What follows belongs to an exercise in optimizing a design on an open flow for small area and a short achievable clock period; a production flow would make more cautious choices.
Where RTL was checked, it was by simulation tests only, not by an equivalence proof against the original.
The series may have gaps, and a smaller design here may also do less where the tests do not look.
No functional check of the RTL was part of runs 1 to 3 and 10.
The flow treats the clock pin as an ideal source, which a real chip does not have.

--- flow/design.v: outline only ---
// module alu_top: 26 lines
// module ALU: 1099 lines
module alu_top (clk, A, B, sel, Cin, Y, Zero);
  // ...
==> flow/flow/run.sh <==
#!/bin/bash
# Standard ORFS flow (standard.sh) with three hooks:
#  - ports.tcl: port buffers with chosen cells (DONT_BUFFER_PORTS skips ORFS's own call)
#  - skew.tcl: output registers clocked from a delayed clock branch (before CTS)
#  - CTS without latency balancing, so that the branch keeps its delay
set -e
F=$PWD/flow
export FLOW_SKEW_CELLS=${FLOW_SKEW_CELLS:-"sky130_fd_sc_hd__clkdlybuf4s50_1 sky130_fd_sc_hd__clkdlybuf4s50_1 sky130_fd_sc_hd__clkdlybuf4s25_1"}
export FLOW_INBUF=${FLOW_INBUF:-sky130_fd_sc_hd__buf_1}
export FLOW_OUTBUF=${FLOW_OUTBUF:-sky130_fd_sc_hd__buf_4}
bash standard.sh DONT_BUFFER_PORTS=1 PRE_GLOBAL_PLACE_TCL=$F/ports.tcl PRE_CTS_TCL=$F/skew.tcl \
  "CTS_ARGS=-sink_clustering_enable -repair_clock_nets -no_insertion_delay" finish > standard.log 2>&1
==> flow/flow/ports.tcl <==
# Buffer every input and output port, as the standard flow does, with smaller cells.
buffer_ports -inputs -buffer_cell $::env(FLOW_INBUF)
buffer_ports -outputs -buffer_cell $::env(FLOW_OUTBUF)
==> flow/flow/skew.tcl <==
# Useful skew for the register-to-register paths: the output registers (y_q*, zero_q)
# take their clock from a delayed copy of the clock, so the ALU paths from the input
# registers get more time. Runs before CTS; CTS then builds a tree on each clock net.
proc my_insert_skew {cells} {
  set block [ord::get_db_block]
  set clknet [$block findNet clk]
  set ys {}
  set sx 0; set sy 0
  foreach inst [$block getInsts] {
    set n [$inst getName]
    if {[string match "y_q*" $n] || [string match "zero_q*" $n]} {
      lappend ys $inst
      set loc [$inst getLocation]
      set sx [expr {$sx + [lindex $loc 0]}]; set sy [expr {$sy + [lindex $loc 1]}]
    }
  }
  set cx [expr {int($sx / [llength $ys])}]; set cy [expr {int($sy / [llength $ys])}]
  set prev $clknet
  set i 0
  foreach dlycell $cells {
    set master [[ord::get_db] findMaster $dlycell]
    set inst [odb::dbInst_create $block $master "skewdly_$i"]
    $inst setLocation $cx $cy
    $inst setPlacementStatus PLACED
    set out [odb::dbNet_create $block "clk_skew_$i"]
    $out setSigType CLOCK
    [$inst findITerm A] connect $prev
    [$inst findITerm X] connect $out
    set prev $out
    incr i
  }
  foreach inst $ys {
    set it [$inst findITerm CLK]
    $it disconnect
    $it connect $prev
  }
  puts "my_insert_skew: [llength $ys] registers behind $cells at $cx $cy"
}
my_insert_skew $::env(FLOW_SKEW_CELLS)
==> flow/standard.sh <==
#!/bin/bash
# synth_recipe.tcl (not shown) runs the flow's synth.tcl, then flattens the netlist and writes it again
# the make line also repeats each setting of config.mk as NAME=value (left out here)
make -C /OpenROAD-flow-scripts/flow DESIGN_CONFIG=/design/flow/config.mk WORK_HOME=/design/flow/orfs CLKGATE_MAP_FILE= SYNTH_SCRIPT=/design/flow/synth_recipe.tcl "${@:-finish}"
==> flow/config.mk <==
export PLATFORM = sky130hd
export DESIGN_NAME = alu_top
export DESIGN_NICKNAME = alu_top
export VERILOG_FILES = /design/flow/design.v
export SDC_FILE = /design/flow/constraint.sdc
export NUM_CORES = 4
export LEC_CHECK = 0
export CAP_MARGIN = 20
export CORE_MARGIN = 2
export CORE_UTILIZATION = 30
export PLACE_DENSITY = 0.5
export SETUP_SLACK_MARGIN = 3.5
export SLEW_MARGIN = 20
==> flow/constraint.sdc <==
create_clock -name core_clock -period 7.0 [get_ports {clk}]
set_input_delay 1.4000 -clock core_clock [delete_from_list [all_inputs] [get_ports {clk}]]
set_output_delay 1.4000 -clock core_clock [all_outputs]
set_load 0.01 [all_outputs]
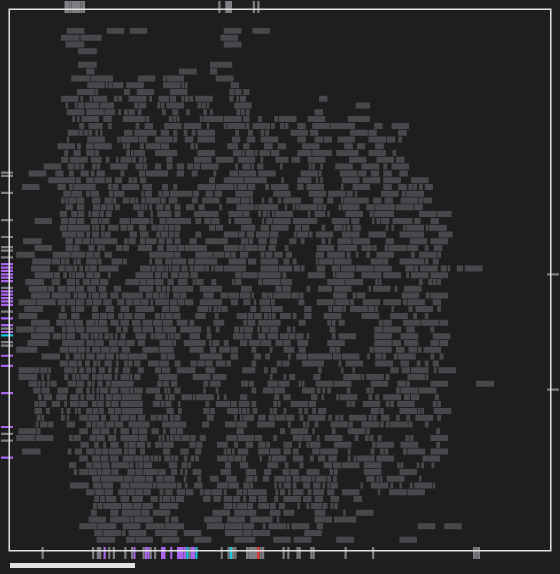
Run 1: ports around the boundary
The bar under the picture is 50 um long. Pins as bars across the die edge, other pins in gray.
| color | port | pins | direction | edge |
|---|---|---|---|---|
| purple | Y | 32 | output | 19 west, 13 south |
| red | Cin | 1 | input | south |
| cyan | sel | 4 | input | 3 south, 1 west |
Die X: 216 um
Buffers on Ports: 102

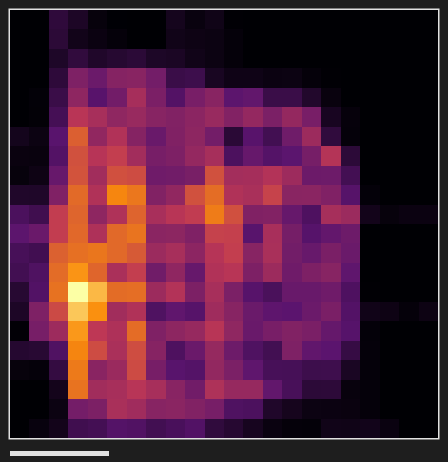
Run 1: wiring heat map
The bar under the picture is 50 um long. The die is cut into 22 by 22 equal tiles; black is low, pale yellow is high, scaled to the fullest tile. Values are wire area over tile area, all layers added.
mean over tiles: 0.22
tiles over half the peak: 11%
fullest tile: 0.94
nearly empty tiles: 28%
densest ninth of the die: west
emptiest ninth of the die: north-east
WL per Instance: 25.9 um
GRT Total Usage: 25.4%
Vias: 13200
final WL: 60.1 mm

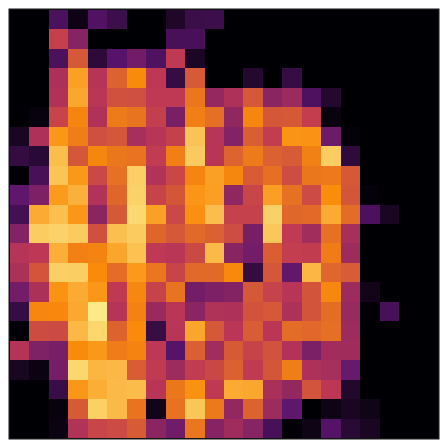
Run 1: cell density map
The die is cut into 22 by 22 equal tiles; black is low, pale yellow is high, 0 to 100% covered.
nearly empty tiles: 29%
densest ninth of the die: west
fullest tile: 95%
core area: 44400 um2
initial core utilization: 30.5%
final design utilization: 41.9%

==> reports/qor.yml, run 1 <==
logic_synthesis:
  yosysWarnings: 2
  syn_avg_cell_area_um2: 8.84
  synth_compound_area_share_pct: 12.5
  synthFlopType: "dfxtp_1"
  synth-seq-cells: 102
  synth_top_family_by_area: "adder cells"
  synthCells: 1531
  synth_mux_area_share_pct: 0.0739
  async_flop_share_pct: 0
  yosysSeqAreaShare_pct: 15.1
  synthSimpleGateAreaFrac_pct: 16.3
  netlist_area_um2: 13500
  synth_edf_count: 0
  synth-xor-area-share_pct: 8.21
  ys_types: 67
  synthAdderAreaFrac_pct: 39.2
final_layout:
  nets: 2095
  most-common-layout-cells: "fa_1, inv_1, nor3_1"
  final_common_cell: "fa_1"
  area_growth_pct: 37.4
  drive_gt1_share_pct: 25.4
sta:
  slew_headroom_pct: 32.5
  clock_skew_ns: 1.64
  fin_crit_sh_pct: 62.2
  worstMarginPinSlew_ns: 1.00
  hold_violations: 2
  fin_setup_tns_ns: 0
  min_period_ns: 4.35
  setup_viol: 0
  timing.fmax_ghz: 0.230
  hold_ws_ns: -0.0781
  grt_setup_unrepaired: "true"
  slew_viol_final: 0
  fin_ws_ns: 2.65
clocking:
  cts_tree: "done"
  clkTransAtPathRegs_ns: 0.09
  insertion_delay_ns: 2.02
run:
  max_cap_viol_count: 0
critical_path:
  slowest_delay_ns: 0.58
  cp_cell_sequence: "nor3b_4 -> buf_8 -> buf_6 -> nand2_8 -> buf_4 -> nor3_1 -> fa_1 -> fa_1 -> fa_1 -> fa_1 -> inv_1 -> fa_1 -> o21ai_1 -> ha_1 -> and2_1 -> a22o_1 -> nor3_4 -> o21ai_1 -> a211oi_2 -> xnor2_1 -> o221ai_2"
  worstRegToRegCells: 21
  cp_max_fo: 8
  crit_family: "adder cells"
  critPathCaptureType: "flip-flop"
  cp.required_ns: 8.89
  worstSetupPathDepth: 21
  crit_path_frequent_cell: "fa_1"
  arrival_ns: 6.24
  crit_path_start_kind: "flip-flop"
  path_class: "flip-flop to flip-flop"
  cp_num_buf_inv: 4
  cp_slowest_cell: "fa_1"
  r2r_slack_ns: 2.65
drt:
  drt_pass1_iterations: 10
  avgViaCountPerCell: 5.70
  drc_errors: 0
  ant_nets: 0
  drtIter0Drc: 1544
global_route:
  grt_pass1_wl_mm: 87.8
  grt_pass1_vias: 13500
  overflow: 0
  grt_max_degree: 70
  antenna_found_initial: 7
worst_hold_path:
  holdPathStages: 7
  holdCritPathClass: "flip-flop to flip-flop"
floorplan:
  pin_count: 103
  die_area_um2: 46900
  rows: 77
place:
  gp_congestion: 0.951
  dp_hpwl_mm: 40.1
  place_ws_ns: 0.380
status:
  status: "finished with violations"
  failed_checks: "hold timing"
## run 1: synthesized netlist by cell type (3+ instances only)
cell type	n	area (um2)
buf_1	3	11.3
nor2_1	44	165
ha_1	109	1360
a211oi_1	5	37.5
a21oi_1	50	250
xnor2_1	96	841
o21ai_1	17	85.1
and3_1	3	18.8
nor4_1	24	150
o21bai_1	11	82.6
a22oi_1	8	60.1
nand3_1	28	140
xor2_1	29	254
clkinv_1	21	78.8
a221oi_1	3	26.3
clkbuf_1	93	349
nor3b_1	6	45.0
nor3_1	253	1270
nor2b_1	6	37.5
nand4_1	14	87.6
inv_1	177	664
o21ai_0	72	360
fa_1	197	3940
nand2_1	43	161
o221ai_1	7	61.3
dfxtp_1	102	2040
nand2b_1	7	43.8
a222oi_1	19	190
a21o_1	32	240
buf_2	4	20.0
o31a_1	4	35.0
## run 1: cells by family (layout without fill, tap and decap cells)
group,count (synthesis),in the layout
buffers and inverters,301,493
adder cells (fa/ha/maj),306,306
other,0,4
AO/OA/AOI/OAI,256,256
AND/OR/NAND/NOR,439,443
multiplexers,1,1
flip-flops,102,102
XOR/XNOR,126,126
## run 1: worst reg2reg max path: cells and delay by family (launching register included)
| family | cells | cell delay (ns) |
|---|---|---|
| xor gates and xnor gates | 1 | 0.17 |
| DFF | 1 | 0.35 |
| AOI/OAI and AO/OA | 5 | 0.86 |
| and+or+nand+nor | 5 | 0.94 |
| buffers and inverters | 4 | 0.58 |
| adders and majority gates | 6 | 2.94 |
## run 1: through the flow
| step | std cells | cell area (um2) |
|---|---|---|
| floorplan | 1531 | 14200 |
| global placement | 2065 | 14600 |
| detailed placement | 2065 | 14600 |
| CTS | 2272 | 17600 |
| global route | 2320 | 18600 |
| finish | 2323 | 18600 |
## run 1: per-layer routing
metal | up-vias | GRT usage [%] | wire (um)
met4 | 6 | 10.2 | 2890
met1 | 6601 | 34.0 | 24800
met2 | 832 | 39.9 | 27000
met3 | 205 | 5.43 | 5320
li1 | 5586 | - | -
met5 | - | 0 | 36
## run 1: cell type report, clock buffers not listed
| cell class | count | area [um2] |
|---|---|---|
| Fill cell | 4261 | 25800 |
| Multi-Input combinational cell | 1132 | 11700 |
| Timing Repair Buffer | 268 | 2700 |
| Sequential cell | 102 | 2130 |
| Inverter | 198 | 831 |
| Tap cell | 592 | 741 |
| Clock inverter | 9 | 86.3 |
| Buffer | 3 | 30.0 |
| Antenna cell | 4 | 10.0 |
## run 1: what timing repair did
action | CTS | global route
gates resized for setup | 173 | 136
hold endpoints to repair | 33 | 7
endpoints found under the setup margin | 56 | 63
buffers inserted | 31 | 36
gates cloned | 6 | 5
hold buffers | 143 | 6
pin swaps | 51 | 62
==> run 2: too many edits to list; what changed since run 1 <==
flow/design.v: 1126 -> 1456 lines; modules unchanged: 1
  ALU: edited, 1099 -> 1429 lines
==> flow/flow/run.sh (replaced) <==
#!/bin/bash
# Standard ORFS flow (standard.sh) with these changes:
#  - netopt.py: after synthesis, two local rewrites of the gate netlist (registers
#    untouched): and2 cells on widely shared signals become nor2 cells on shared
#    inverted copies, and full adders are used in inverted form where that removes
#    inverters between them (a full adder is self-dual)
#  - ports.tcl: port buffers with chosen cells (DONT_BUFFER_PORTS skips ORFS's own call)
#  - skew.tcl: output registers clocked from taps of a delayed clock branch (before CTS)
#  - CTS without latency balancing, so that the branch keeps its delay
# standard.sh writes the full ORFS logs under orfs/logs; console output goes to *.log here.
set -e
F=$PWD/flow
R=$PWD/orfs/results/sky130hd/alu_top/base
source $F/params.sh
ARGS=(DONT_BUFFER_PORTS=1 PRE_GLOBAL_PLACE_TCL=$F/ports.tcl PRE_CTS_TCL=$F/skew.tcl
  "CTS_ARGS=-sink_clustering_enable -repair_clock_nets -no_insertion_delay")
bash standard.sh "${ARGS[@]}" $R/1_2_yosys.v > synth.log 2>&1
if [[ "${FLOW_NETOPT:-1}" == 1 ]]; then
  python3 $F/netopt.py $R/1_2_yosys.v $R/1_2_yosys.flip.v > netopt.log 2>&1
  cp $R/1_2_yosys.v $R/1_2_yosys.orig.v
  mv $R/1_2_yosys.flip.v $R/1_2_yosys.v
fi
bash standard.sh "${ARGS[@]}" finish > standard.log 2>&1
==> flow/flow/netopt.py (new file) <==
#!/usr/bin/env python3
"""Remove inverters around full-adder cells in a Yosys gate netlist.

A full adder is self-dual: FA(~a, ~b, ~c) = (~sum, ~cout). Yosys's extract_fa often
maps adders with inverted inputs and outputs, leaving inverters between adder cells.
This picks, for each fa cell, whether to use it in inverted form, so that as few
inverters as possible are needed, then rewrites the netlist: inverters on adder
nets are rebuilt (at most one per signal), everything else is left as it is.
usage: faflip.py in.v out.v
"""
import re, sys, collections, random, os

src = open(sys.argv[1]).read()
# split module body into statements ending with ';'
m = re.search(r'\bmodule\b.*?;\n', src, re.S)
head_end = m.end()
end_idx = src.rindex('endmodule')
body = src[head_end:end_idx]
stmts = [s for s in re.split(r';\s*\n', body) if s.strip()]

INV = re.compile(r'sky130_fd_sc_hd__(clk)?inv_\d+$')
cells = []   # dict(type, name, pins: {pin: net}, text)
other = []
for s in stmts:
    t = s.strip()
    mm = re.match(r'(sky130_fd_sc_hd__\w+)\s+(\S+)\s*\((.*)\)\s*$', t, re.S)
    if mm:
        pins = dict((p, n.strip()) for p, n in re.findall(r'\.(\w+)\(([^()]*)\)', mm.group(3)))
        cells.append(dict(type=mm.group(1), name=mm.group(2), pins=pins))
    else:
        other.append(t)


# Pass 1: and2 cells on signals that feed several and2 cells become nor2 cells on
# inverted copies of those signals (one inverter per signal, shared).
if os.environ.get('NETOPT_AND2', '1') == '1':
    AND2 = re.compile(r'sky130_fd_sc_hd__and2_\d+$')
    BUF = re.compile(r'sky130_fd_sc_hd__(clk)?buf_\d+$')
    bufdrv = {}
    for c in cells:
        if BUF.match(c['type']):
            bufdrv[c['pins']['X']] = c['pins']['A']
    def root(n):
        seen = 0
        while n in bufdrv and seen < 10:
            n = bufdrv[n]; seen += 1
        return n
    use = collections.Counter()
    for c in cells:
        if AND2.match(c['type']):
            c['pins']['A'] = root(c['pins']['A']); c['pins']['B'] = root(c['pins']['B'])
            use[c['pins']['A']] += 1; use[c['pins']['B']] += 1
    inv_have = {}
    for c in cells:
        if INV.match(c['type']):
            inv_have.setdefault(c['pins']['A'], c['pins']['Y'])
    ports_in = set()
    for t in other:
        mm = re.match(r'input\s+(\[\d+:\d+\]\s*)?(\S+)', t)
        if mm: ports_in.add(mm.group(2))
    made = 0; conv = 0
    extra = []
    for c in list(cells):
        if not AND2.match(c['type']):
            continue
        a, b = c['pins']['A'], c['pins']['B']
        if use[a] < 2 or use[b] < 2:
            continue
        for sgl in (a, b):
            if sgl not in inv_have:
                made += 1
                nn = f"_netopt_n{made}_"
                extra.append(dict(type='sky130_fd_sc_hd__inv_1', name=f"_netopt_i{made}_", pins={'A': sgl, 'Y': nn}))
                inv_have[sgl] = nn
        c['type'] = 'sky130_fd_sc_hd__nor2_1'
        c['pins'] = {'A': inv_have[a], 'B': inv_have[b], 'Y': c['pins']['X']}
        conv += 1
    cells.extend(extra)
    # drop buffers left without loads
    while True:
        used = set()
        for c in cells:
            for p, n in c['pins'].items():
                if p not in ('X', 'Y', 'Q', 'SUM', 'COUT', 'Q_N', 'HI', 'LO'):
                    used.add(n)
        for t in other:
            if re.match(r'(assign|output)\b', t):
                for n in re.findall(r'(\\\S+|[A-Za-z_][\w$]*(?:\[\d+\])?)', t):
                    used.add(n)
        dead = [i for i, c in enumerate(cells) if BUF.match(c['type']) and c['pins']['X'] not in used]
        if not dead:
            break
        for i in reversed(dead):
            del cells[i]
    print(f"netopt: {len(cells)} cells after buffer cleanup", file=sys.stderr)
    NEWWIRES = [e['pins']['Y'] for e in extra]
    print(f"netopt: {conv} and2 -> nor2, {made} inverters added", file=sys.stderr)
else:
    NEWWIRES = []

OUTPINS = {'X', 'Y', 'Q', 'SUM', 'COUT', 'Q_N', 'HI', 'LO'}
driver = {}
loads = collections.defaultdict(list)
for i, c in enumerate(cells):
    for p, n in c['pins'].items():
        if p in OUTPINS:
            driver[n] = (i, p)
        else:
            loads[n].append((i, p))
# nets used by assigns/ports are treated as fixed loads
fixed_nets = set()
for t in other:
    if not re.match(r'(assign|input|output)\b', t):
        continue
    for n in re.findall(r'(\\\S+|[A-Za-z_][\w$]*(?:\[\d+\])?)', t):
        fixed_nets.add(n)

def is_inv(i): return bool(INV.match(cells[i]['type']))
def is_fa(i): return cells[i]['type'].startswith('sky130_fd_sc_hd__fa_')

# signals: nets driven by a non-inverter cell output (or undriven = input)
# For each such signal S: level-1 loads (pol 0) and loads through one inverter (pol 1).
inv_of = collections.defaultdict(list)   # S -> inverter cell indices fed by S
for i, c in enumerate(cells):
    if is_inv(i):
        inv_of[c['pins']['A']].append(i)

def src_of(net):
    """signal and polarity that a net carries: through at most one inverter."""
    d = driver.get(net)
    if d is not None and is_inv(d[0]):
        a = cells[d[0]]['pins']['A']
        da = driver.get(a)
        if da is None or not is_inv(da[0]):
            return a, 1
    return net, 0

fa_idx = [i for i in range(len(cells)) if is_fa(i)]
# signals touched by adders
sigs = set()
for i in fa_idx:
    for p in ('A', 'B', 'CIN'):
        sigs.add(src_of(cells[i]['pins'][p])[0])
    for p in ('SUM', 'COUT'):
        sigs.add(cells[i]['pins'][p])

# for each signal: list of (load cell, pin, pol) reached directly or via its inverters;
# a signal is rebuildable if all its inverters have only cell loads (no fixed nets)
info = {}
for S in sigs:
    d = driver.get(S)
    if d is not None and is_inv(d[0]):
        continue
    ok = S not in fixed_nets or True
    ls = [(i, p, 0) for (i, p) in loads[S] if not is_inv(i)]
    invs = []
    for iv in inv_of.get(S, []):
        y = cells[iv]['pins']['Y']
        if y in fixed_nets:
            ok = False
        for (i, p) in loads[y]:
            ls.append((i, p, 1))
        invs.append(iv)
    # direct inverter loads that feed further inverters are fine (they become pol-1 loads)
    info[S] = dict(loads=ls, invs=invs, ok=ok, drv=d)

flip = {i: 0 for i in fa_idx}
def delivered(S):
    d = info[S]['drv']
    if d is not None and d[0] in flip and d[1] in ('SUM', 'COUT'):
        return flip[d[0]]
    return 0
def need(S, l):
    i, p, pol = l
    if i in flip and p in ('A', 'B', 'CIN'):
        return pol ^ flip[i]
    return pol
def cost(S):
    if not info[S]['ok']:
        return 0
    dv = delivered(S)
    return 1 if any(need(S, l) != dv for l in info[S]['loads']) else 0

touch = collections.defaultdict(set)
for S in info:
    d = info[S]['drv']
    if d is not None and d[0] in flip:
        touch[d[0]].add(S)
    for (i, p, pol) in info[S]['loads']:
        if i in flip:
            touch[i].add(S)
total0 = sum(cost(S) for S in info)
random.seed(1)
improved = True
while improved:
    improved = False
    for i in fa_idx:
        before = sum(cost(S) for S in touch[i])
        flip[i] ^= 1
        after = sum(cost(S) for S in touch[i])
        if after < before:
            improved = True
        else:
            flip[i] ^= 1
total1 = sum(cost(S) for S in info)
old_invs = sum(len(info[S]['invs']) for S in info if info[S]['ok'])
print(f"faflip: {sum(flip.values())} of {len(fa_idx)} adders flipped; inverters on adder signals {old_invs} -> {total1} (cost before {total0})", file=sys.stderr)

# rewrite
removed = set()
newcells = []
k = 0
for S, inf in info.items():
    if not inf['ok']:
        continue
    dv = delivered(S)
    for iv in inf['invs']:
        removed.add(iv)
    need_inv = [l for l in inf['loads'] if need(S, l) != dv]
    same = [l for l in inf['loads'] if need(S, l) == dv]
    for (i, p, pol) in same:
        cells[i]['pins'][p] = S
    if need_inv:
        k += 1
        nn = f"_faflip_n{k}_"
        newcells.append(dict(type='sky130_fd_sc_hd__inv_1', name=f"_faflip_i{k}_", pins={'A': S, 'Y': nn}, new=True))
        for (i, p, pol) in need_inv:
            cells[i]['pins'][p] = nn

out = [src[:head_end]]
for k2 in range(1, k + 1):
    out.append(f"  wire _faflip_n{k2}_;\n")
for w in NEWWIRES:
    out.append(f"  wire {w};\n")
for t in other:
    out.append("  " + t + " ;\n")
for i, c in enumerate(cells + newcells):
    if i in removed and i < len(cells):
        continue
    pins = ",\n    ".join(f".{p}({n}{' ' if n.startswith(chr(92)) else ''})" for p, n in c['pins'].items())
    out.append(f" {c['type']} {c['name']} ({pins});\n")
out.append("endmodule\n")
open(sys.argv[2], 'w').write("".join(out))
==> flow/flow/params.sh (new file) <==
export FLOW_SKEW_CELLS="sky130_fd_sc_hd__clkdlybuf4s50_1 sky130_fd_sc_hd__clkdlybuf4s50_1 sky130_fd_sc_hd__clkdlybuf4s25_1"
export FLOW_SKEW_GROUPS='{^y_q 3} {^zero_q 3}'
export FLOW_INBUF=sky130_fd_sc_hd__buf_1
export FLOW_OUTBUF=sky130_fd_sc_hd__buf_4
==> flow/flow/skew.tcl (replaced) <==
proc my_insert_skew {cells groups} {
  set block [ord::get_db_block]
  set clknet [$block findNet clk]
  set members [dict create]
  foreach inst [$block getInsts] {
    set n [$inst getName]
    foreach g $groups {
      lassign $g re tap
      if {[regexp $re $n]} {
        if {$tap > 0} { dict lappend members $tap $inst }
        break
      }
    }
  }
  # place the chain at the centroid of all moved registers
  set sx 0; set sy 0; set cnt 0
  dict for {tap insts} $members {
    foreach inst $insts {
      set loc [$inst getLocation]
      set sx [expr {$sx + [lindex $loc 0]}]; set sy [expr {$sy + [lindex $loc 1]}]; incr cnt
    }
  }
  set cx [expr {int($sx / $cnt)}]; set cy [expr {int($sy / $cnt)}]
  set taps [list $clknet]
  set prev $clknet
  set i 0
  foreach dlycell $cells {
    set master [[ord::get_db] findMaster $dlycell]
    set inst [odb::dbInst_create $block $master "skewdly_$i"]
    $inst setLocation $cx $cy
    $inst setPlacementStatus PLACED
    set out [odb::dbNet_create $block "clk_skew_$i"]
    $out setSigType CLOCK
    [$inst findITerm A] connect $prev
    [$inst findITerm X] connect $out
    set prev $out
    lappend taps $out
    incr i
  }
  dict for {tap insts} $members {
    set net [lindex $taps $tap]
    foreach inst $insts {
      set it [$inst findITerm CLK]
      $it disconnect
      $it connect $net
    }
    puts "my_insert_skew: [llength $insts] registers on tap $tap ([$net getName])"
  }
}
my_insert_skew $::env(FLOW_SKEW_CELLS) $::env(FLOW_SKEW_GROUPS)
--- a/flow/config.mk
+++ b/flow/config.mk
@@ -10,4 +10,4 @@
 export CORE_UTILIZATION = 30
 export PLACE_DENSITY = 0.5
-export SETUP_SLACK_MARGIN = 3.5
+export SETUP_SLACK_MARGIN = 3.0
 export SLEW_MARGIN = 20
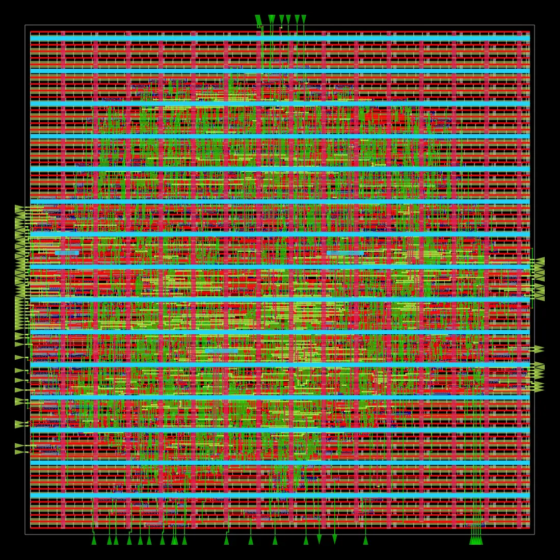
Run 2: top view of the die
DIE HEIGHT: 212 um
Non-Filler Instances: 2264
final design utilization: 40.6%
final WL: 52.3 mm
final instance area: 17500 um2

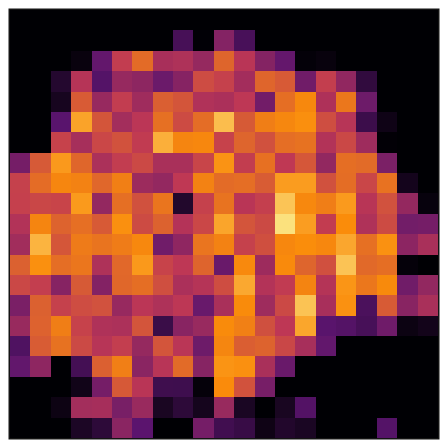
Run 2: cell density map
The die is cut into 21 by 21 equal tiles; black is low, pale yellow is high, 0 to 100% covered.
fullest tile: 94%
tiles over 75% full: 6.8%
nearly empty tiles: 26%
core area: 43000 um2
initial core utilization: 30.3%

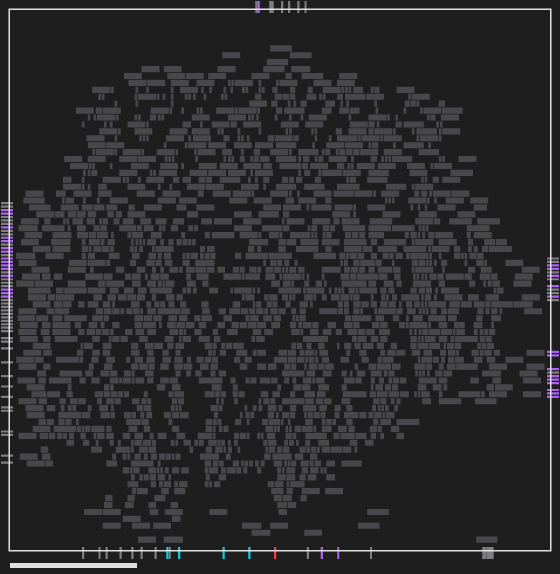
Run 2: ports around the boundary
The bar under the picture is 50 um long. Pins as bars across the die edge, other pins in gray.
| color | port | pins | direction | edge |
|---|---|---|---|---|
| purple | Y | 32 | output | 15 west, 14 east, 2 south, 1 north |
| cyan | sel | 4 | input | south |
| red | Cin | 1 | input | south |
all pins by edge: 51 west, 22 south, 22 east, 8 north
Die X: 212 um

==> run 2 against run 1 <==
Routed wire length shrank 13%. Global-route usage shrank 1.6 points. Still fails the layout checks on hold timing. Worst hold slack gained 0.023 ns. Worst setup slack gained 0.39 ns. Cell count shrank 2.5%. Critical endpoint is now y_q[21]. First-iteration DRC count shrank 21%. Register-to-register slack gained 0.39 ns.
==> reports/qor.yml, run 2 <==
logic_synthesis:
  syn_avg_cell_area_um2: 8.93  # +0.98%
  synthCells: 1457  # -4.8%
  netlist_area_um2: 13000  # -3.9%
  yosysWarnings: 2  # unchanged
drt:
  ant_nets: 0  # unchanged
  avgViaCountPerCell: 5.48  # -3.7%
  drt_pass1_iterations: 9  # -1
  via_count: 12400  # -6.2%
  wl_per_cell_um: 23.1  # -11%
  drc_errors: 0  # unchanged
  drtIter0Drc: 1217  # -21%
worst_hold_path:
  holdCritPathClass: "flip-flop to flip-flop"
  holdPathStages: 9  # +2
critical_path:
  cp_max_fo: 5  # -3
  cp_slowest_cell: "fa_2"
  slowest_delay_ns: 0.55  # -0.03 ns
  crit_family: "adder cells"
  arrival_ns: 5.90  # -0.34 ns
  cp_cell_sequence: "clkinvlp_4 -> buf_4 -> buf_6 -> buf_4 -> nor2_2 -> fa_1 -> fa_2 -> fa_2 -> fa_1 -> fa_2 -> xor2_1 -> xnor2_1 -> ha_4 -> buf_6 -> nand2_4 -> nor2_2 -> a211o_1 -> a21o_1 -> a211oi_2 -> nand2b_4 -> nand3_2 -> o211ai_1"
  crit_path_start_kind: "flip-flop"
  cp.required_ns: 8.93  # +0.04 ns
  crit_path_frequent_cell: "fa_2"
  path_class: "flip-flop to flip-flop"
  worstRegToRegCells: 22  # +4.8%
  worstSetupPathDepth: 22  # +4.8%
  r2r_slack_ns: 3.03  # +0.39 ns
  critPathCaptureType: "flip-flop"
  cp_num_buf_inv: 5  # +1
sta:
  fin_setup_tns_ns: 0  # unchanged
  timing.fmax_ghz: 0.252  # +9.7%
  min_period_ns: 3.97  # -0.386 ns
  fin_crit_sh_pct: 56.6  # -5.5 points
  slew_viol_final: 0  # unchanged
  slew_headroom_pct: 33.9  # +1.3 points
  setup_viol: 0  # unchanged
  worstMarginPinSlew_ns: 0.990  # -0.0131 ns
  clock_skew_ns: 1.69  # +0.0468 ns
  grt_setup_unrepaired: "true"
  hold_violations: 1  # -1
  fin_ws_ns: 3.03  # +0.386 ns
  hold_ws_ns: -0.0551  # +0.0230 ns
floorplan:
  rows: 76  # -1.3%
  pin_count: 103  # unchanged
  die_area_um2: 45100  # -3.8%
final_layout:
  final_common_cell: "nor2_1"
  nets: 2014  # -3.9%
  area_growth_pct: 34.2
  drive_gt1_share_pct: 20.5  # -4.9 points
  nFillCells: 4331  # +1.6%
  most-common-layout-cells: "nor2_1, fa_1, dlygate4sd3_1"
place:
  gp_congestion: 0.894  # -6.0%
  io_buffers: 102  # unchanged
  dp_hpwl_mm: 37.0  # -7.9%
  place_ws_ns: 0.188  # -0.191 ns
global_route:
  grt_pass1_wl_mm: 78.8  # -10%
  antenna_found_initial: 5  # -2
  grt_max_degree: 32  # -54%
  track_usage_pct: 23.8  # -1.6 points
  grt_pass1_vias: 13000  # -3.9%
clocking:
  clkTransAtPathRegs_ns: 0.08  # about the same
  cts_tree: "done"
  insertion_delay_ns: 2.06  # +0.04 ns
status:
  failed_checks: "hold timing"
  status: "finished with violations"
run:
  max_cap_viol_count: 0  # unchanged
## run 2: area by class of cell, clock buffers not listed
class                   count  area (um2)  area share (%)
inverters                  65         343            1.96
well taps                 585         732            4.19
plain buffers               3        30.0           0.172
diodes                      3        7.51          0.0430
clock inverters             8        57.6           0.330
repair buffers            286        2660            15.3
repair inverters            3        17.5           0.100
flip-flops and latches    102        2120            12.1
multi-input cells        1193       11100            63.7
## run 2: per-layer routing
metal  track usage [%]  up-vias  share of wire, %
met4              8.61        6               3.4
li1                  -     5439                 -
met3              5.88      113               8.5
met1              31.3     6248                43
met5                 0        -             0.065
met2              37.8      609                45
## run 2: metrics by stage
step | instance area, um2 | hold WS [ns] | instances
after floorplan | 13500 | 0.507 | 1457
after global placement | 13900 | 0.632 | 1972
after detailed placement | 13900 | 0.650 | 1972
after CTS | 16800 | 0.0139 | 2232
after global routing | 17500 | 0.0127 | 2262
final | 17500 | -0.0551 | 2264
## run 2: what timing repair did
item	CTS	global route
hold endpoints to repair	33	3
buffers inserted	71	24
endpoints found under the setup margin	19	14
pin swaps	8	75
cloned	3	0
hold buffers	159	5
gates resized for setup	79	97
## run 2: worst min-delay path, delay by kind of cell, from the launching register on
| family | cells | cell delay, ns |
|---|---|---|
| adders and majority gates | 3 | 0.59 |
| buffers and inverters | 3 | 0.30 |
| and+or+nand+nor | 1 | 0.14 |
| AOI/OAI and AO/OA | 1 | 0.15 |
| xor gates and xnor gates | 1 | 0.07 |
| DFF | 1 | 0.32 |
## Run 3: large edit since run 2, in outline
flow/design.v: 1456 -> 1474 lines; modules unchanged: 1
  ALU: edited, 1429 -> 1447 lines
==> flow/run.sh (new file) <==
#!/bin/bash
# synth_recipe.tcl (not shown) runs the flow's synth.tcl, then flattens the netlist and writes it again
# the make line also repeats each setting of config.mk as NAME=value (left out here)
make -C /OpenROAD-flow-scripts/flow DESIGN_CONFIG=/design/flow/config.mk WORK_HOME=/design/flow/orfs CLKGATE_MAP_FILE= SYNTH_SCRIPT=/design/flow/synth_recipe.tcl finish
--- a/flow/config.mk
+++ b/flow/config.mk
@@ -10,4 +10,3 @@
 export CORE_UTILIZATION = 30
 export PLACE_DENSITY = 0.5
-export SETUP_SLACK_MARGIN = 3.0
 export SLEW_MARGIN = 20
removed: flow/flow/run.sh
removed: flow/flow/netopt.py
removed: flow/flow/params.sh
removed: flow/flow/ports.tcl
removed: flow/flow/skew.tcl
removed: flow/standard.sh
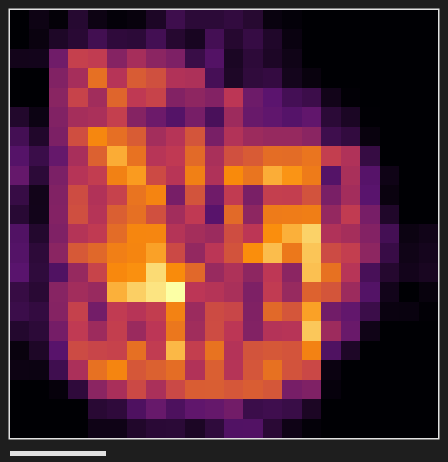
Run 3: wiring heat map
The bar under the picture is 50 um long. The die is cut into 22 by 22 equal tiles; black is low, pale yellow is high, scaled to the fullest tile. Values are wire area over tile area, all layers added.
densest ninth of the die: center
emptiest ninth of the die: north-east
tiles over half the peak: 28%
Vias: 12800
WL per Instance: 24.5 um

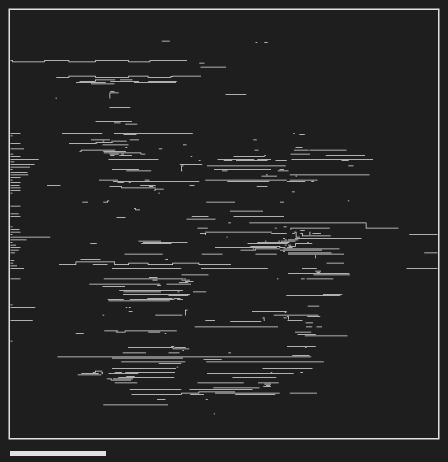
Run 3: signal wires on met3
The bar under the picture is 50 um long.
nets with wire on the layer: 214
wire length on this layer: 3860 um
main direction: horizontal
longest straight run: 133 um
met3 Use GR: 3.19%
final WL: 59.0 mm

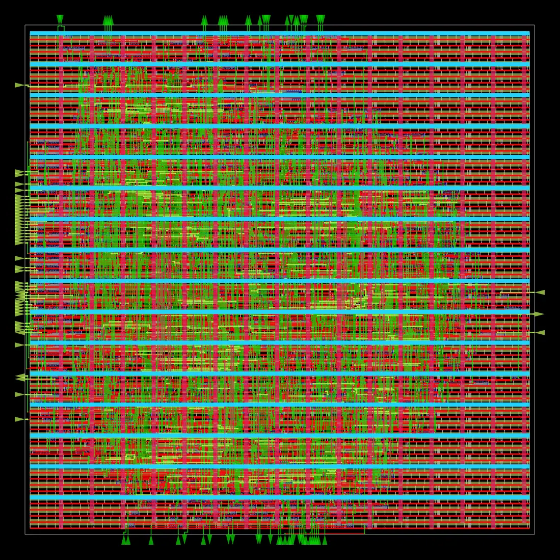
Run 3: top view of the die
die area: 50200 um2
std cell rows: 80
Non-Filler Instances: 2411
Die X: 224 um

==> run 3 against run 2 <==
The run now finishes clean. Fmax down 40%. Worst hold slack better by 0.80 ns. First-iteration DRC count increased by 5.3%. Clock skew shrank 1.7 ns.
==> reports/qor.yml, run 3 <==
drt:
  ant_nets: 0  # unchanged
  drt_pass1_iterations: 8  # -1
  drtIter0Drc: 1281  # +5.3%
  avgViaCountPerCell: 5.32  # -3.0%
  drc_errors: 0  # unchanged
critical_path:
  crit_path_start_kind: "flip-flop"
  r2r_slack_ns: 0.36  # -2.68 ns
  critPathCaptureType: "flip-flop"
  worstRegToRegCells: 16  # -27%
  path_class: "flip-flop to flip-flop"
  cp_max_fo: 8  # +3
  cp.required_ns: 7.29  # -1.64 ns
  arrival_ns: 6.93  # +1.03 ns
logic_synthesis:
  yosysSeqAreaShare_pct: 14.1
  synthFlopType: "dfxtp_1"
  synth_top_cells_by_count: "inv_1, nor2_1, fa_1"
  async_flop_share_pct: 0
  synth_edf_count: 0
  yosys-top-cells-area: "fa_1, dfxtp_1, ha_1, inv_1, xnor2_1"
  syn_avg_cell_area_um2: 8.60  # -3.7%
  synth-seq-cells: 102
  ys_types: 84
  synth.largest_area_cell: "fa_1"
  synth.top_cell.area_share_pct: 27.2
  synthCells: 1688  # +16%
  post-synth-top-count-cell: "inv_1"
  yosysWarnings: 2  # unchanged
  netlist_area_um2: 14500  # +12%
final_layout:
  nets: 2182  # +8.3%
  final_common_cell: "inv_1"
  most-common-layout-cells: "inv_1, nor2_1, fa_1"
  num_antenna_cells: 0  # -3
  drive_gt1_share_pct: 6.57  # -14 points
  area_growth_pct: 16.1
  utilization_pct: 35.3  # -5.3 points
  nFillCells: 4888  # +13%
global_route:
  grt_pass1_vias: 13500  # +3.7%
  antenna_found_initial: 1  # -4
  grt_pass1_wl_mm: 87.9  # +12%
  grtUsageMet1_pct: 29.7  # -1.6 points
  busiest_layer: "met2"
  track_usage_pct: 24.0  # +0.26 points
  grt_max_degree: 32  # unchanged
  met2_usage_pct: 42.1  # +4.3 points
  overflow: 0
floorplan:
  start_util_pct: 30.4  # +0.13 points
  coreArea_um2: 47700  # +11%
  pin_count: 103  # unchanged
worst_hold_path:
  holdCritPathClass: "flip-flop to flip-flop"
  holdPathStages: 2  # -7
sta:
  hold_violations: 0  # -1
  fin_crit_sh_pct: 94.9  # +38 points
  setup_viol: 0  # unchanged
  timing.fmax_ghz: 0.151  # -40%
  fin_ws_ns: 0.358  # -2.68 ns
  slew_headroom_pct: 27.8  # -6.1 points
  worstMarginPinSlew_ns: 1.08  # +0.0889 ns
  hold_ws_ns: 0.745  # +0.800 ns
  min_period_ns: 6.64  # +2.68 ns
  grt_setup_unrepaired: "false"
  clock_skew_ns: 0.0202  # -1.67 ns
  fin_setup_tns_ns: 0  # unchanged
  slew_viol_final: 0  # unchanged
clocking:
  cts_tree: "done"
  h-tree-depth: 3
  clkTransAtPathRegs_ns: 0.08  # about the same
  post-cts-setup-buffer-count: 0  # -100%
  clockRootBuffer: "clkbuf_16"
  cts_max_path_buffers: 2
  insertion_delay_ns: 0.40  # -1.66 ns
  cts_made_buffers: 9
  cts.sinks: 102
place:
  gp_congestion: 0.989  # +11%
  io_buffers: 102  # unchanged
  dp_hpwl_mm: 48.4  # +31%
  place_ws_ns: 0.335  # +0.147 ns
status:
  status: "timing/DRC/antenna clean"
run:
  max_cap_viol_count: 0  # unchanged
==> run 3: cell families after synthesis <==
group	share of synthesized area [%]
AND/OR/NAND/NOR	15.1
buffers and inverters	8.99
adder cells (fa/ha/maj)	37.9
AO/OA/AOI/OAI	14.7
XOR/XNOR	8.56
flip-flops	14.1
multiplexers	0.715
==> run 3: cell type report <==
type / count / area, um2 / area share, %
clock buffers: 10 / 239 / 1.42
well taps: 615 / 769 / 4.57
clock inverters: 6 / 76.3 / 0.453
inverters: 264 / 991 / 5.88
flip-flops and latches: 102 / 2040 / 12.1
multi-input cells: 1246 / 11200 / 66.6
repair buffers: 168 / 1520 / 9.00
==> run 3: layer usage <==
metal	vias to the layer above	wire, um
met5	-	0
met3	114	3860
met1	6406	23800
met2	533	28900
li1	5773	-
met4	0	2420
==> run 3: critical path: stages (launching register included) <==
cell and delay, ns:
dfxtp_1 0.70, inv_1 0.35, nor2_1 0.24, fa_1 0.43
fa_1 0.50, fa_1 0.58, fa_1 0.45, fa_1 0.58
fa_1 0.43, ha_1 0.42, a21oi_1 0.17, o21ai_0 0.22
o31ai_2 0.44, o21ai_1 0.19, a22o_1 0.23, o41a_1 0.37
a211o_1 0.22
==> run 3: stage by stage <==
stage          std cells  instance area (um2)
2_1_floorplan       1688                14500
3_5_place_dp        2395                16500
4_1_cts             2411                16800
6_report            2411                16900
5_1_grt             2411                16900
3_3_place_gp        2394                16500
==> run 3: repair_timing <==
action,in CTS,in global routing
setup endpoints to repair,0,1
hold buffers,0,0
gates resized for setup,0,1
## Run 4: large edit since run 3, in outline
flow/design.v: 1474 -> 1474 lines; modules unchanged: 1
  ALU: edited, 1447 -> 1447 lines
--- a/flow/config.mk
+++ b/flow/config.mk
@@ -10,3 +10,4 @@
 export CORE_UTILIZATION = 30
 export PLACE_DENSITY = 0.5
+export SETUP_SLACK_MARGIN = 2.5
 export SLEW_MARGIN = 20
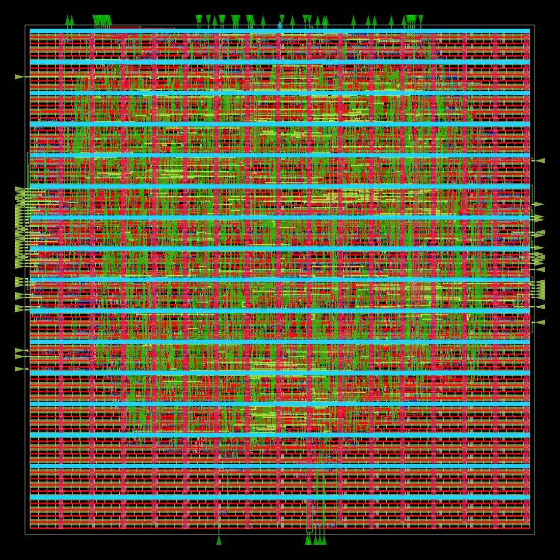
Run 4: top view of the die
final WL: 58.2 mm
die area: 49700 um2

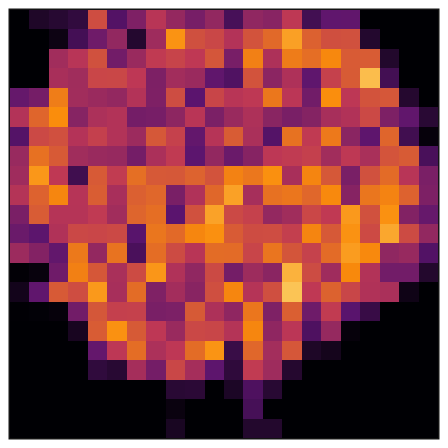
Run 4: cell density map
The die is cut into 22 by 22 equal tiles; black is low, pale yellow is high, 0 to 100% covered.
nearly empty tiles: 23%
emptiest ninth of the die: south-east
mean over tiles: 36%
tiles over 75% full: 4.3%
fullest tile: 87%
final design utilization: 39.0%
core area: 47500 um2
initial core utilization: 30.2%

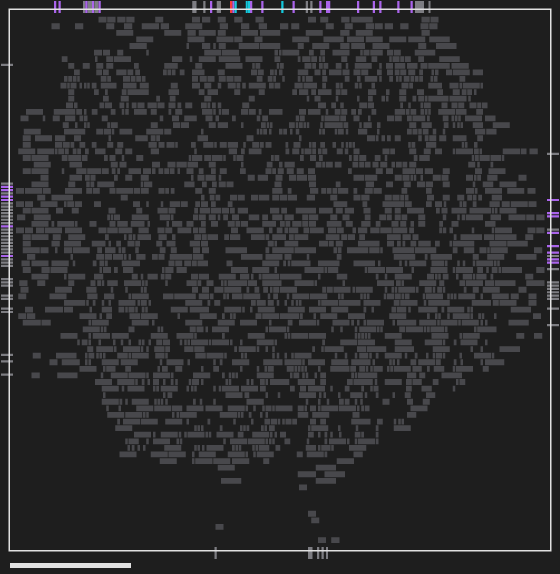
Run 4: ports around the boundary
The bar under the picture is 50 um long. Pins as bars across the die edge, other pins in gray.
| color | port | pins | direction | edge |
|---|---|---|---|---|
| red | Cin | 1 | input | north |
| purple | Y | 32 | output | 18 north, 8 east, 6 west |
| cyan | sel | 4 | input | north |
all pins by edge: 40 north, 37 west, 20 east, 6 south
Die X: 223 um
DIE HEIGHT: 223 um

==> run 4 against run 3 <==
Synthesized cell count increased by 0.24%. Count of clock-buffer cells in the layout shrank 1. Largest cell class unchanged. Worst setup slack improved by 1.1 ns. Die area shrank 0.91%. Cell count is 3.5% higher. Highest routed layer unchanged. Critical endpoint is now y_q[29]. Still clean on timing, DRC and antenna. Fmax increased by 19%.
==> reports/qor.yml, run 4 <==
status:
  status: "timing/DRC/antenna clean"
sta:
  worstMarginPinSlew_ns: 1.12  # +0.0406 ns
  grt_setup_unrepaired: "true"
  slew_headroom_pct: 25.0  # -2.8 points
  min_period_ns: 5.58  # -1.06 ns
  setup_viol: 0  # unchanged
  fin_crit_sh_pct: 79.8  # -15 points
  timing.fmax_ghz: 0.179  # +19%
  slew_viol_final: 0  # unchanged
  clock_skew_ns: 0.0158  # -0.00437 ns
final_layout:
  num_antenna_cells: 0  # unchanged
  drive_gt1_share_pct: 20.4  # +14 points
  nets: 2266  # +3.8%
logic_synthesis:
  syn_avg_cell_area_um2: 8.50  # -1.2%
  synth_edf_count: 0  # unchanged
  async_flop_share_pct: 0  # unchanged
  yosys-top-cells-area: "fa_1, dfxtp_1, ha_1, inv_1, xnor2_1"
  yosysWarnings: 2  # unchanged
  synth.top_cell.area_share_pct: 27.4  # +0.26 points
  synth.largest_area_cell: "fa_1"
  post-synth-top-count-cell: "inv_1"
  yosysSeqAreaShare_pct: 14.2  # +0.13 points
  synth-seq-cells: 102  # unchanged
  netlist_area_um2: 14400  # -0.93%
  ys_types: 77  # -8.3%
drt:
  wl_per_cell_um: 23.3  # -4.7%
  avgViaCountPerCell: 5.28  # -0.68%
  ant_nets: 0  # unchanged
  drtIter0Drc: 1248  # -2.6%
  via_count: 13200  # +2.8%
  drc_errors: 0  # unchanged
  drt_pass1_iterations: 7  # -1
clocking:
  insertion_delay_ns: 0.41  # about the same
  cts_tree: "done"
  cts_made_buffers: 9  # unchanged
  clockRootBuffer: "clkbuf_16"
  h-tree-depth: 3  # unchanged
  postCtsHoldBufs: 0  # unchanged
  clkTransAtPathRegs_ns: 0.08  # about the same
  cts.sinks: 102  # unchanged
place:
  io_buffers: 102  # unchanged
  dp_hpwl_mm: 43.9  # -9.2%
  gp_congestion: 0.959  # -3.1%
global_route:
  grt_max_degree: 32  # unchanged
  grt_pass1_vias: 13800  # +2.3%
  overflow: 0  # unchanged
  antenna_found_initial: 0  # -1
  track_usage_pct: 23.8  # -0.22 points
floorplan:
  pin_count: 103  # unchanged
  rows: 80  # unchanged
critical_path:
  arrival_ns: 5.93  # -1.00 ns
  r2r_slack_ns: 1.42  # +1.06 ns
  path_class: "flip-flop to flip-flop"
  worstRegToRegCells: 20  # +4
  cp.required_ns: 7.35  # +0.06 ns
  cp_max_fo: 14  # +6
run:
  max_cap_viol_count: 0  # unchanged
worst_hold_path:
  holdPathStages: 2  # unchanged
  holdCritPathClass: "flip-flop to flip-flop"
## run 4: cell families after synthesis
family / count (synthesis) / share of synthesized area, %
adder cells (fa/ha/maj): 321 / 38.2
flip-flops: 102 / 14.2
AND/OR/NAND/NOR: 496 / 15.4
buffers and inverters: 343 / 9.20
XOR/XNOR: 143 / 8.81
AO/OA/AOI/OAI: 280 / 13.7
multiplexers: 7 / 0.487
## run 4: routing by layer
layer	wire [um]	GRT usage, %	vias up
li1	-	-	5928
met1	24500	30.8	6604
met2	27000	38.7	560
met3	4110	4.56	90
met4	2550	10.4	0
met5	0	0	-
## run 4: timing repair
| action | CTS | global route |
|---|---|---|
| setup endpoints to repair | 32 | 29 |
| gates resized for setup | 213 | 45 |
| buffers inserted | 92 | 17 |
| pin swaps | 60 | 38 |
## run 4: area by class of cell
class	instances	area (um2)
Fill cell	4757	29000
Multi-Input combinational cell	1247	11900
Tap cell	615	769
Clock inverter	7	90.1
Clock buffer	9	225
Timing Repair Buffer	248	2320
Inverter	267	1120
Sequential cell	102	2130
## run 4: metrics by stage
stage / hold slack, ns / std cells / worst slack (ns) / area [um2]
after CTS: 0.696 / 2478 / 1.48 / 18200
final: 0.701 / 2495 / 1.42 / 18500
after detailed placement: 0.681 / 2370 / 0.581 / 16400
after global placement: 0.673 / 2370 / 0.552 / 16400
after global routing: 0.737 / 2495 / 1.24 / 18500
after floorplan: 0.531 / 1692 / 1.67 / 14800
## run 4: worst max-delay path: stages, from the launching register on
cell	delay [ns]
dfxtp_1	0.33
buf_4	0.29
clkinv_2	0.26
nor2_1	0.19
fa_1	0.43
inv_1	0.09
fa_1	0.42
inv_1	0.08
fa_1	0.42
fa_1	0.54
fa_1	0.46
ha_4	0.35
and3_4	0.20
and2_1	0.16
nand2b_1	0.07
o211ai_1	0.20
buf_4	0.18
a211oi_2	0.07
or4_1	0.52
o211ai_1	0.11
or3b_1	0.13
--- run 5: outline of the changes from run 4 ---
flow/design.v: 1474 -> 1477 lines; modules unchanged: 1
  ALU: edited, 1447 -> 1450 lines
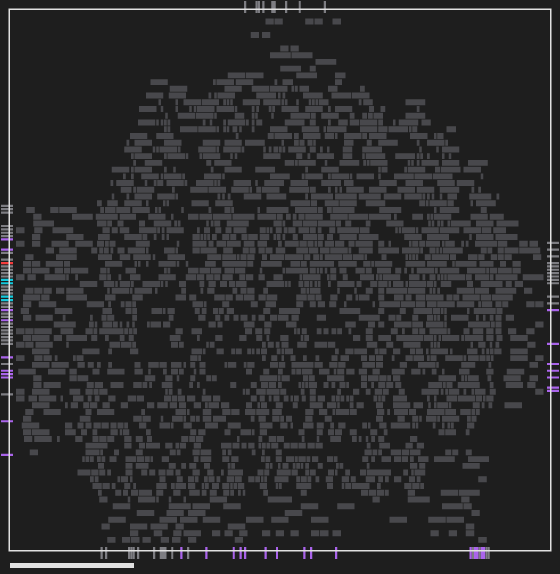
Run 5: ports around the boundary
The bar under the picture is 50 um long. Pins as bars across the die edge, other pins in gray.
| color | port | pins | direction | edge |
|---|---|---|---|---|
| purple | Y | 32 | output | 15 south, 10 west, 7 east |
| red | Cin | 1 | input | west |
| cyan | sel | 4 | input | west |
DIE HEIGHT: 218 um
Die X: 218 um

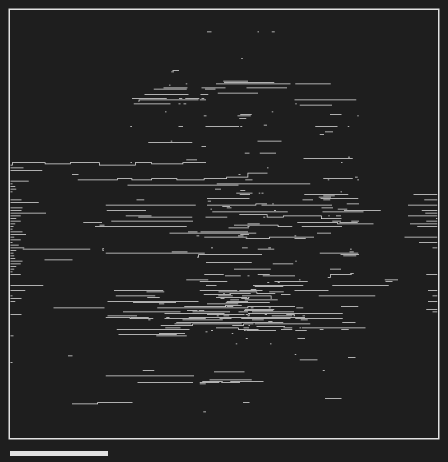
Run 5: signal wires on met3
The bar under the picture is 50 um long.
longest straight run: 58.9 um
main direction: horizontal
nets with wire on the layer: 233
share of all routed wire: 7.2%
wire length on this layer: 3970 um
met3 Use GR: 3.45%
final WL: 55.0 mm
Vias: 12700

==> run 5 against run 4 <==
Critical path type unchanged. Register-to-register slack lost 0.09 ns. Sequential share of layout area grew 0.15 points. Die area shrank 4.2%. Highest routed layer unchanged. Final area shrank 0.50%.
==> reports/qor.yml, run 5 <==
clocking:
  cts_made_buffers: 9  # unchanged
  insertion_delay_ns: 0.41  # about the same
  clockRootBuffer: "clkbuf_16"
  clkTransAtPathRegs_ns: 0.09  # about the same
final_layout:
  num_antenna_cells: 0  # unchanged
  nFillCells: 4546  # -4.4%
  drive_gt1_share_pct: 26.1  # +5.7 points
critical_path:
  crit_path_frequent_cell: "fa_1"
  r2r_slack_ns: 1.32  # -0.09 ns
  slowest_delay_ns: 0.54  # about the same
  cp_cell_sequence: "clkinvlp_4 -> buf_6 -> nor2_1 -> fa_1 -> fa_1 -> fa_2 -> fa_1 -> fa_1 -> ha_1 -> ha_2 -> nand4_1 -> nor2_4 -> nand4_1 -> o21ai_2 -> a31oi_4 -> nor3b_4 -> o21a_1 -> nor2_1 -> xor2_1 -> a32oi_1"
  path_class: "flip-flop to flip-flop"
  worstRegToRegCells: 20  # unchanged
  cp_max_fo: 5  # -9
  arrival_ns: 5.96  # +0.03 ns
place:
  placed_cell_area_um2: 15700  # -3.7%
  io_buffers: 102  # unchanged
  gp_congestion: 0.918  # -4.3%
global_route:
  antenna_found_initial: 1  # +1
  track_usage_pct: 23.2  # -0.65 points
  grt_max_degree: 30  # -6.3%
  grt_pass1_vias: 12900  # -6.0%
worst_hold_path:
  holdCritPathClass: "flip-flop to flip-flop"
  holdPathStages: 2  # unchanged
logic_synthesis:
  yosysWarnings: 2  # unchanged
  post-synth-top-count-cell: "nor2_1"
  synth.largest_area_cell: "fa_1"
  synth_edf_count: 0  # unchanged
  ys_types: 71  # -7.8%
  async_flop_share_pct: 0  # unchanged
  synth-seq-cells: 102  # unchanged
floorplan:
  pin_count: 103  # unchanged
  coreArea_um2: 45300  # -4.8%
  start_util_pct: 30.4  # +0.14 points
drt:
  drt_pass1_iterations: 6  # -1
sta:
  worstMarginPinSlew_ns: 1.09  # -0.0324 ns
  min_period_ns: 5.68  # +0.0934 ns
  grt_setup_unrepaired: "true"
  fin_crit_sh_pct: 81.1  # +1.3 points
  hold_ws_ns: 0.636  # -0.0650 ns
status:
  status: "timing/DRC/antenna clean"
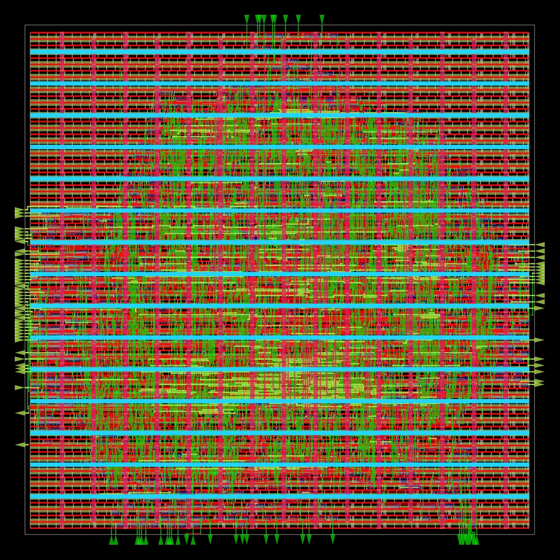
Run 5: top view of the die
Non-Filler Instances: 2355
std cell rows: 78
final instance area: 18400 um2
final design utilization: 40.7%

==> run 5: cell types whose count changed in the layout (fill, tap and decap cells not counted), sizes merged, moves of 8 or more <==
cell	delta
nand4	+11
nand2	-80
a221oi	+9
o221ai	-8
inv	-96
xor2	+16
xnor2	-11
buf	+13
nor2	+66
==> run 5: cell type report <==
type | instances | area [um2] | share of cell area (%)
Clock buffer | 9 | 225 | 1.22
Sequential cell | 102 | 2150 | 11.7
Clock inverter | 7 | 93.8 | 0.509
Inverter | 163 | 843 | 4.57
Multi-Input combinational cell | 1213 | 12000 | 64.9
Timing Repair Buffer | 261 | 2400 | 13.0
Tap cell | 600 | 751 | 4.07
==> run 5: cell families (layout without fill, tap and decap cells) <==
| logic type | Yosys count | after routing | synth area share (%) |
|---|---|---|---|
| buffers and inverters | 231 | 440 | 6.44 |
| AO/OA/AOI/OAI | 278 | 278 | 14.2 |
| flip-flops | 102 | 102 | 14.8 |
| XOR/XNOR | 148 | 148 | 9.42 |
| AND/OR/NAND/NOR | 460 | 461 | 14.8 |
| adder cells (fa/ha/maj) | 321 | 321 | 39.9 |
| multiplexers | 5 | 5 | 0.382 |
==> run 5: stage by stage <==
stage / setup slack [ns]
after floorplan: 1.74
after global placement: 0.836
after detailed placement: 0.757
after CTS: 1.42
after global routing: 1.19
final: 1.32
==> run 5: layer usage <==
| metal | GRT usage, % | vias to the layer above | part of all wire, % |
|---|---|---|---|
| li1 | - | 5620 | - |
| met1 | 31.4 | 6400 | 43 |
| met2 | 37.1 | 570 | 46 |
| met3 | 3.45 | 126 | 7.2 |
| met4 | 8.91 | 0 | 3.8 |
| met5 | 0 | - | 0 |
==> run 5: worst max-delay path: cells and delay by family, from the launching register on <==
kind / cells / cell delay, ns
and+or+nand+nor: 6 / 0.96
adders and majority gates: 7 / 2.94
xor gates and xnor gates: 1 / 0.26
AOI/OAI and AO/OA: 4 / 0.64
DFF: 1 / 0.38
buffers and inverters: 2 / 0.34
==> run 5: repair_timing <==
| action | CTS | global route |
|---|---|---|
| gates resized for setup | 186 | 137 |
| hold buffers | 0 | 0 |
| pin swaps | 62 | 94 |
| buffers inserted | 69 | 68 |
| gates cloned | 1 | 0 |
| endpoints found under the setup margin | 32 | 29 |
==> run 5 -> run 6 <==
==> flow/flow/run.sh (new file) <==
#!/bin/bash
# Standard ORFS flow (standard.sh) with three hooks:
#  - ports.tcl: port buffers with chosen cells (DONT_BUFFER_PORTS skips ORFS's own call)
#  - skew.tcl: output registers clocked from taps of a delayed clock branch (before CTS)
#  - CTS without latency balancing, so that the branch keeps its delay
# standard.sh writes the full ORFS logs under orfs/logs; its console output goes to standard.log.
set -e
F=$PWD/flow
source $F/params.sh
bash standard.sh DONT_BUFFER_PORTS=1 PRE_GLOBAL_PLACE_TCL=$F/ports.tcl PRE_CTS_TCL=$F/skew.tcl \
  "CTS_ARGS=-sink_clustering_enable -repair_clock_nets -no_insertion_delay" finish > standard.log 2>&1
==> flow/flow/params.sh (new file) <==
export FLOW_SKEW_CELLS="sky130_fd_sc_hd__clkdlybuf4s50_1 sky130_fd_sc_hd__clkdlybuf4s50_1 sky130_fd_sc_hd__clkdlybuf4s25_1"
export FLOW_SKEW_GROUPS='{^zero_q 1} {{^y_q\\?\[([0-9]|1[01])\\?\]} 2} {^y_q 3}'
export FLOW_INBUF=sky130_fd_sc_hd__buf_1
export FLOW_OUTBUF=sky130_fd_sc_hd__buf_4
==> flow/flow/ports.tcl (new file) <==
# Buffer every input and output port, as the standard flow does, with smaller cells.
buffer_ports -inputs -buffer_cell $::env(FLOW_INBUF)
buffer_ports -outputs -buffer_cell $::env(FLOW_OUTBUF)
==> flow/flow/skew.tcl (new file) <==
proc my_insert_skew {cells groups} {
  set block [ord::get_db_block]
  set clknet [$block findNet clk]
  set members [dict create]
  foreach inst [$block getInsts] {
    set n [$inst getName]
    foreach g $groups {
      lassign $g re tap
      if {[regexp $re $n]} {
        if {$tap > 0} { dict lappend members $tap $inst }
        break
      }
    }
  }
  # place the chain at the centroid of all moved registers
  set sx 0; set sy 0; set cnt 0
  dict for {tap insts} $members {
    foreach inst $insts {
      set loc [$inst getLocation]
      set sx [expr {$sx + [lindex $loc 0]}]; set sy [expr {$sy + [lindex $loc 1]}]; incr cnt
    }
  }
  set cx [expr {int($sx / $cnt)}]; set cy [expr {int($sy / $cnt)}]
  set taps [list $clknet]
  set prev $clknet
  set i 0
  foreach dlycell $cells {
    set master [[ord::get_db] findMaster $dlycell]
    set inst [odb::dbInst_create $block $master "skewdly_$i"]
    $inst setLocation $cx $cy
    $inst setPlacementStatus PLACED
    set out [odb::dbNet_create $block "clk_skew_$i"]
    $out setSigType CLOCK
    [$inst findITerm A] connect $prev
    [$inst findITerm X] connect $out
    set prev $out
    lappend taps $out
    incr i
  }
  dict for {tap insts} $members {
    set net [lindex $taps $tap]
    foreach inst $insts {
      set it [$inst findITerm CLK]
      $it disconnect
      $it connect $net
    }
    puts "my_insert_skew: [llength $insts] registers on tap $tap ([$net getName])"
  }
}
my_insert_skew $::env(FLOW_SKEW_CELLS) $::env(FLOW_SKEW_GROUPS)
==> flow/standard.sh (new file) <==
#!/bin/bash
# synth_recipe.tcl (not shown) runs the flow's synth.tcl, then flattens the netlist and writes it again
# the make line also repeats each setting of config.mk as NAME=value (left out here)
make -C /OpenROAD-flow-scripts/flow DESIGN_CONFIG=/design/flow/config.mk WORK_HOME=/design/flow/orfs CLKGATE_MAP_FILE= SYNTH_SCRIPT=/design/flow/synth_recipe.tcl "${@:-finish}"
--- a/flow/config.mk
+++ b/flow/config.mk
@@ -10,4 +10,4 @@
 export CORE_UTILIZATION = 30
 export PLACE_DENSITY = 0.5
-export SETUP_SLACK_MARGIN = 2.5
+export SETUP_SLACK_MARGIN = 3.5
 export SLEW_MARGIN = 20
removed: flow/run.sh
==> run 6 against run 5 <==
Now fails the layout checks on hold timing. Flip-flop and latch count stayed put. Die area stayed put. Routed wire length is 14% higher. Final area is 4.1% higher. First-iteration DRC count is 50% higher.
==> reports/qor.yml, run 6 <==
sta:
  worstMarginPinSlew_ns: 1.27  # +0.186 ns
  hold_violations: 18
  hold_ws_ns: -0.356  # -0.991 ns
  fin_crit_sh_pct: 67.2  # -14 points
  grt_setup_unrepaired: "true"
  setup_viol: 0
  min_period_ns: 4.70  # -0.976 ns
  fin_setup_tns_ns: 0
critical_path:
  r2r_slack_ns: 2.41  # +1.09 ns
  crit_path_start_kind: "flip-flop"
  cp_max_fo: 1  # -4
  path_class: "flip-flop to output port"
  worstSetupPathDepth: 0  # -100%
  worstRegToRegCells: 21  # +5.0%
  arrival_ns: 3.30  # -2.66 ns
place:
  io_buffers: 102  # unchanged
  gp_congestion: 0.929  # +1.2%
  placed_cell_area_um2: 15000  # -4.9%
logic_synthesis:
  synthFlopType: "dfxtp_1"
  yosysSeqAreaShare_pct: 14.8
  synth.largest_area_cell: "fa_1"
  synth-seq-cells: 102  # unchanged
  synth_edf_count: 0  # unchanged
  synthCells: 1545
  yosys-top-cells-area: "fa_1, dfxtp_1, ha_1, nor2_1, xnor2_1"
  yosysWarnings: 2  # unchanged
  async_flop_share_pct: 0  # unchanged
  ys_types: 71  # unchanged
  post-synth-top-count-cell: "nor2_1"
  synth.top_cell.area_share_pct: 28.7
drt:
  drc_errors: 0
  drt_pass1_iterations: 6  # unchanged
  avgViaCountPerCell: 5.70
status:
  status: "finished with violations"
  failed_checks: "hold timing"
global_route:
  grt_max_degree: 34  # +13%
  grt_pass1_vias: 13800  # +7.0%
  antenna_found_initial: 1  # unchanged
floorplan:
  rows: 78  # unchanged
  die_h_um: 218  # unchanged
  die_x_um: 218  # unchanged
  die_area_um2: 47600
  pin_count: 103  # unchanged
final_layout:
  postLayoutCellArea_um2: 19200  # +4.1%
  nFillCells: 4436  # -2.4%
  area_growth_pct: 39.6
  final_cells: 2468  # +4.8%
  drive_gt1_share_pct: 17.9  # -8.2 points
clocking:
  insertion_delay_ns: 2.91  # +2.50 ns
  clkTransAtPathRegs_ns: 0.10  # about the same
worst_hold_path:
  holdCritPathClass: "flip-flop to flip-flop"
  holdPathStages: 10  # +8
==> run 6: routing by layer <==
metal | GRT usage [%] | vias up | routed length (um)
met5 | 0 | - | 11
met4 | 11.0 | 2 | 3470
met3 | 7.17 | 256 | 7080
met2 | 40.0 | 953 | 27700
met1 | 33.0 | 6984 | 24400
li1 | - | 5866 | -
==> run 6: layout make-up, clock buffers not listed <==
cell class                      instances  area [um2]  area share (%)
Buffer                                  3        30.0           0.156
Antenna cell                            1        2.50          0.0130
Multi-Input combinational cell       1213       11500            60.0
Clock inverter                          8         110           0.573
Inverter                              163         742            3.86
Timing Repair Buffer                  358        3430            17.9
Sequential cell                       102        2150            11.2
Tap cell                              600         751            3.91
==> run 6: cell families (layout without fill, tap and decap cells) <==
family                     count (synthesis)  in the layout  share of synthesized area, %
adders and majority gates                321            321                          39.9
DFF                                      102            102                          14.8
buffers and inverters                    231            552                          6.44
AOI/OAI and AO/OA                        278            278                          14.2
and+or+nand+nor                          460            461                          14.8
xor gates and xnor gates                 148            148                          9.42
other                                      0              1                             0
muxes                                      5              5                         0.382
==> run 6: metrics by stage <==
step                worst slack, ns  util, %
finish                         2.30     42.4
detailed placement            0.867     33.1
CTS                            2.31     39.8
global placement              0.905     33.1
floorplan                      1.74        -
global route                   2.24     42.4
==> run 6: repair_timing <==
item | CTS | global route
hold buffers | 236 | 85
cloned | 0 | 1
pin swaps | 0 | 9
setup endpoints to repair | 43 | 64
hold endpoints to repair | 32 | 33
gates resized for setup | 48 | 228
setup buffers | 2 | 21
==> run 6: tightest hold or removal path, stage by stage (launching register included) <==
cell	delay (ns)
dfxtp_4	0.41
ha_1	0.19
fa_1	0.20
fa_2	0.23
fa_1	0.16
ha_1	0.14
ha_1	0.26
a21o_1	0.15
a21oi_1	0.07
xor2_1	0.18
a21oi_1	0.10
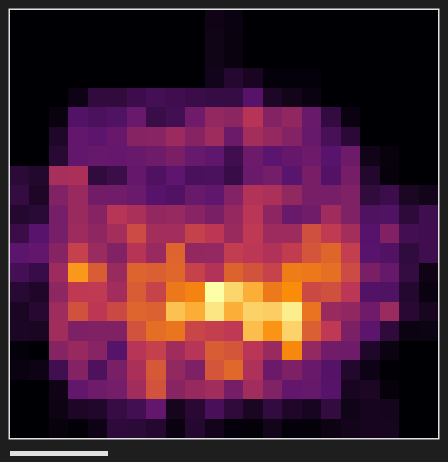
Run 6: wiring heat map
The bar under the picture is 50 um long. The die is cut into 22 by 22 equal tiles; black is low, pale yellow is high, scaled to the fullest tile. Values are wire area over tile area, all layers added.
emptiest ninth of the die: north-east
fullest tile: 0.96
nearly empty tiles: 28%
final WL: 62.7 mm
WL per Instance: 25.4 um
GRT Total Usage: 25.6%
Vias: 14100

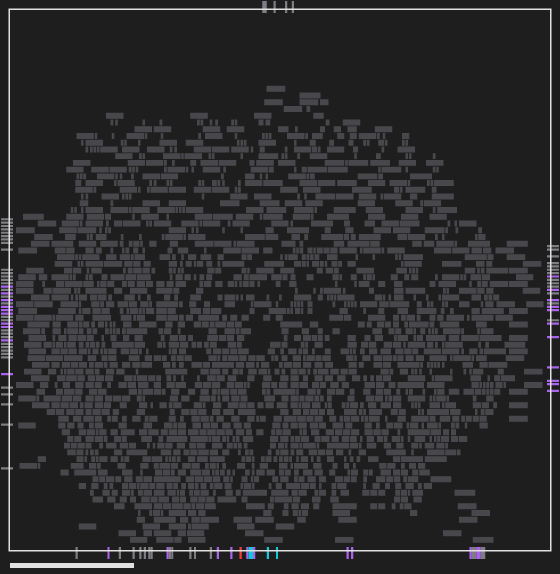
Run 6: ports around the boundary
The bar under the picture is 50 um long. Pins as bars across the die edge, other pins in gray.
| color | port | pins | direction | edge |
|---|---|---|---|---|
| purple | Y | 32 | output | 11 east, 11 south, 10 west |
| cyan | sel | 4 | input | south |
| red | Cin | 1 | input | south |
all pins by edge: 42 west, 32 south, 24 east, 5 north

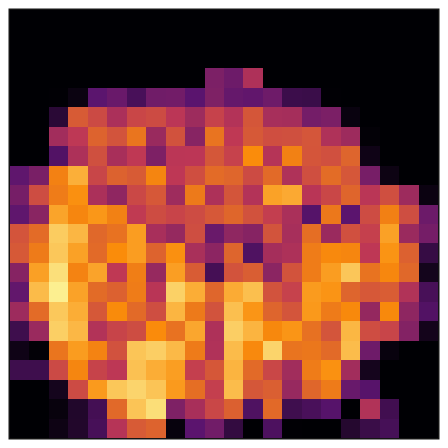
Run 6: cell density map
The die is cut into 22 by 22 equal tiles; black is low, pale yellow is high, 0 to 100% covered.
nearly empty tiles: 28%
tiles over 75% full: 13%
fullest tile: 97%
emptiest ninth of the die: north-east
mean over tiles: 39%
core area: 45300 um2
initial core utilization: 30.4%

==> run 6 -> run 7 <==
==> flow/flow/run.sh (replaced) <==
#!/bin/bash
# Standard ORFS flow (standard.sh) with three hooks:
#  - ports.tcl: port buffers with chosen cells (DONT_BUFFER_PORTS skips ORFS's own call)
#  - skew.tcl: output registers clocked from a delayed clock branch (before CTS)
#  - CTS without latency balancing, so that the branch keeps its delay
set -e
F=$PWD/flow
export FLOW_SKEW_CELLS=${FLOW_SKEW_CELLS:-"sky130_fd_sc_hd__clkdlybuf4s50_1 sky130_fd_sc_hd__clkdlybuf4s50_1 sky130_fd_sc_hd__clkdlybuf4s25_1"}
export FLOW_INBUF=${FLOW_INBUF:-sky130_fd_sc_hd__buf_1}
export FLOW_OUTBUF=${FLOW_OUTBUF:-sky130_fd_sc_hd__buf_4}
bash standard.sh DONT_BUFFER_PORTS=1 PRE_GLOBAL_PLACE_TCL=$F/ports.tcl PRE_CTS_TCL=$F/skew.tcl \
  "CTS_ARGS=-sink_clustering_enable -repair_clock_nets -no_insertion_delay" finish > standard.log 2>&1
==> flow/flow/skew.tcl (replaced) <==
# Useful skew for the register-to-register paths: the output registers (y_q*, zero_q)
# take their clock from a delayed copy of the clock, so the ALU paths from the input
# registers get more time. Runs before CTS; CTS then builds a tree on each clock net.
proc my_insert_skew {cells} {
  set block [ord::get_db_block]
  set clknet [$block findNet clk]
  set ys {}
  set sx 0; set sy 0
  foreach inst [$block getInsts] {
    set n [$inst getName]
    if {[string match "y_q*" $n] || [string match "zero_q*" $n]} {
      lappend ys $inst
      set loc [$inst getLocation]
      set sx [expr {$sx + [lindex $loc 0]}]; set sy [expr {$sy + [lindex $loc 1]}]
    }
  }
  set cx [expr {int($sx / [llength $ys])}]; set cy [expr {int($sy / [llength $ys])}]
  set prev $clknet
  set i 0
  foreach dlycell $cells {
    set master [[ord::get_db] findMaster $dlycell]
    set inst [odb::dbInst_create $block $master "skewdly_$i"]
    $inst setLocation $cx $cy
    $inst setPlacementStatus PLACED
    set out [odb::dbNet_create $block "clk_skew_$i"]
    $out setSigType CLOCK
    [$inst findITerm A] connect $prev
    [$inst findITerm X] connect $out
    set prev $out
    incr i
  }
  foreach inst $ys {
    set it [$inst findITerm CLK]
    $it disconnect
    $it connect $prev
  }
  puts "my_insert_skew: [llength $ys] registers behind $cells at $cx $cy"
}
my_insert_skew $::env(FLOW_SKEW_CELLS)
--- a/flow/config.mk
+++ b/flow/config.mk
@@ -10,4 +10,4 @@
 export CORE_UTILIZATION = 30
 export PLACE_DENSITY = 0.5
-export SETUP_SLACK_MARGIN = 3.5
+export SETUP_SLACK_MARGIN = 4.5
 export SLEW_MARGIN = 20
removed: flow/flow/params.sh
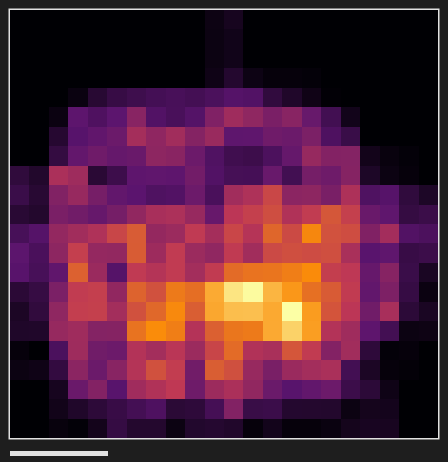
Run 7: wiring heat map
The bar under the picture is 50 um long. The die is cut into 22 by 22 equal tiles; black is low, pale yellow is high, scaled to the fullest tile. Values are wire area over tile area, all layers added.
mean over tiles: 0.22
tiles over half the peak: 16%
nearly empty tiles: 27%
emptiest ninth of the die: north-east
fullest tile: 0.87
final WL: 60.6 mm
Vias: 13800

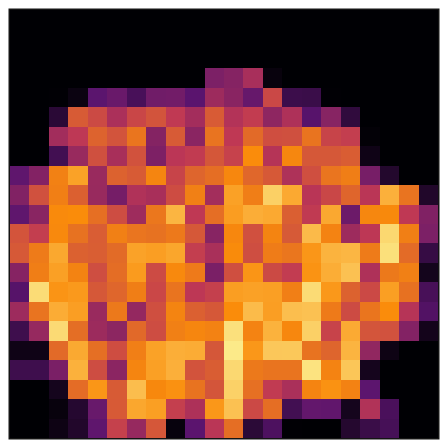
Run 7: cell density map
The die is cut into 22 by 22 equal tiles; black is low, pale yellow is high, 0 to 100% covered.
tiles over 75% full: 15%
emptiest ninth of the die: north-east
fullest tile: 95%
final design utilization: 44.6%

==> run 7 against run 6 <==
Still fails the layout checks on hold timing. Clock skew shrank 0.87 ns. Register-to-register slack gained 0.74 ns. Flip-flop and latch count is the same. Critical path type is now flip-flop to flip-flop. Critical endpoint is now y_q[31]. Largest cell class unchanged.
==> reports/qor.yml, run 7 <==
floorplan:
  start_util_pct: 30.4  # unchanged
  die_h_um: 218  # unchanged
  coreArea_um2: 45300  # unchanged
  rows: 78  # unchanged
  die_x_um: 218  # unchanged
global_route:
  grt_pass1_vias: 14000  # +1.3%
  track_usage_pct: 25.3  # -0.28 points
  antenna_found_initial: 1  # unchanged
  grt_max_degree: 28  # -18%
logic_synthesis:
  synth.top_cell.area_share_pct: 28.7  # unchanged
  synthCells: 1545  # unchanged
  yosysSeqAreaShare_pct: 14.8  # unchanged
  yosys-top-cells-area: "fa_1, dfxtp_1, ha_1, nor2_1, xnor2_1"
  yosysWarnings: 2  # unchanged
  post-synth-top-count-cell: "nor2_1"
  synth-seq-cells: 102  # unchanged
  ys_types: 71  # unchanged
  synthFlopType: "dfxtp_1"
  async_flop_share_pct: 0  # unchanged
  synth_edf_count: 0  # unchanged
worst_hold_path:
  holdCritPathClass: "flip-flop to flip-flop"
  holdPathStages: 9  # -1
place:
  io_buffers: 102  # unchanged
  gp_congestion: 0.929  # unchanged
drt:
  avgViaCountPerCell: 5.59  # -2.0%
  drc_errors: 0  # unchanged
  drt_pass1_iterations: 10  # +4
  wl_per_cell_um: 24.6  # -3.2%
critical_path:
  cp_max_fo: 15  # +14
  path_class: "flip-flop to flip-flop"
  r2r_slack_ns: 3.15  # +0.74 ns
  worstRegToRegCells: 19  # -9.5%
  arrival_ns: 5.77  # +2.47 ns
final_layout:
  drive_gt1_share_pct: 29.9  # +12 points
  area_growth_pct: 46.8
  nFillCells: 4273  # -3.7%
  num_antenna_cells: 0  # -1
sta:
  grt_setup_unrepaired: "true"
  min_period_ns: 3.85  # -0.856 ns
  fin_crit_sh_pct: 54.9  # -12 points
  setup_viol: 0  # unchanged
  fin_setup_tns_ns: 0  # unchanged
  hold_ws_ns: -0.0479  # +0.308 ns
  hold_violations: 4  # -14
  timing.fmax_ghz: 0.260
  worstMarginPinSlew_ns: 1.32  # +0.0503 ns
clocking:
  insertion_delay_ns: 2.04  # -0.87 ns
  clkTransAtPathRegs_ns: 0.08  # -0.02 ns
status:
  status: "finished with violations"
  failed_checks: "hold timing"
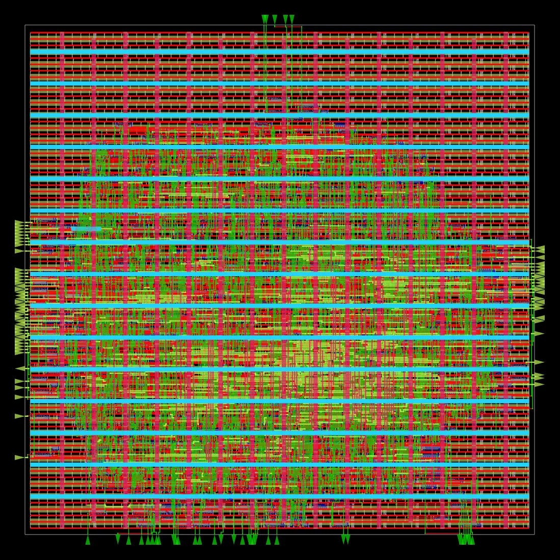
Run 7: top view of the die
die area: 47600 um2
final instance area: 20200 um2
Non-Filler Instances: 2465
IO Pins: 103

## run 7: kinds of logic after synthesis
family          after synthesis  share of synthesized area [%]
compound gates              278                           14.2
xor+xnor                    148                           9.42
mux                           5                          0.382
buf+inv                     231                           6.44
fa+ha+maj                   321                           39.9
flops                       102                           14.8
simple gates                460                           14.8
## run 7: area by class of cell, clock buffers not listed
cell class | count | area [um2] | share of cell area [%]
inverters | 163 | 841 | 4.16
clock inverters | 9 | 90.1 | 0.446
multi-input cells | 1215 | 12500 | 61.7
well taps | 600 | 751 | 3.72
plain buffers | 3 | 30.0 | 0.149
repair buffers | 358 | 3450 | 17.1
flip-flops and latches | 102 | 2210 | 10.9
## run 7: what timing repair did
action | in CTS | in global routing
pin swaps | 82 | 115
endpoints found under the hold margin | 33 | 29
setup buffers | 93 | 58
cloned | 3 | 0
gates resized for setup | 246 | 161
hold buffers | 156 | 37
endpoints found under the setup margin | 65 | 66
## run 7: stage by stage
step | instance area, um2 | std cells | setup WS [ns] | utilization (%)
floorplan | 14700 | 1545 | 1.74 | -
global placement | 15000 | 2091 | 0.905 | 33.1
detailed placement | 15000 | 2091 | 0.867 | 33.1
CTS | 18700 | 2370 | 3.13 | 41.3
global route | 20200 | 2465 | 2.92 | 44.6
finish | 20200 | 2465 | 3.15 | 44.6
## run 7: layer usage
layer  vias up  GRT usage [%]  part of all wire, %
li1       5858              -                    -
met1      6839           32.7                   39
met2       845           40.2                   46
met3       226           6.86                   10
met4         2           10.0                  4.6
met5         -              0                0.018
## run 7: worst max-delay path, cell delays in order (launching register included)
cell and delay [ns]:
dfxtp_4 0.40, inv_6 0.19, nor2_2 0.07, fa_1 0.55
fa_2 0.48, fa_2 0.41, fa_2 0.55, fa_2 0.44
fa_1 0.57, ha_4 0.23, nor3_2 0.18, nor2_1 0.07
a32oi_1 0.20, o21ai_2 0.13, a31oi_4 0.20, nor3b_4 0.08
o21ai_2 0.23, o21ai_1 0.11, a211oi_1 0.23, a21oi_1 0.06
==> run 7 -> run 8 <==
--- a/flow/flow/run.sh
+++ b/flow/flow/run.sh
@@ -9,4 +9,4 @@
 export FLOW_INBUF=${FLOW_INBUF:-sky130_fd_sc_hd__buf_1}
 export FLOW_OUTBUF=${FLOW_OUTBUF:-sky130_fd_sc_hd__buf_4}
-bash standard.sh DONT_BUFFER_PORTS=1 PRE_GLOBAL_PLACE_TCL=$F/ports.tcl PRE_CTS_TCL=$F/skew.tcl \
+bash standard.sh RECOVER_POWER=100 DONT_BUFFER_PORTS=1 PRE_GLOBAL_PLACE_TCL=$F/ports.tcl PRE_CTS_TCL=$F/skew.tcl \
   "CTS_ARGS=-sink_clustering_enable -repair_clock_nets -no_insertion_delay" finish > standard.log 2>&1
--- a/flow/config.mk
+++ b/flow/config.mk
@@ -10,4 +10,4 @@
 export CORE_UTILIZATION = 30
 export PLACE_DENSITY = 0.5
-export SETUP_SLACK_MARGIN = 4.5
+export SETUP_SLACK_MARGIN = 3.0
 export SLEW_MARGIN = 20
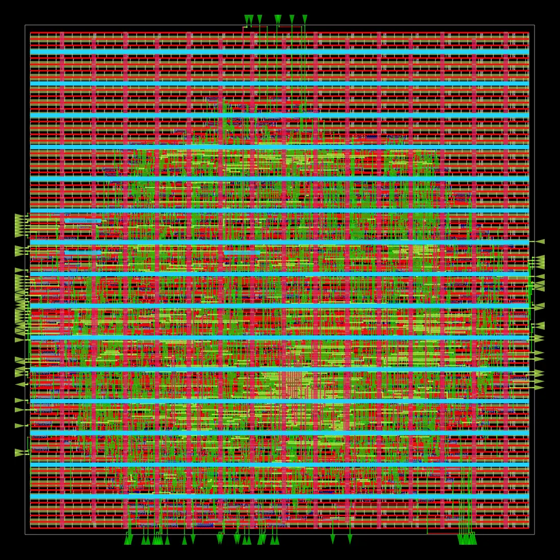
Run 8: top view of the die
final WL: 55.5 mm
final design utilization: 39.0%
Non-Filler Instances: 2334

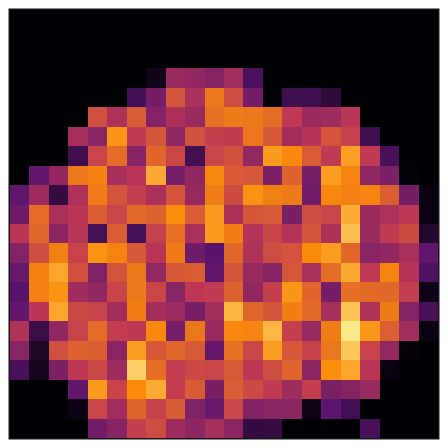
Run 8: cell density map
The die is cut into 22 by 22 equal tiles; black is low, pale yellow is high, 0 to 100% covered.
nearly empty tiles: 30%
fullest tile: 96%
tiles over 75% full: 6.4%
mean over tiles: 36%

==> run 8 against run 7 <==
Final area is 13% lower. Register-to-register slack got worse by 1.2 ns. Cell count decreased by 5.3%. Fmax is 24% lower. Clock skew grew 0.014 ns. Largest cell class unchanged. Via count decreased by 6.5%. Critical path type unchanged. Highest routed layer unchanged. Utilization is 5.6 points lower. Still fails the layout checks on hold timing. Sequential share of layout area grew 1.0 points. Area after synthesis unchanged.
==> reports/qor.yml, run 8 <==
clocking:
  clkTransAtPathRegs_ns: 0.08  # about the same
  insertion_delay_ns: 2.05  # about the same
  cts_tree: "done"
floorplan:
  die_h_um: 218  # unchanged
  pin_count: 103  # unchanged
  rows: 78  # unchanged
  die_x_um: 218  # unchanged
  coreArea_um2: 45300  # unchanged
  die_area_um2: 47600  # unchanged
  start_util_pct: 30.4  # unchanged
global_route:
  grt_pass1_vias: 13400  # -4.7%
  grt_max_degree: 34  # +21%
  track_usage_pct: 23.8  # -1.5 points
  antenna_found_initial: 5  # +4
  overflow: 0
logic_synthesis:
  synth-xor-area-share_pct: 9.42  # unchanged
  synthAdderAreaFrac_pct: 39.9  # unchanged
  synthSimpleGateAreaFrac_pct: 14.8  # unchanged
  synth.top_cell.area_share_pct: 28.7  # unchanged
  post-synth-top-count-cell: "nor2_1"
  synth_edf_count: 0  # unchanged
  synth.largest_area_cell: "fa_1"
  netlist_area_um2: 13800
  synth_top_family_by_area: "adder cells"
  synthCells: 1545  # unchanged
  ys_types: 71  # unchanged
  yosysSeqAreaShare_pct: 14.8  # unchanged
  yosys-top-cells-area: "fa_1, dfxtp_1, ha_1, nor2_1, xnor2_1"
  synthFlopType: "dfxtp_1"
  async_flop_share_pct: 0  # unchanged
  yosysWarnings: 2  # unchanged
  synth_mux_area_share_pct: 0.382  # unchanged
  syn_avg_cell_area_um2: 8.91
  synth-seq-cells: 102  # unchanged
  synth_compound_area_share_pct: 14.2  # unchanged
critical_path:
  r2r_slack_ns: 1.92  # -1.24 ns
  crit_path_start_kind: "flip-flop"
  cp.required_ns: 8.94
  arrival_ns: 7.03  # +1.26 ns
  path_class: "flip-flop to flip-flop"
  worstRegToRegCells: 16  # -3
  cp_max_fo: 23  # +8
drt:
  via_count: 12900  # -6.5%
  drt_pass1_iterations: 6  # -4
  drtIter0Drc: 1426
  drc_errors: 0  # unchanged
  avgViaCountPerCell: 5.51  # -1.3%
  wl_per_cell_um: 23.8  # -3.3%
sta:
  hold_violations: 2  # -2
  slew_viol_final: 0
  clock_skew_ns: 1.67
  timing.fmax_ghz: 0.197  # -24%
  hold_ws_ns: -0.0419  # +0.00598 ns
  fin_crit_sh_pct: 72.6  # +18 points
  fin_setup_tns_ns: 0  # unchanged
  slew_headroom_pct: 6.15
  worstMarginPinSlew_ns: 1.40  # +0.0817 ns
  grt_setup_unrepaired: "true"
  min_period_ns: 5.08  # +1.24 ns
  setup_viol: 0  # unchanged
  fin_ws_ns: 1.92  # -1.24 ns
final_layout:
  drive_gt1_share_pct: 14.7  # -15 points
  nets: 2115
  area_growth_pct: 28.3
worst_hold_path:
  holdPathStages: 9  # unchanged
  holdCritPathClass: "flip-flop to flip-flop"
place:
  gp_congestion: 0.924  # -0.51%
  place_ws_ns: 0.932  # +0.0647 ns
  dp_hpwl_mm: 40.5
  io_buffers: 102  # unchanged
run:
  max_cap_viol_count: 0
status:
  failed_checks: "hold timing"
  status: "finished with violations"
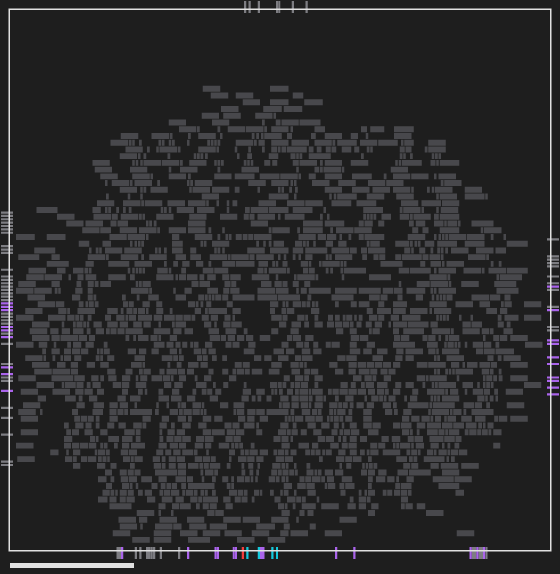
Run 8: ports around the boundary
The bar under the picture is 50 um long. Pins as bars across the die edge, other pins in gray.
| color | port | pins | direction | edge |
|---|---|---|---|---|
| cyan | sel | 4 | input | south |
| purple | Y | 32 | output | 13 south, 10 east, 9 west |
| red | Cin | 1 | input | south |
all pins by edge: 42 west, 33 south, 21 east, 7 north

-- run 8: layout make-up, clock buffers not listed --
cell class                      count  area, um2
Inverter                          163        785
Sequential cell                   102       2110
Fill cell                        4598      27600
Buffer                              3       30.0
Tap cell                          600        751
Multi-Input combinational cell   1212      11300
Clock inverter                      9       87.6
Antenna cell                        2       5.00
Timing Repair Buffer              228       2200
-- run 8: what timing repair did --
action / CTS / global route
hold buffers: 169 / 1
pin swaps: 7 / 20
endpoints found under the setup margin: 14 / 23
buffers inserted: 19 / 20
gates resized for setup: 63 / 37
hold endpoints to repair: 33 / 1
gates cloned: 0 / 0
-- run 8: cells by family after synthesis --
logic type / after synthesis
flip-flops: 102
multiplexers: 5
buffers and inverters: 231
adder cells (fa/ha/maj): 321
AND/OR/NAND/NOR: 460
AO/OA/AOI/OAI: 278
XOR/XNOR: 148
-- run 8: layer usage --
metal  track usage, %  share of wire [%]  up-vias  wire length (um)
met2             37.5                 46      699             25600
met3             6.12                8.8      131              4910
met4             8.55                3.1        6              1710
met5                0              0.074        -                41
li1                 -                  -     5575                 -
met1             31.3                 42     6459             23200
-- run 8: stage by stage --
stage,instance area (um2),hold WS [ns],instances
6_report,17700,-0.0419,2334
5_1_grt,17700,0.00182,2333
4_1_cts,17400,0.00408,2310
3_5_place_dp,14800,0.685,2095
3_3_place_gp,14800,0.671,2095
2_1_floorplan,14400,0.509,1545
-- run 8: critical path: stages (launching register included) --
cell	delay (ns)
dfxtp_1	0.30
dlygate4sd3_1	0.53
buf_4	0.26
nand3b_1	0.17
nand2_1	0.82
xnor2_1	0.51
ha_1	0.38
a21o_1	0.23
a21o_1	0.18
a221oi_1	0.48
o21ai_0	0.44
nor3_1	0.85
o21ai_0	0.40
a31o_4	0.37
a21oi_1	0.26
mux2i_1	0.15
a211o_1	0.28
==> run 8 -> run 9 <==
==> flow/flow/run.sh (replaced) <==
#!/bin/bash
# Standard ORFS flow (standard.sh) with three hooks:
#  - ports.tcl: port buffers with chosen cells (DONT_BUFFER_PORTS skips ORFS's own call)
#  - skew.tcl: output registers clocked from a delayed clock branch (before CTS)
#  - CTS without latency balancing, so that the branch keeps its delay
set -e
F=$PWD/flow
export FLOW_SKEW_NDLY=${FLOW_SKEW_NDLY:-2}
export FLOW_SKEW_CELL=${FLOW_SKEW_CELL:-sky130_fd_sc_hd__clkdlybuf4s50_1}
export FLOW_INBUF=${FLOW_INBUF:-sky130_fd_sc_hd__buf_1}
export FLOW_OUTBUF=${FLOW_OUTBUF:-sky130_fd_sc_hd__buf_4}
bash standard.sh DONT_BUFFER_PORTS=1 PRE_GLOBAL_PLACE_TCL=$F/ports.tcl PRE_CTS_TCL=$F/skew.tcl \
  "CTS_ARGS=-sink_clustering_enable -repair_clock_nets -no_insertion_delay" finish > standard.log 2>&1
--- a/flow/flow/skew.tcl
+++ b/flow/flow/skew.tcl
@@ -2,5 +2,5 @@
 # take their clock from a delayed copy of the clock, so the ALU paths from the input
 # registers get more time. Runs before CTS; CTS then builds a tree on each clock net.
-proc my_insert_skew {cells} {
+proc my_insert_skew {ndly dlycell} {
   set block [ord::get_db_block]
   set clknet [$block findNet clk]
@@ -16,8 +16,7 @@
   }
   set cx [expr {int($sx / [llength $ys])}]; set cy [expr {int($sy / [llength $ys])}]
+  set master [[ord::get_db] findMaster $dlycell]
   set prev $clknet
-  set i 0
-  foreach dlycell $cells {
-    set master [[ord::get_db] findMaster $dlycell]
+  for {set i 0} {$i < $ndly} {incr i} {
     set inst [odb::dbInst_create $block $master "skewdly_$i"]
     $inst setLocation $cx $cy
@@ -28,5 +27,4 @@
     [$inst findITerm X] connect $out
     set prev $out
-    incr i
   }
   foreach inst $ys {
@@ -35,5 +33,5 @@
     $it connect $prev
   }
-  puts "my_insert_skew: [llength $ys] registers behind $cells at $cx $cy"
+  puts "my_insert_skew: [llength $ys] registers behind $ndly x $dlycell at $cx $cy"
 }
-my_insert_skew $::env(FLOW_SKEW_CELLS)
+my_insert_skew $::env(FLOW_SKEW_NDLY) $::env(FLOW_SKEW_CELL)
--- a/flow/config.mk
+++ b/flow/config.mk
@@ -10,4 +10,4 @@
 export CORE_UTILIZATION = 30
 export PLACE_DENSITY = 0.5
-export SETUP_SLACK_MARGIN = 3.0
+export SETUP_SLACK_MARGIN = 3.5
 export SLEW_MARGIN = 20
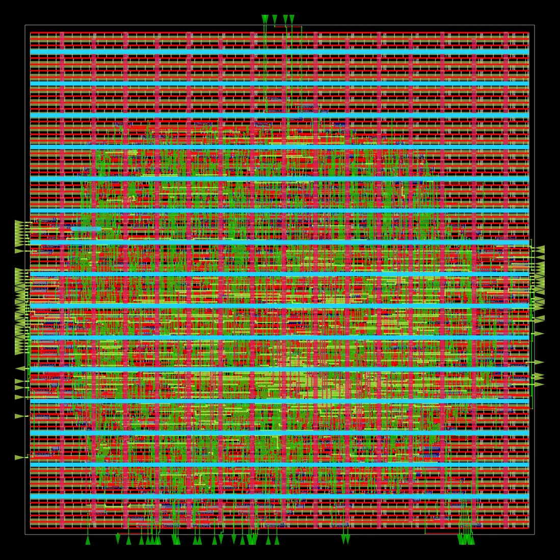
Run 9: top view of the die
final design utilization: 39.7%
Non-Filler Instances: 2308
final instance area: 18000 um2

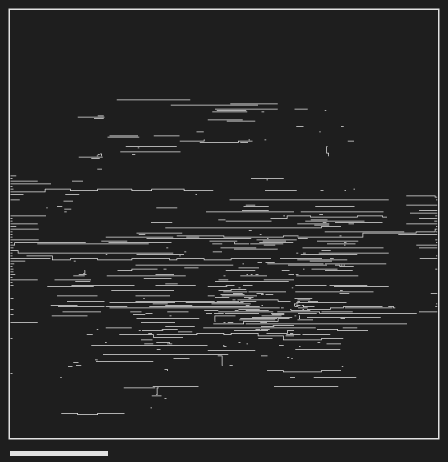
Run 9: signal wires on met3
The bar under the picture is 50 um long.
longest straight run: 86.5 um
wire length on this layer: 5190 um
share of all routed wire: 9.2%
main direction: horizontal
nets with wire on the layer: 263
Vias: 12900
met3 Use GR: 6.39%
final WL: 56.5 mm

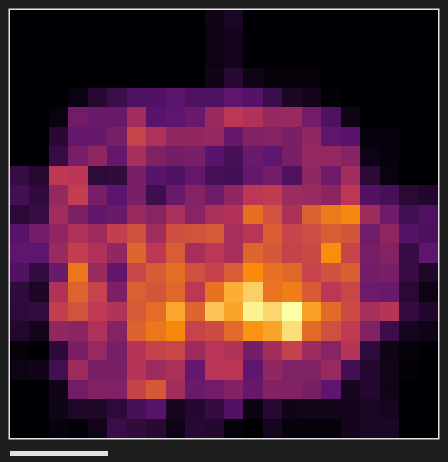
Run 9: wiring heat map
The bar under the picture is 50 um long. The die is cut into 22 by 22 equal tiles; black is low, pale yellow is high, scaled to the fullest tile. Values are wire area over tile area, all layers added.
fullest tile: 0.77
mean over tiles: 0.20
nearly empty tiles: 27%
densest ninth of the die: center
tiles over half the peak: 18%
emptiest ninth of the die: north-east
WL per Instance: 24.5 um
GRT Total Usage: 24.3%

==> run 9 against run 8 <==
Now clean on timing, DRC and antenna. Critical path depth up 6. Worst hold slack better by 0.074 ns. Clock skew down 0.29 ns. Largest cell class unchanged. Flip-flop and latch count unchanged. Highest routed layer unchanged. Area after synthesis unchanged.
==> reports/qor.yml, run 9 <==
logic_synthesis:
  synth.top_cell.area_share_pct: 28.7  # unchanged
  yosysWarnings: 2  # unchanged
  syn_avg_cell_area_um2: 8.91  # unchanged
  async_flop_share_pct: 0  # unchanged
  synth_edf_count: 0  # unchanged
  ys_types: 71  # unchanged
  post-synth-top-count-cell: "nor2_1"
  yosysSeqAreaShare_pct: 14.8  # unchanged
  netlist_area_um2: 13800  # unchanged
  synth.largest_area_cell: "fa_1"
  yosys-top-cells-area: "fa_1, dfxtp_1, ha_1, nor2_1, xnor2_1"
  synth_top_cells_by_count: "nor2_1, fa_1, inv_1"
  synth-seq-cells: 102  # unchanged
  synthFlopType: "dfxtp_1"
  synthCells: 1545  # unchanged
sta:
  timing.fmax_ghz: 0.243  # +24%
  hold_violations: 0  # -2
  fin_ws_ns: 2.89  # +0.972 ns
  slew_viol_final: 0  # unchanged
  clock_skew_ns: 1.39  # -0.285 ns
  hold_ws_ns: 0.0318  # +0.0736 ns
  fin_setup_tns_ns: 0  # unchanged
  fin_crit_sh_pct: 58.8  # -14 points
  min_period_ns: 4.11  # -0.972 ns
  worstMarginPinSlew_ns: 1.14  # -0.260 ns
  setup_viol: 0  # unchanged
  grt_setup_unrepaired: "true"
  slew_headroom_pct: 23.1  # +17 points
critical_path:
  critPathCaptureType: "flip-flop"
  cp_slowest_cell: "fa_1"
  cp_cell_sequence: "inv_6 -> nor2_2 -> fa_1 -> fa_2 -> fa_2 -> fa_2 -> fa_1 -> inv_1 -> fa_2 -> inv_2 -> fa_1 -> ha_4 -> nor3_2 -> nor2_1 -> a32oi_1 -> o21ai_2 -> a31oi_4 -> nor3b_4 -> o21a_1 -> nor2_2 -> xor2_2 -> a32oi_1"
  crit_path_frequent_cell: "fa_2"
  cp_max_fo: 16  # -30%
  arrival_ns: 5.76  # -1.27 ns
  crit_path_start_kind: "flip-flop"
  slowest_delay_ns: 0.49  # -0.36 ns
  cp.required_ns: 8.65  # -0.29 ns
  path_class: "flip-flop to flip-flop"
  r2r_slack_ns: 2.89  # +0.97 ns
  worstRegToRegCells: 22  # +6
worst_hold_path:
  holdPathStages: 3  # -6
  holdCritPathClass: "flip-flop to flip-flop"
clocking:
  clkTransAtPathRegs_ns: 0.07  # about the same
  insertion_delay_ns: 1.77  # -0.28 ns
  cts_tree: "done"
final_layout:
  nets: 2091  # -1.1%
  area_growth_pct: 30.7
  nFillCells: 4540  # -1.3%
  multi_input_area_um2: 11800  # +4.3%
  drive_gt1_share_pct: 23.3  # +8.6 points
  layout.area.seq_um2: 2200  # +4.4%
  most-common-layout-cells: "nor2_1, fa_1, inv_1"
  final_common_cell: "nor2_1"
  num_antenna_cells: 0  # -2
floorplan:
  start_util_pct: 30.4  # unchanged
  die_x_um: 218  # unchanged
  die_area_um2: 47600  # unchanged
  die_h_um: 218  # unchanged
  pin_count: 103  # unchanged
  coreArea_um2: 45300  # unchanged
  rows: 78  # unchanged
drt:
  drtIter0Drc: 1293  # -9.3%
  drc_errors: 0  # unchanged
  avgViaCountPerCell: 5.57  # +0.97%
  ant_nets: 0
  drt_pass1_iterations: 8  # +2
place:
  gp_congestion: 0.929  # +0.51%
  dp_hpwl_mm: 39.7  # -2.0%
  placed_cell_area_um2: 15000  # +0.94%
  io_buffers: 102  # unchanged
  dpl.cell_count: 2091  # -0.19%
  place_ws_ns: 0.867  # -0.0647 ns
global_route:
  grt_max_degree: 34  # unchanged
  antenna_found_initial: 1  # -4
  grt_pass1_wl_mm: 84.7
  grt_pass1_vias: 13300  # -0.22%
  overflow: 0  # unchanged
status:
  status: "timing/DRC/antenna clean"
run:
  max_cap_viol_count: 0  # unchanged
run 9: cell counts after synthesis:
No cell type changed its count.
run 9: cell type report, clock buffers not listed:
class                   instances  area share (%)
plain buffers                   2           0.111
clock inverters                 9           0.501
inverters                     163            4.58
multi-input cells            1213            65.7
flip-flops and latches        102            12.3
well taps                     600            4.17
repair buffers                204            10.7
run 9: cell families after synthesis:
logic type                 synth area share (%)
AOI/OAI and AO/OA                          14.2
xor gates and xnor gates                   9.42
adders and majority gates                  39.9
buffers and inverters                      6.44
DFF                                        14.8
muxes                                     0.382
and+or+nand+nor                            14.8
run 9: worst max-delay path, delay by kind of cell (launching register included):
kind,cells,cell delay (ns)
flops,1,0.38
simple gates,5,0.52
compound gates,5,0.82
buf+inv,3,0.31
xor+xnor,1,0.22
fa+ha+maj,8,3.12
run 9: repair_timing:
action	4_1_cts	5_1_grt
hold endpoints to repair	33	0
pin swaps	25	26
hold buffers	119	0
buffers inserted	50	21
setup endpoints to repair	65	65
resized for setup	160	70
cloned	0	1
run 9: routing by layer:
layer	share of wire [%]	vias up	track usage (%)
met5	0.019	-	0
met3	9.2	146	6.39
met2	46	632	38.5
li1	-	5536	-
met1	41	6534	31.7
met4	3.8	2	9.21
Run 9, cell density map:
The die is cut into 22 by 22 equal tiles; black is low, pale yellow is high, 0 to 100% covered.
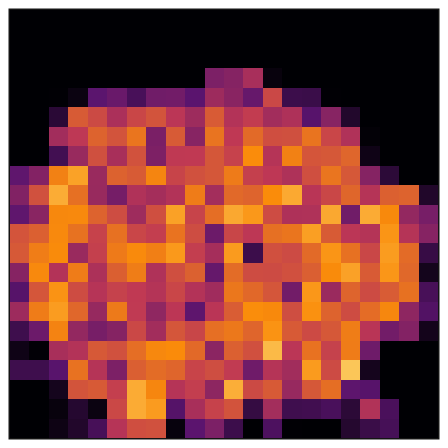

## Run 10: large edit since run 9, in outline
flow/design.v: 1477 -> 1275 lines; modules unchanged: 1
  ALU: edited, 1450 -> 718 lines
  ALU_fin: new, 263 lines
  ALU_add: new, 267 lines
==> flow/flow/run.sh (replaced) <==
#!/bin/bash
# Standard ORFS flow (standard.sh) with these changes:
#  - netopt.py: after synthesis, two local rewrites of the gate netlist (registers
#    untouched): and2 cells on widely shared signals become nor2 cells on shared
#    inverted copies, and full adders are used in inverted form where that removes
#    inverters between them (a full adder is self-dual)
#  - ports.tcl: port buffers with chosen cells (DONT_BUFFER_PORTS skips ORFS's own call)
#  - skew.tcl: output registers clocked from taps of a delayed clock branch (before CTS)
#  - CTS without latency balancing, so that the branch keeps its delay
# standard.sh writes the full ORFS logs under orfs/logs; console output goes to *.log here.
set -e
F=$PWD/flow
R=$PWD/orfs/results/sky130hd/alu_top/base
source $F/params.sh
ARGS=(DONT_BUFFER_PORTS=1 PRE_GLOBAL_PLACE_TCL=$F/ports.tcl PRE_CTS_TCL=$F/skew.tcl
  "CTS_ARGS=-sink_clustering_enable -repair_clock_nets -no_insertion_delay")
bash standard.sh "${ARGS[@]}" $R/1_2_yosys.v > synth.log 2>&1
if [[ "${FLOW_NETOPT:-1}" == 1 ]]; then
  python3 $F/netopt.py $R/1_2_yosys.v $R/1_2_yosys.flip.v > netopt.log 2>&1
  cp $R/1_2_yosys.v $R/1_2_yosys.orig.v
  mv $R/1_2_yosys.flip.v $R/1_2_yosys.v
fi
bash standard.sh "${ARGS[@]}" finish > standard.log 2>&1
==> flow/flow/netopt.py (new file) <==
#!/usr/bin/env python3
"""Remove inverters around full-adder cells in a Yosys gate netlist.

A full adder is self-dual: FA(~a, ~b, ~c) = (~sum, ~cout). Yosys's extract_fa often
maps adders with inverted inputs and outputs, leaving inverters between adder cells.
This picks, for each fa cell, whether to use it in inverted form, so that as few
inverters as possible are needed, then rewrites the netlist: inverters on adder
nets are rebuilt (at most one per signal), everything else is left as it is.
usage: faflip.py in.v out.v
"""
import re, sys, collections, random, os

src = open(sys.argv[1]).read()
# split module body into statements ending with ';'
m = re.search(r'\bmodule\b.*?;\n', src, re.S)
head_end = m.end()
end_idx = src.rindex('endmodule')
body = src[head_end:end_idx]
stmts = [s for s in re.split(r';\s*\n', body) if s.strip()]

INV = re.compile(r'sky130_fd_sc_hd__(clk)?inv_\d+$')
cells = []   # dict(type, name, pins: {pin: net}, text)
other = []
for s in stmts:
    t = s.strip()
    mm = re.match(r'(sky130_fd_sc_hd__\w+)\s+(\S+)\s*\((.*)\)\s*$', t, re.S)
    if mm:
        pins = dict((p, n.strip()) for p, n in re.findall(r'\.(\w+)\(([^()]*)\)', mm.group(3)))
        cells.append(dict(type=mm.group(1), name=mm.group(2), pins=pins))
    else:
        other.append(t)


# Pass 1: and2 cells on signals that feed several and2 cells become nor2 cells on
# inverted copies of those signals (one inverter per signal, shared).
if os.environ.get('NETOPT_AND2', '1') == '1':
    AND2 = re.compile(r'sky130_fd_sc_hd__and2_\d+$')
    BUF = re.compile(r'sky130_fd_sc_hd__(clk)?buf_\d+$')
    bufdrv = {}
    for c in cells:
        if BUF.match(c['type']):
            bufdrv[c['pins']['X']] = c['pins']['A']
    def root(n):
        seen = 0
        while n in bufdrv and seen < 10:
            n = bufdrv[n]; seen += 1
        return n
    use = collections.Counter()
    for c in cells:
        if AND2.match(c['type']):
            c['pins']['A'] = root(c['pins']['A']); c['pins']['B'] = root(c['pins']['B'])
            use[c['pins']['A']] += 1; use[c['pins']['B']] += 1
    inv_have = {}
    for c in cells:
        if INV.match(c['type']):
            inv_have.setdefault(c['pins']['A'], c['pins']['Y'])
    ports_in = set()
    for t in other:
        mm = re.match(r'input\s+(\[\d+:\d+\]\s*)?(\S+)', t)
        if mm: ports_in.add(mm.group(2))
    made = 0; conv = 0
    extra = []
    for c in list(cells):
        if not AND2.match(c['type']):
            continue
        a, b = c['pins']['A'], c['pins']['B']
        if use[a] < 2 or use[b] < 2:
            continue
        for sgl in (a, b):
            if sgl not in inv_have:
                made += 1
                nn = f"_netopt_n{made}_"
                extra.append(dict(type='sky130_fd_sc_hd__inv_1', name=f"_netopt_i{made}_", pins={'A': sgl, 'Y': nn}))
                inv_have[sgl] = nn
        c['type'] = 'sky130_fd_sc_hd__nor2_1'
        c['pins'] = {'A': inv_have[a], 'B': inv_have[b], 'Y': c['pins']['X']}
        conv += 1
    cells.extend(extra)
    # drop buffers left without loads
    while True:
        used = set()
        for c in cells:
            for p, n in c['pins'].items():
                if p not in ('X', 'Y', 'Q', 'SUM', 'COUT', 'Q_N', 'HI', 'LO'):
                    used.add(n)
        for t in other:
            if re.match(r'(assign|output)\b', t):
                for n in re.findall(r'(\\\S+|[A-Za-z_][\w$]*(?:\[\d+\])?)', t):
                    used.add(n)
        dead = [i for i, c in enumerate(cells) if BUF.match(c['type']) and c['pins']['X'] not in used]
        if not dead:
            break
        for i in reversed(dead):
            del cells[i]
    print(f"netopt: {len(cells)} cells after buffer cleanup", file=sys.stderr)
    NEWWIRES = [e['pins']['Y'] for e in extra]
    print(f"netopt: {conv} and2 -> nor2, {made} inverters added", file=sys.stderr)
else:
    NEWWIRES = []

OUTPINS = {'X', 'Y', 'Q', 'SUM', 'COUT', 'Q_N', 'HI', 'LO'}
driver = {}
loads = collections.defaultdict(list)
for i, c in enumerate(cells):
    for p, n in c['pins'].items():
        if p in OUTPINS:
            driver[n] = (i, p)
        else:
            loads[n].append((i, p))
# nets used by assigns/ports are treated as fixed loads
fixed_nets = set()
for t in other:
    if not re.match(r'(assign|input|output)\b', t):
        continue
    for n in re.findall(r'(\\\S+|[A-Za-z_][\w$]*(?:\[\d+\])?)', t):
        fixed_nets.add(n)

def is_inv(i): return bool(INV.match(cells[i]['type']))
def is_fa(i): return cells[i]['type'].startswith('sky130_fd_sc_hd__fa_')

# signals: nets driven by a non-inverter cell output (or undriven = input)
# For each such signal S: level-1 loads (pol 0) and loads through one inverter (pol 1).
inv_of = collections.defaultdict(list)   # S -> inverter cell indices fed by S
for i, c in enumerate(cells):
    if is_inv(i):
        inv_of[c['pins']['A']].append(i)

def src_of(net):
    """signal and polarity that a net carries: through at most one inverter."""
    d = driver.get(net)
    if d is not None and is_inv(d[0]):
        a = cells[d[0]]['pins']['A']
        da = driver.get(a)
        if da is None or not is_inv(da[0]):
            return a, 1
    return net, 0

fa_idx = [i for i in range(len(cells)) if is_fa(i)]
# signals touched by adders
sigs = set()
for i in fa_idx:
    for p in ('A', 'B', 'CIN'):
        sigs.add(src_of(cells[i]['pins'][p])[0])
    for p in ('SUM', 'COUT'):
        sigs.add(cells[i]['pins'][p])

# for each signal: list of (load cell, pin, pol) reached directly or via its inverters;
# a signal is rebuildable if all its inverters have only cell loads (no fixed nets)
info = {}
for S in sigs:
    d = driver.get(S)
    if d is not None and is_inv(d[0]):
        continue
    ok = S not in fixed_nets or True
    ls = [(i, p, 0) for (i, p) in loads[S] if not is_inv(i)]
    invs = []
    for iv in inv_of.get(S, []):
        y = cells[iv]['pins']['Y']
        if y in fixed_nets:
            ok = False
        for (i, p) in loads[y]:
            ls.append((i, p, 1))
        invs.append(iv)
    # direct inverter loads that feed further inverters are fine (they become pol-1 loads)
    info[S] = dict(loads=ls, invs=invs, ok=ok, drv=d)

flip = {i: 0 for i in fa_idx}
def delivered(S):
    d = info[S]['drv']
    if d is not None and d[0] in flip and d[1] in ('SUM', 'COUT'):
        return flip[d[0]]
    return 0
def need(S, l):
    i, p, pol = l
    if i in flip and p in ('A', 'B', 'CIN'):
        return pol ^ flip[i]
    return pol
def cost(S):
    if not info[S]['ok']:
        return 0
    dv = delivered(S)
    return 1 if any(need(S, l) != dv for l in info[S]['loads']) else 0

touch = collections.defaultdict(set)
for S in info:
    d = info[S]['drv']
    if d is not None and d[0] in flip:
        touch[d[0]].add(S)
    for (i, p, pol) in info[S]['loads']:
        if i in flip:
            touch[i].add(S)
total0 = sum(cost(S) for S in info)
random.seed(1)
improved = True
while improved:
    improved = False
    for i in fa_idx:
        before = sum(cost(S) for S in touch[i])
        flip[i] ^= 1
        after = sum(cost(S) for S in touch[i])
        if after < before:
            improved = True
        else:
            flip[i] ^= 1
total1 = sum(cost(S) for S in info)
old_invs = sum(len(info[S]['invs']) for S in info if info[S]['ok'])
print(f"faflip: {sum(flip.values())} of {len(fa_idx)} adders flipped; inverters on adder signals {old_invs} -> {total1} (cost before {total0})", file=sys.stderr)

# rewrite
removed = set()
newcells = []
k = 0
for S, inf in info.items():
    if not inf['ok']:
        continue
    dv = delivered(S)
    for iv in inf['invs']:
        removed.add(iv)
    need_inv = [l for l in inf['loads'] if need(S, l) != dv]
    same = [l for l in inf['loads'] if need(S, l) == dv]
    for (i, p, pol) in same:
        cells[i]['pins'][p] = S
    if need_inv:
        k += 1
        nn = f"_faflip_n{k}_"
        newcells.append(dict(type='sky130_fd_sc_hd__inv_1', name=f"_faflip_i{k}_", pins={'A': S, 'Y': nn}, new=True))
        for (i, p, pol) in need_inv:
            cells[i]['pins'][p] = nn

out = [src[:head_end]]
for k2 in range(1, k + 1):
    out.append(f"  wire _faflip_n{k2}_;\n")
for w in NEWWIRES:
    out.append(f"  wire {w};\n")
for t in other:
    out.append("  " + t + " ;\n")
for i, c in enumerate(cells + newcells):
    if i in removed and i < len(cells):
        continue
    pins = ",\n    ".join(f".{p}({n}{' ' if n.startswith(chr(92)) else ''})" for p, n in c['pins'].items())
    out.append(f" {c['type']} {c['name']} ({pins});\n")
out.append("endmodule\n")
open(sys.argv[2], 'w').write("".join(out))
==> flow/flow/params.sh (new file) <==
export FLOW_SKEW_CELLS="sky130_fd_sc_hd__clkdlybuf4s50_1 sky130_fd_sc_hd__clkdlybuf4s50_1 sky130_fd_sc_hd__clkdlybuf4s25_1"
export FLOW_SKEW_GROUPS='{^y_q 3} {^zero_q 3}'
export FLOW_INBUF=sky130_fd_sc_hd__buf_1
export FLOW_OUTBUF=sky130_fd_sc_hd__buf_4
==> flow/flow/skew.tcl (replaced) <==
proc my_insert_skew {cells groups} {
  set block [ord::get_db_block]
  set clknet [$block findNet clk]
  set members [dict create]
  foreach inst [$block getInsts] {
    set n [$inst getName]
    foreach g $groups {
      lassign $g re tap
      if {[regexp $re $n]} {
        if {$tap > 0} { dict lappend members $tap $inst }
        break
      }
    }
  }
  # place the chain at the centroid of all moved registers
  set sx 0; set sy 0; set cnt 0
  dict for {tap insts} $members {
    foreach inst $insts {
      set loc [$inst getLocation]
      set sx [expr {$sx + [lindex $loc 0]}]; set sy [expr {$sy + [lindex $loc 1]}]; incr cnt
    }
  }
  set cx [expr {int($sx / $cnt)}]; set cy [expr {int($sy / $cnt)}]
  set taps [list $clknet]
  set prev $clknet
  set i 0
  foreach dlycell $cells {
    set master [[ord::get_db] findMaster $dlycell]
    set inst [odb::dbInst_create $block $master "skewdly_$i"]
    $inst setLocation $cx $cy
    $inst setPlacementStatus PLACED
    set out [odb::dbNet_create $block "clk_skew_$i"]
    $out setSigType CLOCK
    [$inst findITerm A] connect $prev
    [$inst findITerm X] connect $out
    set prev $out
    lappend taps $out
    incr i
  }
  dict for {tap insts} $members {
    set net [lindex $taps $tap]
    foreach inst $insts {
      set it [$inst findITerm CLK]
      $it disconnect
      $it connect $net
    }
    puts "my_insert_skew: [llength $insts] registers on tap $tap ([$net getName])"
  }
}
my_insert_skew $::env(FLOW_SKEW_CELLS) $::env(FLOW_SKEW_GROUPS)
--- a/flow/config.mk
+++ b/flow/config.mk
@@ -9,5 +9,8 @@
 export CORE_MARGIN = 2
 export CORE_UTILIZATION = 30
+export HOLD_SLACK_MARGIN = 0.05
 export PLACE_DENSITY = 0.5
-export SETUP_SLACK_MARGIN = 3.5
+export SETUP_SLACK_MARGIN = 3.0
 export SLEW_MARGIN = 20
+export SYNTH_HIERARCHICAL = 1
+export SYNTH_MINIMUM_KEEP_SIZE = 0
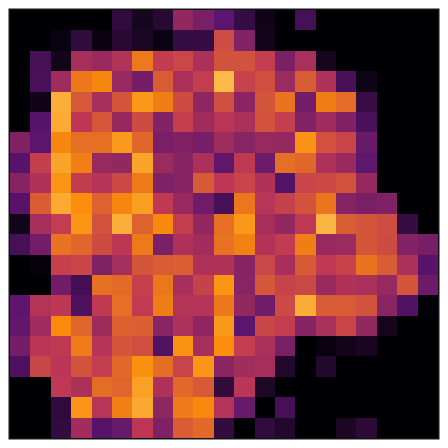
Run 10: cell density map
The die is cut into 21 by 21 equal tiles; black is low, pale yellow is high, 0 to 100% covered.
mean over tiles: 36%
nearly empty tiles: 22%
emptiest ninth of the die: south-east
core area: 43000 um2
final design utilization: 39.8%
initial core utilization: 30.4%

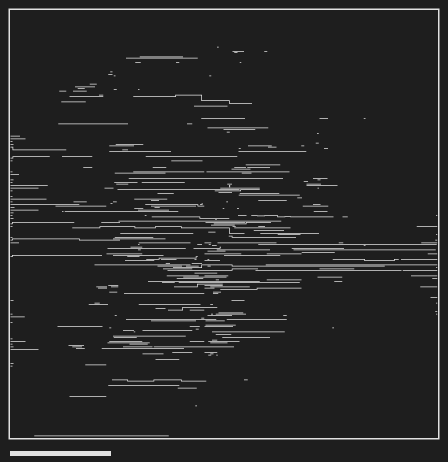
Run 10: signal wires on met3
The bar under the picture is 50 um long.
longest straight run: 88.3 um
share of all routed wire: 8.5%
main direction: horizontal
final WL: 51.5 mm
met3 Use GR: 6.13%

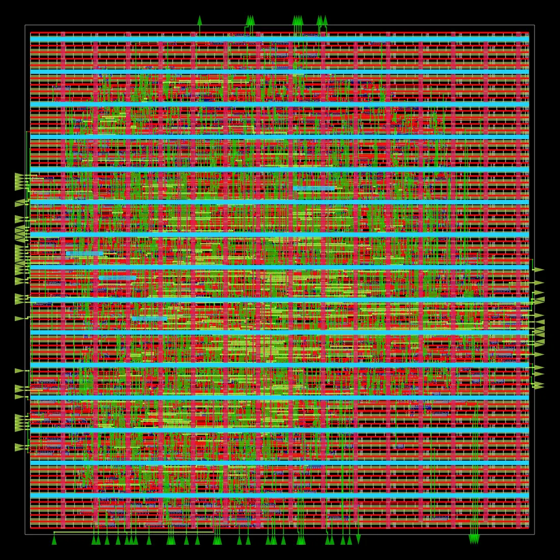
Run 10: top view of the die
final instance area: 17100 um2
std cell rows: 76

==> run 10 against run 9 <==
Still clean on timing, DRC and antenna. Flip-flop and latch count did not move. Sequential share of layout area is 0.16 points higher. First-iteration DRC count decreased by 25%. Worst setup slack improved by 0.15 ns. Cell count shrank 2.1%. Global-route usage is 0.62 points lower. Register-to-register slack improved by 0.15 ns. Utilization about the same. Largest cell class unchanged.
==> reports/qor.yml, run 10 <==
status:
  status: "timing/DRC/antenna clean"
run:
  max_cap_viol_count: 0  # unchanged
critical_path:
  cp_max_fo: 8  # -8
  cp.required_ns: 8.94  # +0.29 ns
  cp_num_buf_inv: 1  # -2
  worstSetupPathDepth: 16  # -27%
  crit_path_start_kind: "flip-flop"
  crit_family: "adder cells"
  r2r_slack_ns: 3.04  # +0.15 ns
  worstRegToRegCells: 16  # -27%
  slowest_delay_ns: 0.55  # +0.06 ns
  cp_cell_sequence: "clkinvlp_4 -> nor2_4 -> fa_1 -> fa_2 -> fa_2 -> fa_2 -> fa_1 -> fa_2 -> fa_1 -> ha_4 -> a21o_1 -> a221o_2 -> a21o_4 -> a221oi_4 -> a211oi_2 -> a311o_1"
  arrival_ns: 5.90  # +0.14 ns
  path_class: "flip-flop to flip-flop"
  critPathCaptureType: "flip-flop"
  cp_slowest_cell: "fa_1"
  crit_path_frequent_cell: "fa_2"
worst_hold_path:
  holdPathStages: 7  # +4
  holdCritPathClass: "flip-flop to flip-flop"
global_route:
  grt_pass1_wl_mm: 77.5  # -8.5%
  grt_pass1_vias: 12400  # -7.2%
  grt_max_degree: 33  # -2.9%
  antenna_found_initial: 12  # +11
  overflow: 0  # unchanged
  track_usage_pct: 23.7  # -0.62 points
drt:
  avgViaCountPerCell: 5.28  # -5.2%
  via_count: 11900  # -7.2%
  drt_pass1_iterations: 5  # -3
  drc_errors: 0  # unchanged
  ant_nets: 0  # unchanged
  drtIter0Drc: 964  # -25%
  wl_per_cell_um: 22.8  # -7.0%
sta:
  slew_viol_final: 0  # unchanged
  fin_ws_ns: 3.04  # +0.153 ns
  fin_crit_sh_pct: 56.6  # -2.2 points
  clock_skew_ns: 1.70  # +0.312 ns
  fin_setup_tns_ns: 0  # unchanged
  worstMarginPinSlew_ns: 1.16  # +0.0128 ns
  timing.fmax_ghz: 0.253  # +3.9%
  hold_violations: 0  # unchanged
  setup_viol: 0  # unchanged
  grt_setup_unrepaired: "true"
  min_period_ns: 3.96  # -0.153 ns
  slew_headroom_pct: 21.8  # -1.4 points
logic_synthesis:
  netlist_area_um2: 13100  # -5.1%
  yosysWarnings: 8  # +6
  syn_avg_cell_area_um2: 9.13  # +2.5%
  synthCells: 1430  # -7.4%
floorplan:
  die_x_um: 213  # -2.5%
  pin_count: 103  # unchanged
  die_h_um: 213  # -2.5%
  die_area_um2: 45200  # -5.0%
clocking:
  cts_tree: "done"
  insertion_delay_ns: 2.05  # +0.28 ns
  clkTransAtPathRegs_ns: 0.07  # about the same
place:
  placed_cell_area_um2: 13900  # -7.5%
  place_ws_ns: 0.830  # -0.0374 ns
  io_buffers: 102  # unchanged
  gp_congestion: 0.917  # -1.2%
  dp_hpwl_mm: 38.0  # -4.4%
final_layout:
  drive_gt1_share_pct: 17.3  # -6.0 points
  nFillCells: 4460  # -1.8%
  final_common_cell: "nor2_1"
  most-common-layout-cells: "nor2_1, fa_1, dlygate4sd3_1"
  multi_input_area_um2: 10500  # -11%
  area_growth_pct: 30.9
  layout.area.seq_um2: 2120  # -3.7%
  nets: 2010  # -3.9%
[run 10: per-layer routing]
layer | track usage (%) | vias to the layer above | wire length (um)
met5 | 0 | - | 56
met4 | 8.17 | 8 | 1670
met3 | 6.13 | 84 | 4390
met2 | 37.7 | 514 | 23400
met1 | 31.2 | 6036 | 22000
li1 | - | 5288 | -
[run 10: area by class of cell, clock buffers not listed]
type | instances | share of cell area (%)
clock inverters | 9 | 0.344
flip-flops and latches | 102 | 12.4
multi-input cells | 1119 | 61.7
repair buffers | 289 | 15.5
well taps | 585 | 4.28
repair inverters | 1 | 0.0293
plain buffers | 3 | 0.176
diodes | 7 | 0.102
inverters | 130 | 3.42
[run 10: what timing repair did]
action / CTS / global route
hold endpoints to repair: 33 / 0
hold buffers: 173 / 0
pin swaps: 5 / 23
resized for setup: 51 / 57
setup endpoints to repair: 12 / 27
setup buffers: 44 / 45
cloned: 0 / 1
[run 10: worst register-to-register path: cells and delay by family (launching register included)]
family / cells / cell delay (ns)
adder cells (fa/ha/maj): 8 / 3.16
AO/OA/AOI/OAI: 6 / 1.63
flip-flops: 1 / 0.38
buffers and inverters: 1 / 0.20
AND/OR/NAND/NOR: 1 / 0.17
[run 10: per-stage QoR]
step / hold WS [ns] / instances
after floorplan: 0.655 / 1432
after global placement: 0.849 / 1963
after detailed placement: 0.871 / 1963
after CTS: 0.0537 / 2207
after global routing: 0.109 / 2256
final: 0.0730 / 2260

==> screenshots <==
Wiring heat map.
image #1
The bar under the picture is 50 um long. The die is cut into 22 by 22 equal tiles; black is low, pale yellow is high, scaled to the fullest tile. Values are wire area over tile area, all layers added.
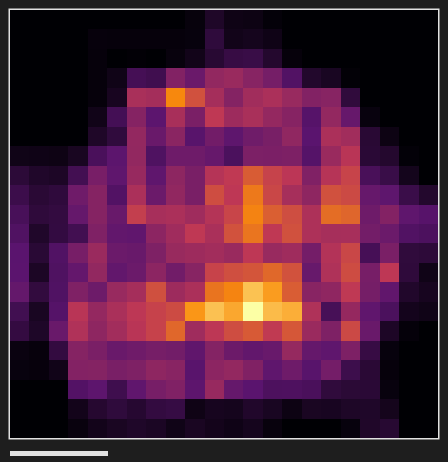
image #2
The bar under the picture is 50 um long. The die is cut into 21 by 21 equal tiles; black is low, pale yellow is high, scaled to the fullest tile. Values are wire area over tile area, all layers added.
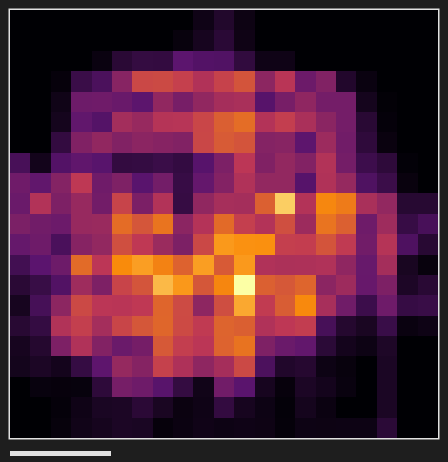
image #3
The bar under the picture is 50 um long. The die is cut into 22 by 22 equal tiles; black is low, pale yellow is high, scaled to the fullest tile. Values are wire area over tile area, all layers added.
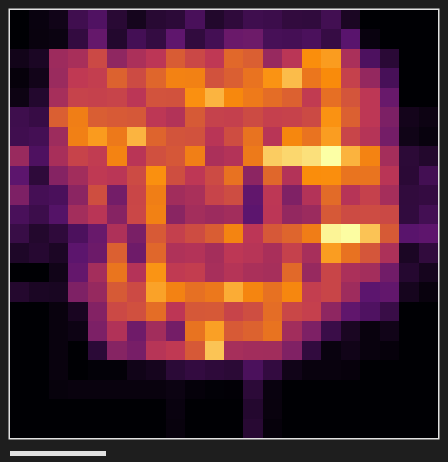
image #4
The bar under the picture is 50 um long. The die is cut into 22 by 22 equal tiles; black is low, pale yellow is high, scaled to the fullest tile. Values are wire area over tile area, all layers added.
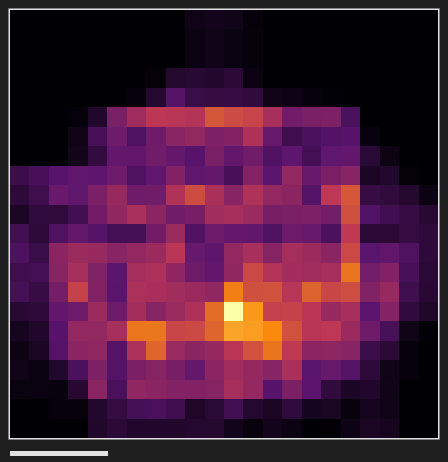
image #5
The bar under the picture is 50 um long. The die is cut into 21 by 21 equal tiles; black is low, pale yellow is high, scaled to the fullest tile. Values are wire area over tile area, all layers added.
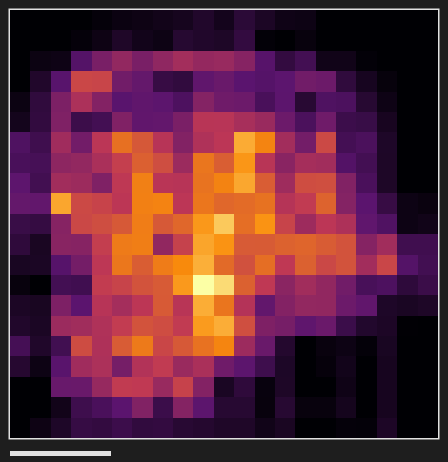
run 5 -> image #1
run 4 -> image #3
run 2 -> image #2
run 8 -> image #4
run 10 -> image #5

Key to image #1:
fullest tile: 0.80
nearly empty tiles: 24%
tiles over half the peak: 12%
emptiest ninth of the die: north-west
densest ninth of the die: center
mean over tiles: 0.19


==> layout pictures side by side <==
Ports around the boundary.
The bar under the picture is 50 um long. Pins as bars across the die edge, other pins in gray.
panel A
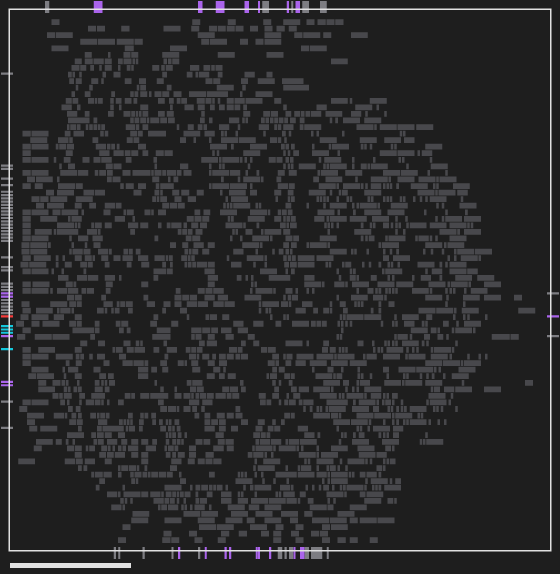
panel B
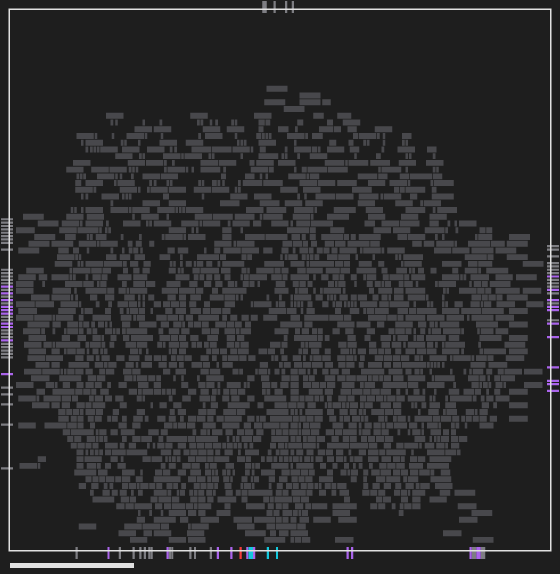
panel C
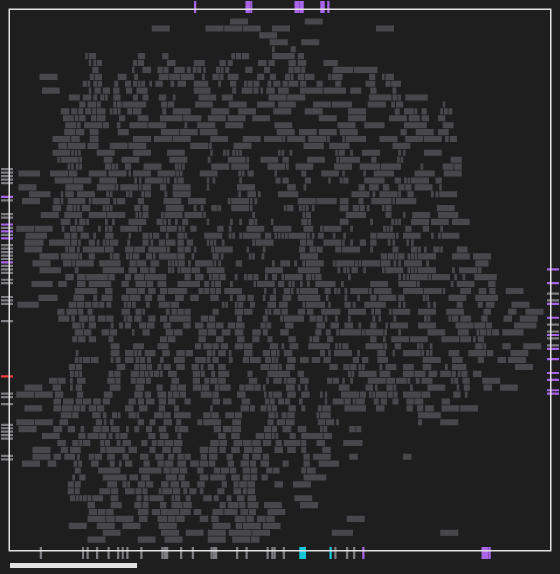
run 3: panel A
run 10: panel C
run 7: panel B

Key to panel C:
| color | port | pins | direction | edge |
|---|---|---|---|---|
| purple | Y | 32 | output | 11 east, 11 north, 5 west, 5 south |
| red | Cin | 1 | input | west |
| cyan | sel | 4 | input | south |

## separate check: timing with driven ports
The flow's constraints put no driver on any port. The routed layouts listed below were extracted and timed again, unchanged, in two steps. Step 1 (the two cells are an assumption about what drives the block):
set clk [get_ports {clk}]
set_driving_cell -lib_cell sky130_fd_sc_hd__clkbuf_16 $clk
set_driving_cell -lib_cell sky130_fd_sc_hd__buf_2 [delete_from_list [all_inputs] $clk]
Step 2, shift: input delay + t, output delay - t, t = (earliest + latest rising clock arrival at the registers) / 2. This alone moves slack from input paths to output paths. Three values: no drivers, after step 1, after step 2; two values: the first two.
run	t (ns)	setup slack, ns	worst hold slack (ns)	worst setup path at the end	latest minus earliest clock arrival (ns)	slew at the worst register clock pin (ns)
run 1	1.260	2.649 / 2.649 / 2.649	-0.078 / -0.078 / -0.078	register to register	1.639 / 1.639	0.09 / 0.09
run 2	1.261	3.035 / 3.024 / 3.035	-0.055 / -0.055 / -0.055	register to register	1.685 / 1.686	0.08 / 0.08
run 3	0.452	0.358 / 0.358 / 0.358	0.745 / 0.745 / 0.745	register to register	0.021 / 0.020	0.09 / 0.09
run 4	0.459	1.416 / 1.416 / 1.416	0.701 / 0.701 / 0.701	register to register	0.016 / 0.016	0.09 / 0.09
run 5	0.452	1.322 / 1.322 / 1.322	0.636 / 0.636 / 0.636	register to register	0.016 / 0.016	0.09 / 0.09
run 6	1.692	2.298 / 2.250 / 2.406	-0.356 / -0.356 / -0.356	register to register	2.527 / 2.527	0.10 / 0.10
run 7	1.260	3.154 / 3.130 / 3.154	-0.048 / -0.048 / -0.048	register to register	1.657 / 1.658	0.08 / 0.08
run 8	1.263	1.916 / 1.916 / 1.916	-0.042 / -0.042 / -0.042	register to register	1.671 / 1.672	0.08 / 0.08
run 9	1.123	2.887 / 2.887 / 2.887	0.032 / 0.032 / 0.032	register to register	1.386 / 1.386	0.08 / 0.08
run 10	1.245	3.040 / 3.040 / 3.040	0.073 / 0.073 / 0.073	register to register	1.698 / 1.698	0.07 / 0.07
In 7 of these runs the clock reaches the registers at very different times; t lies between them, and the last value is a rough guide only.
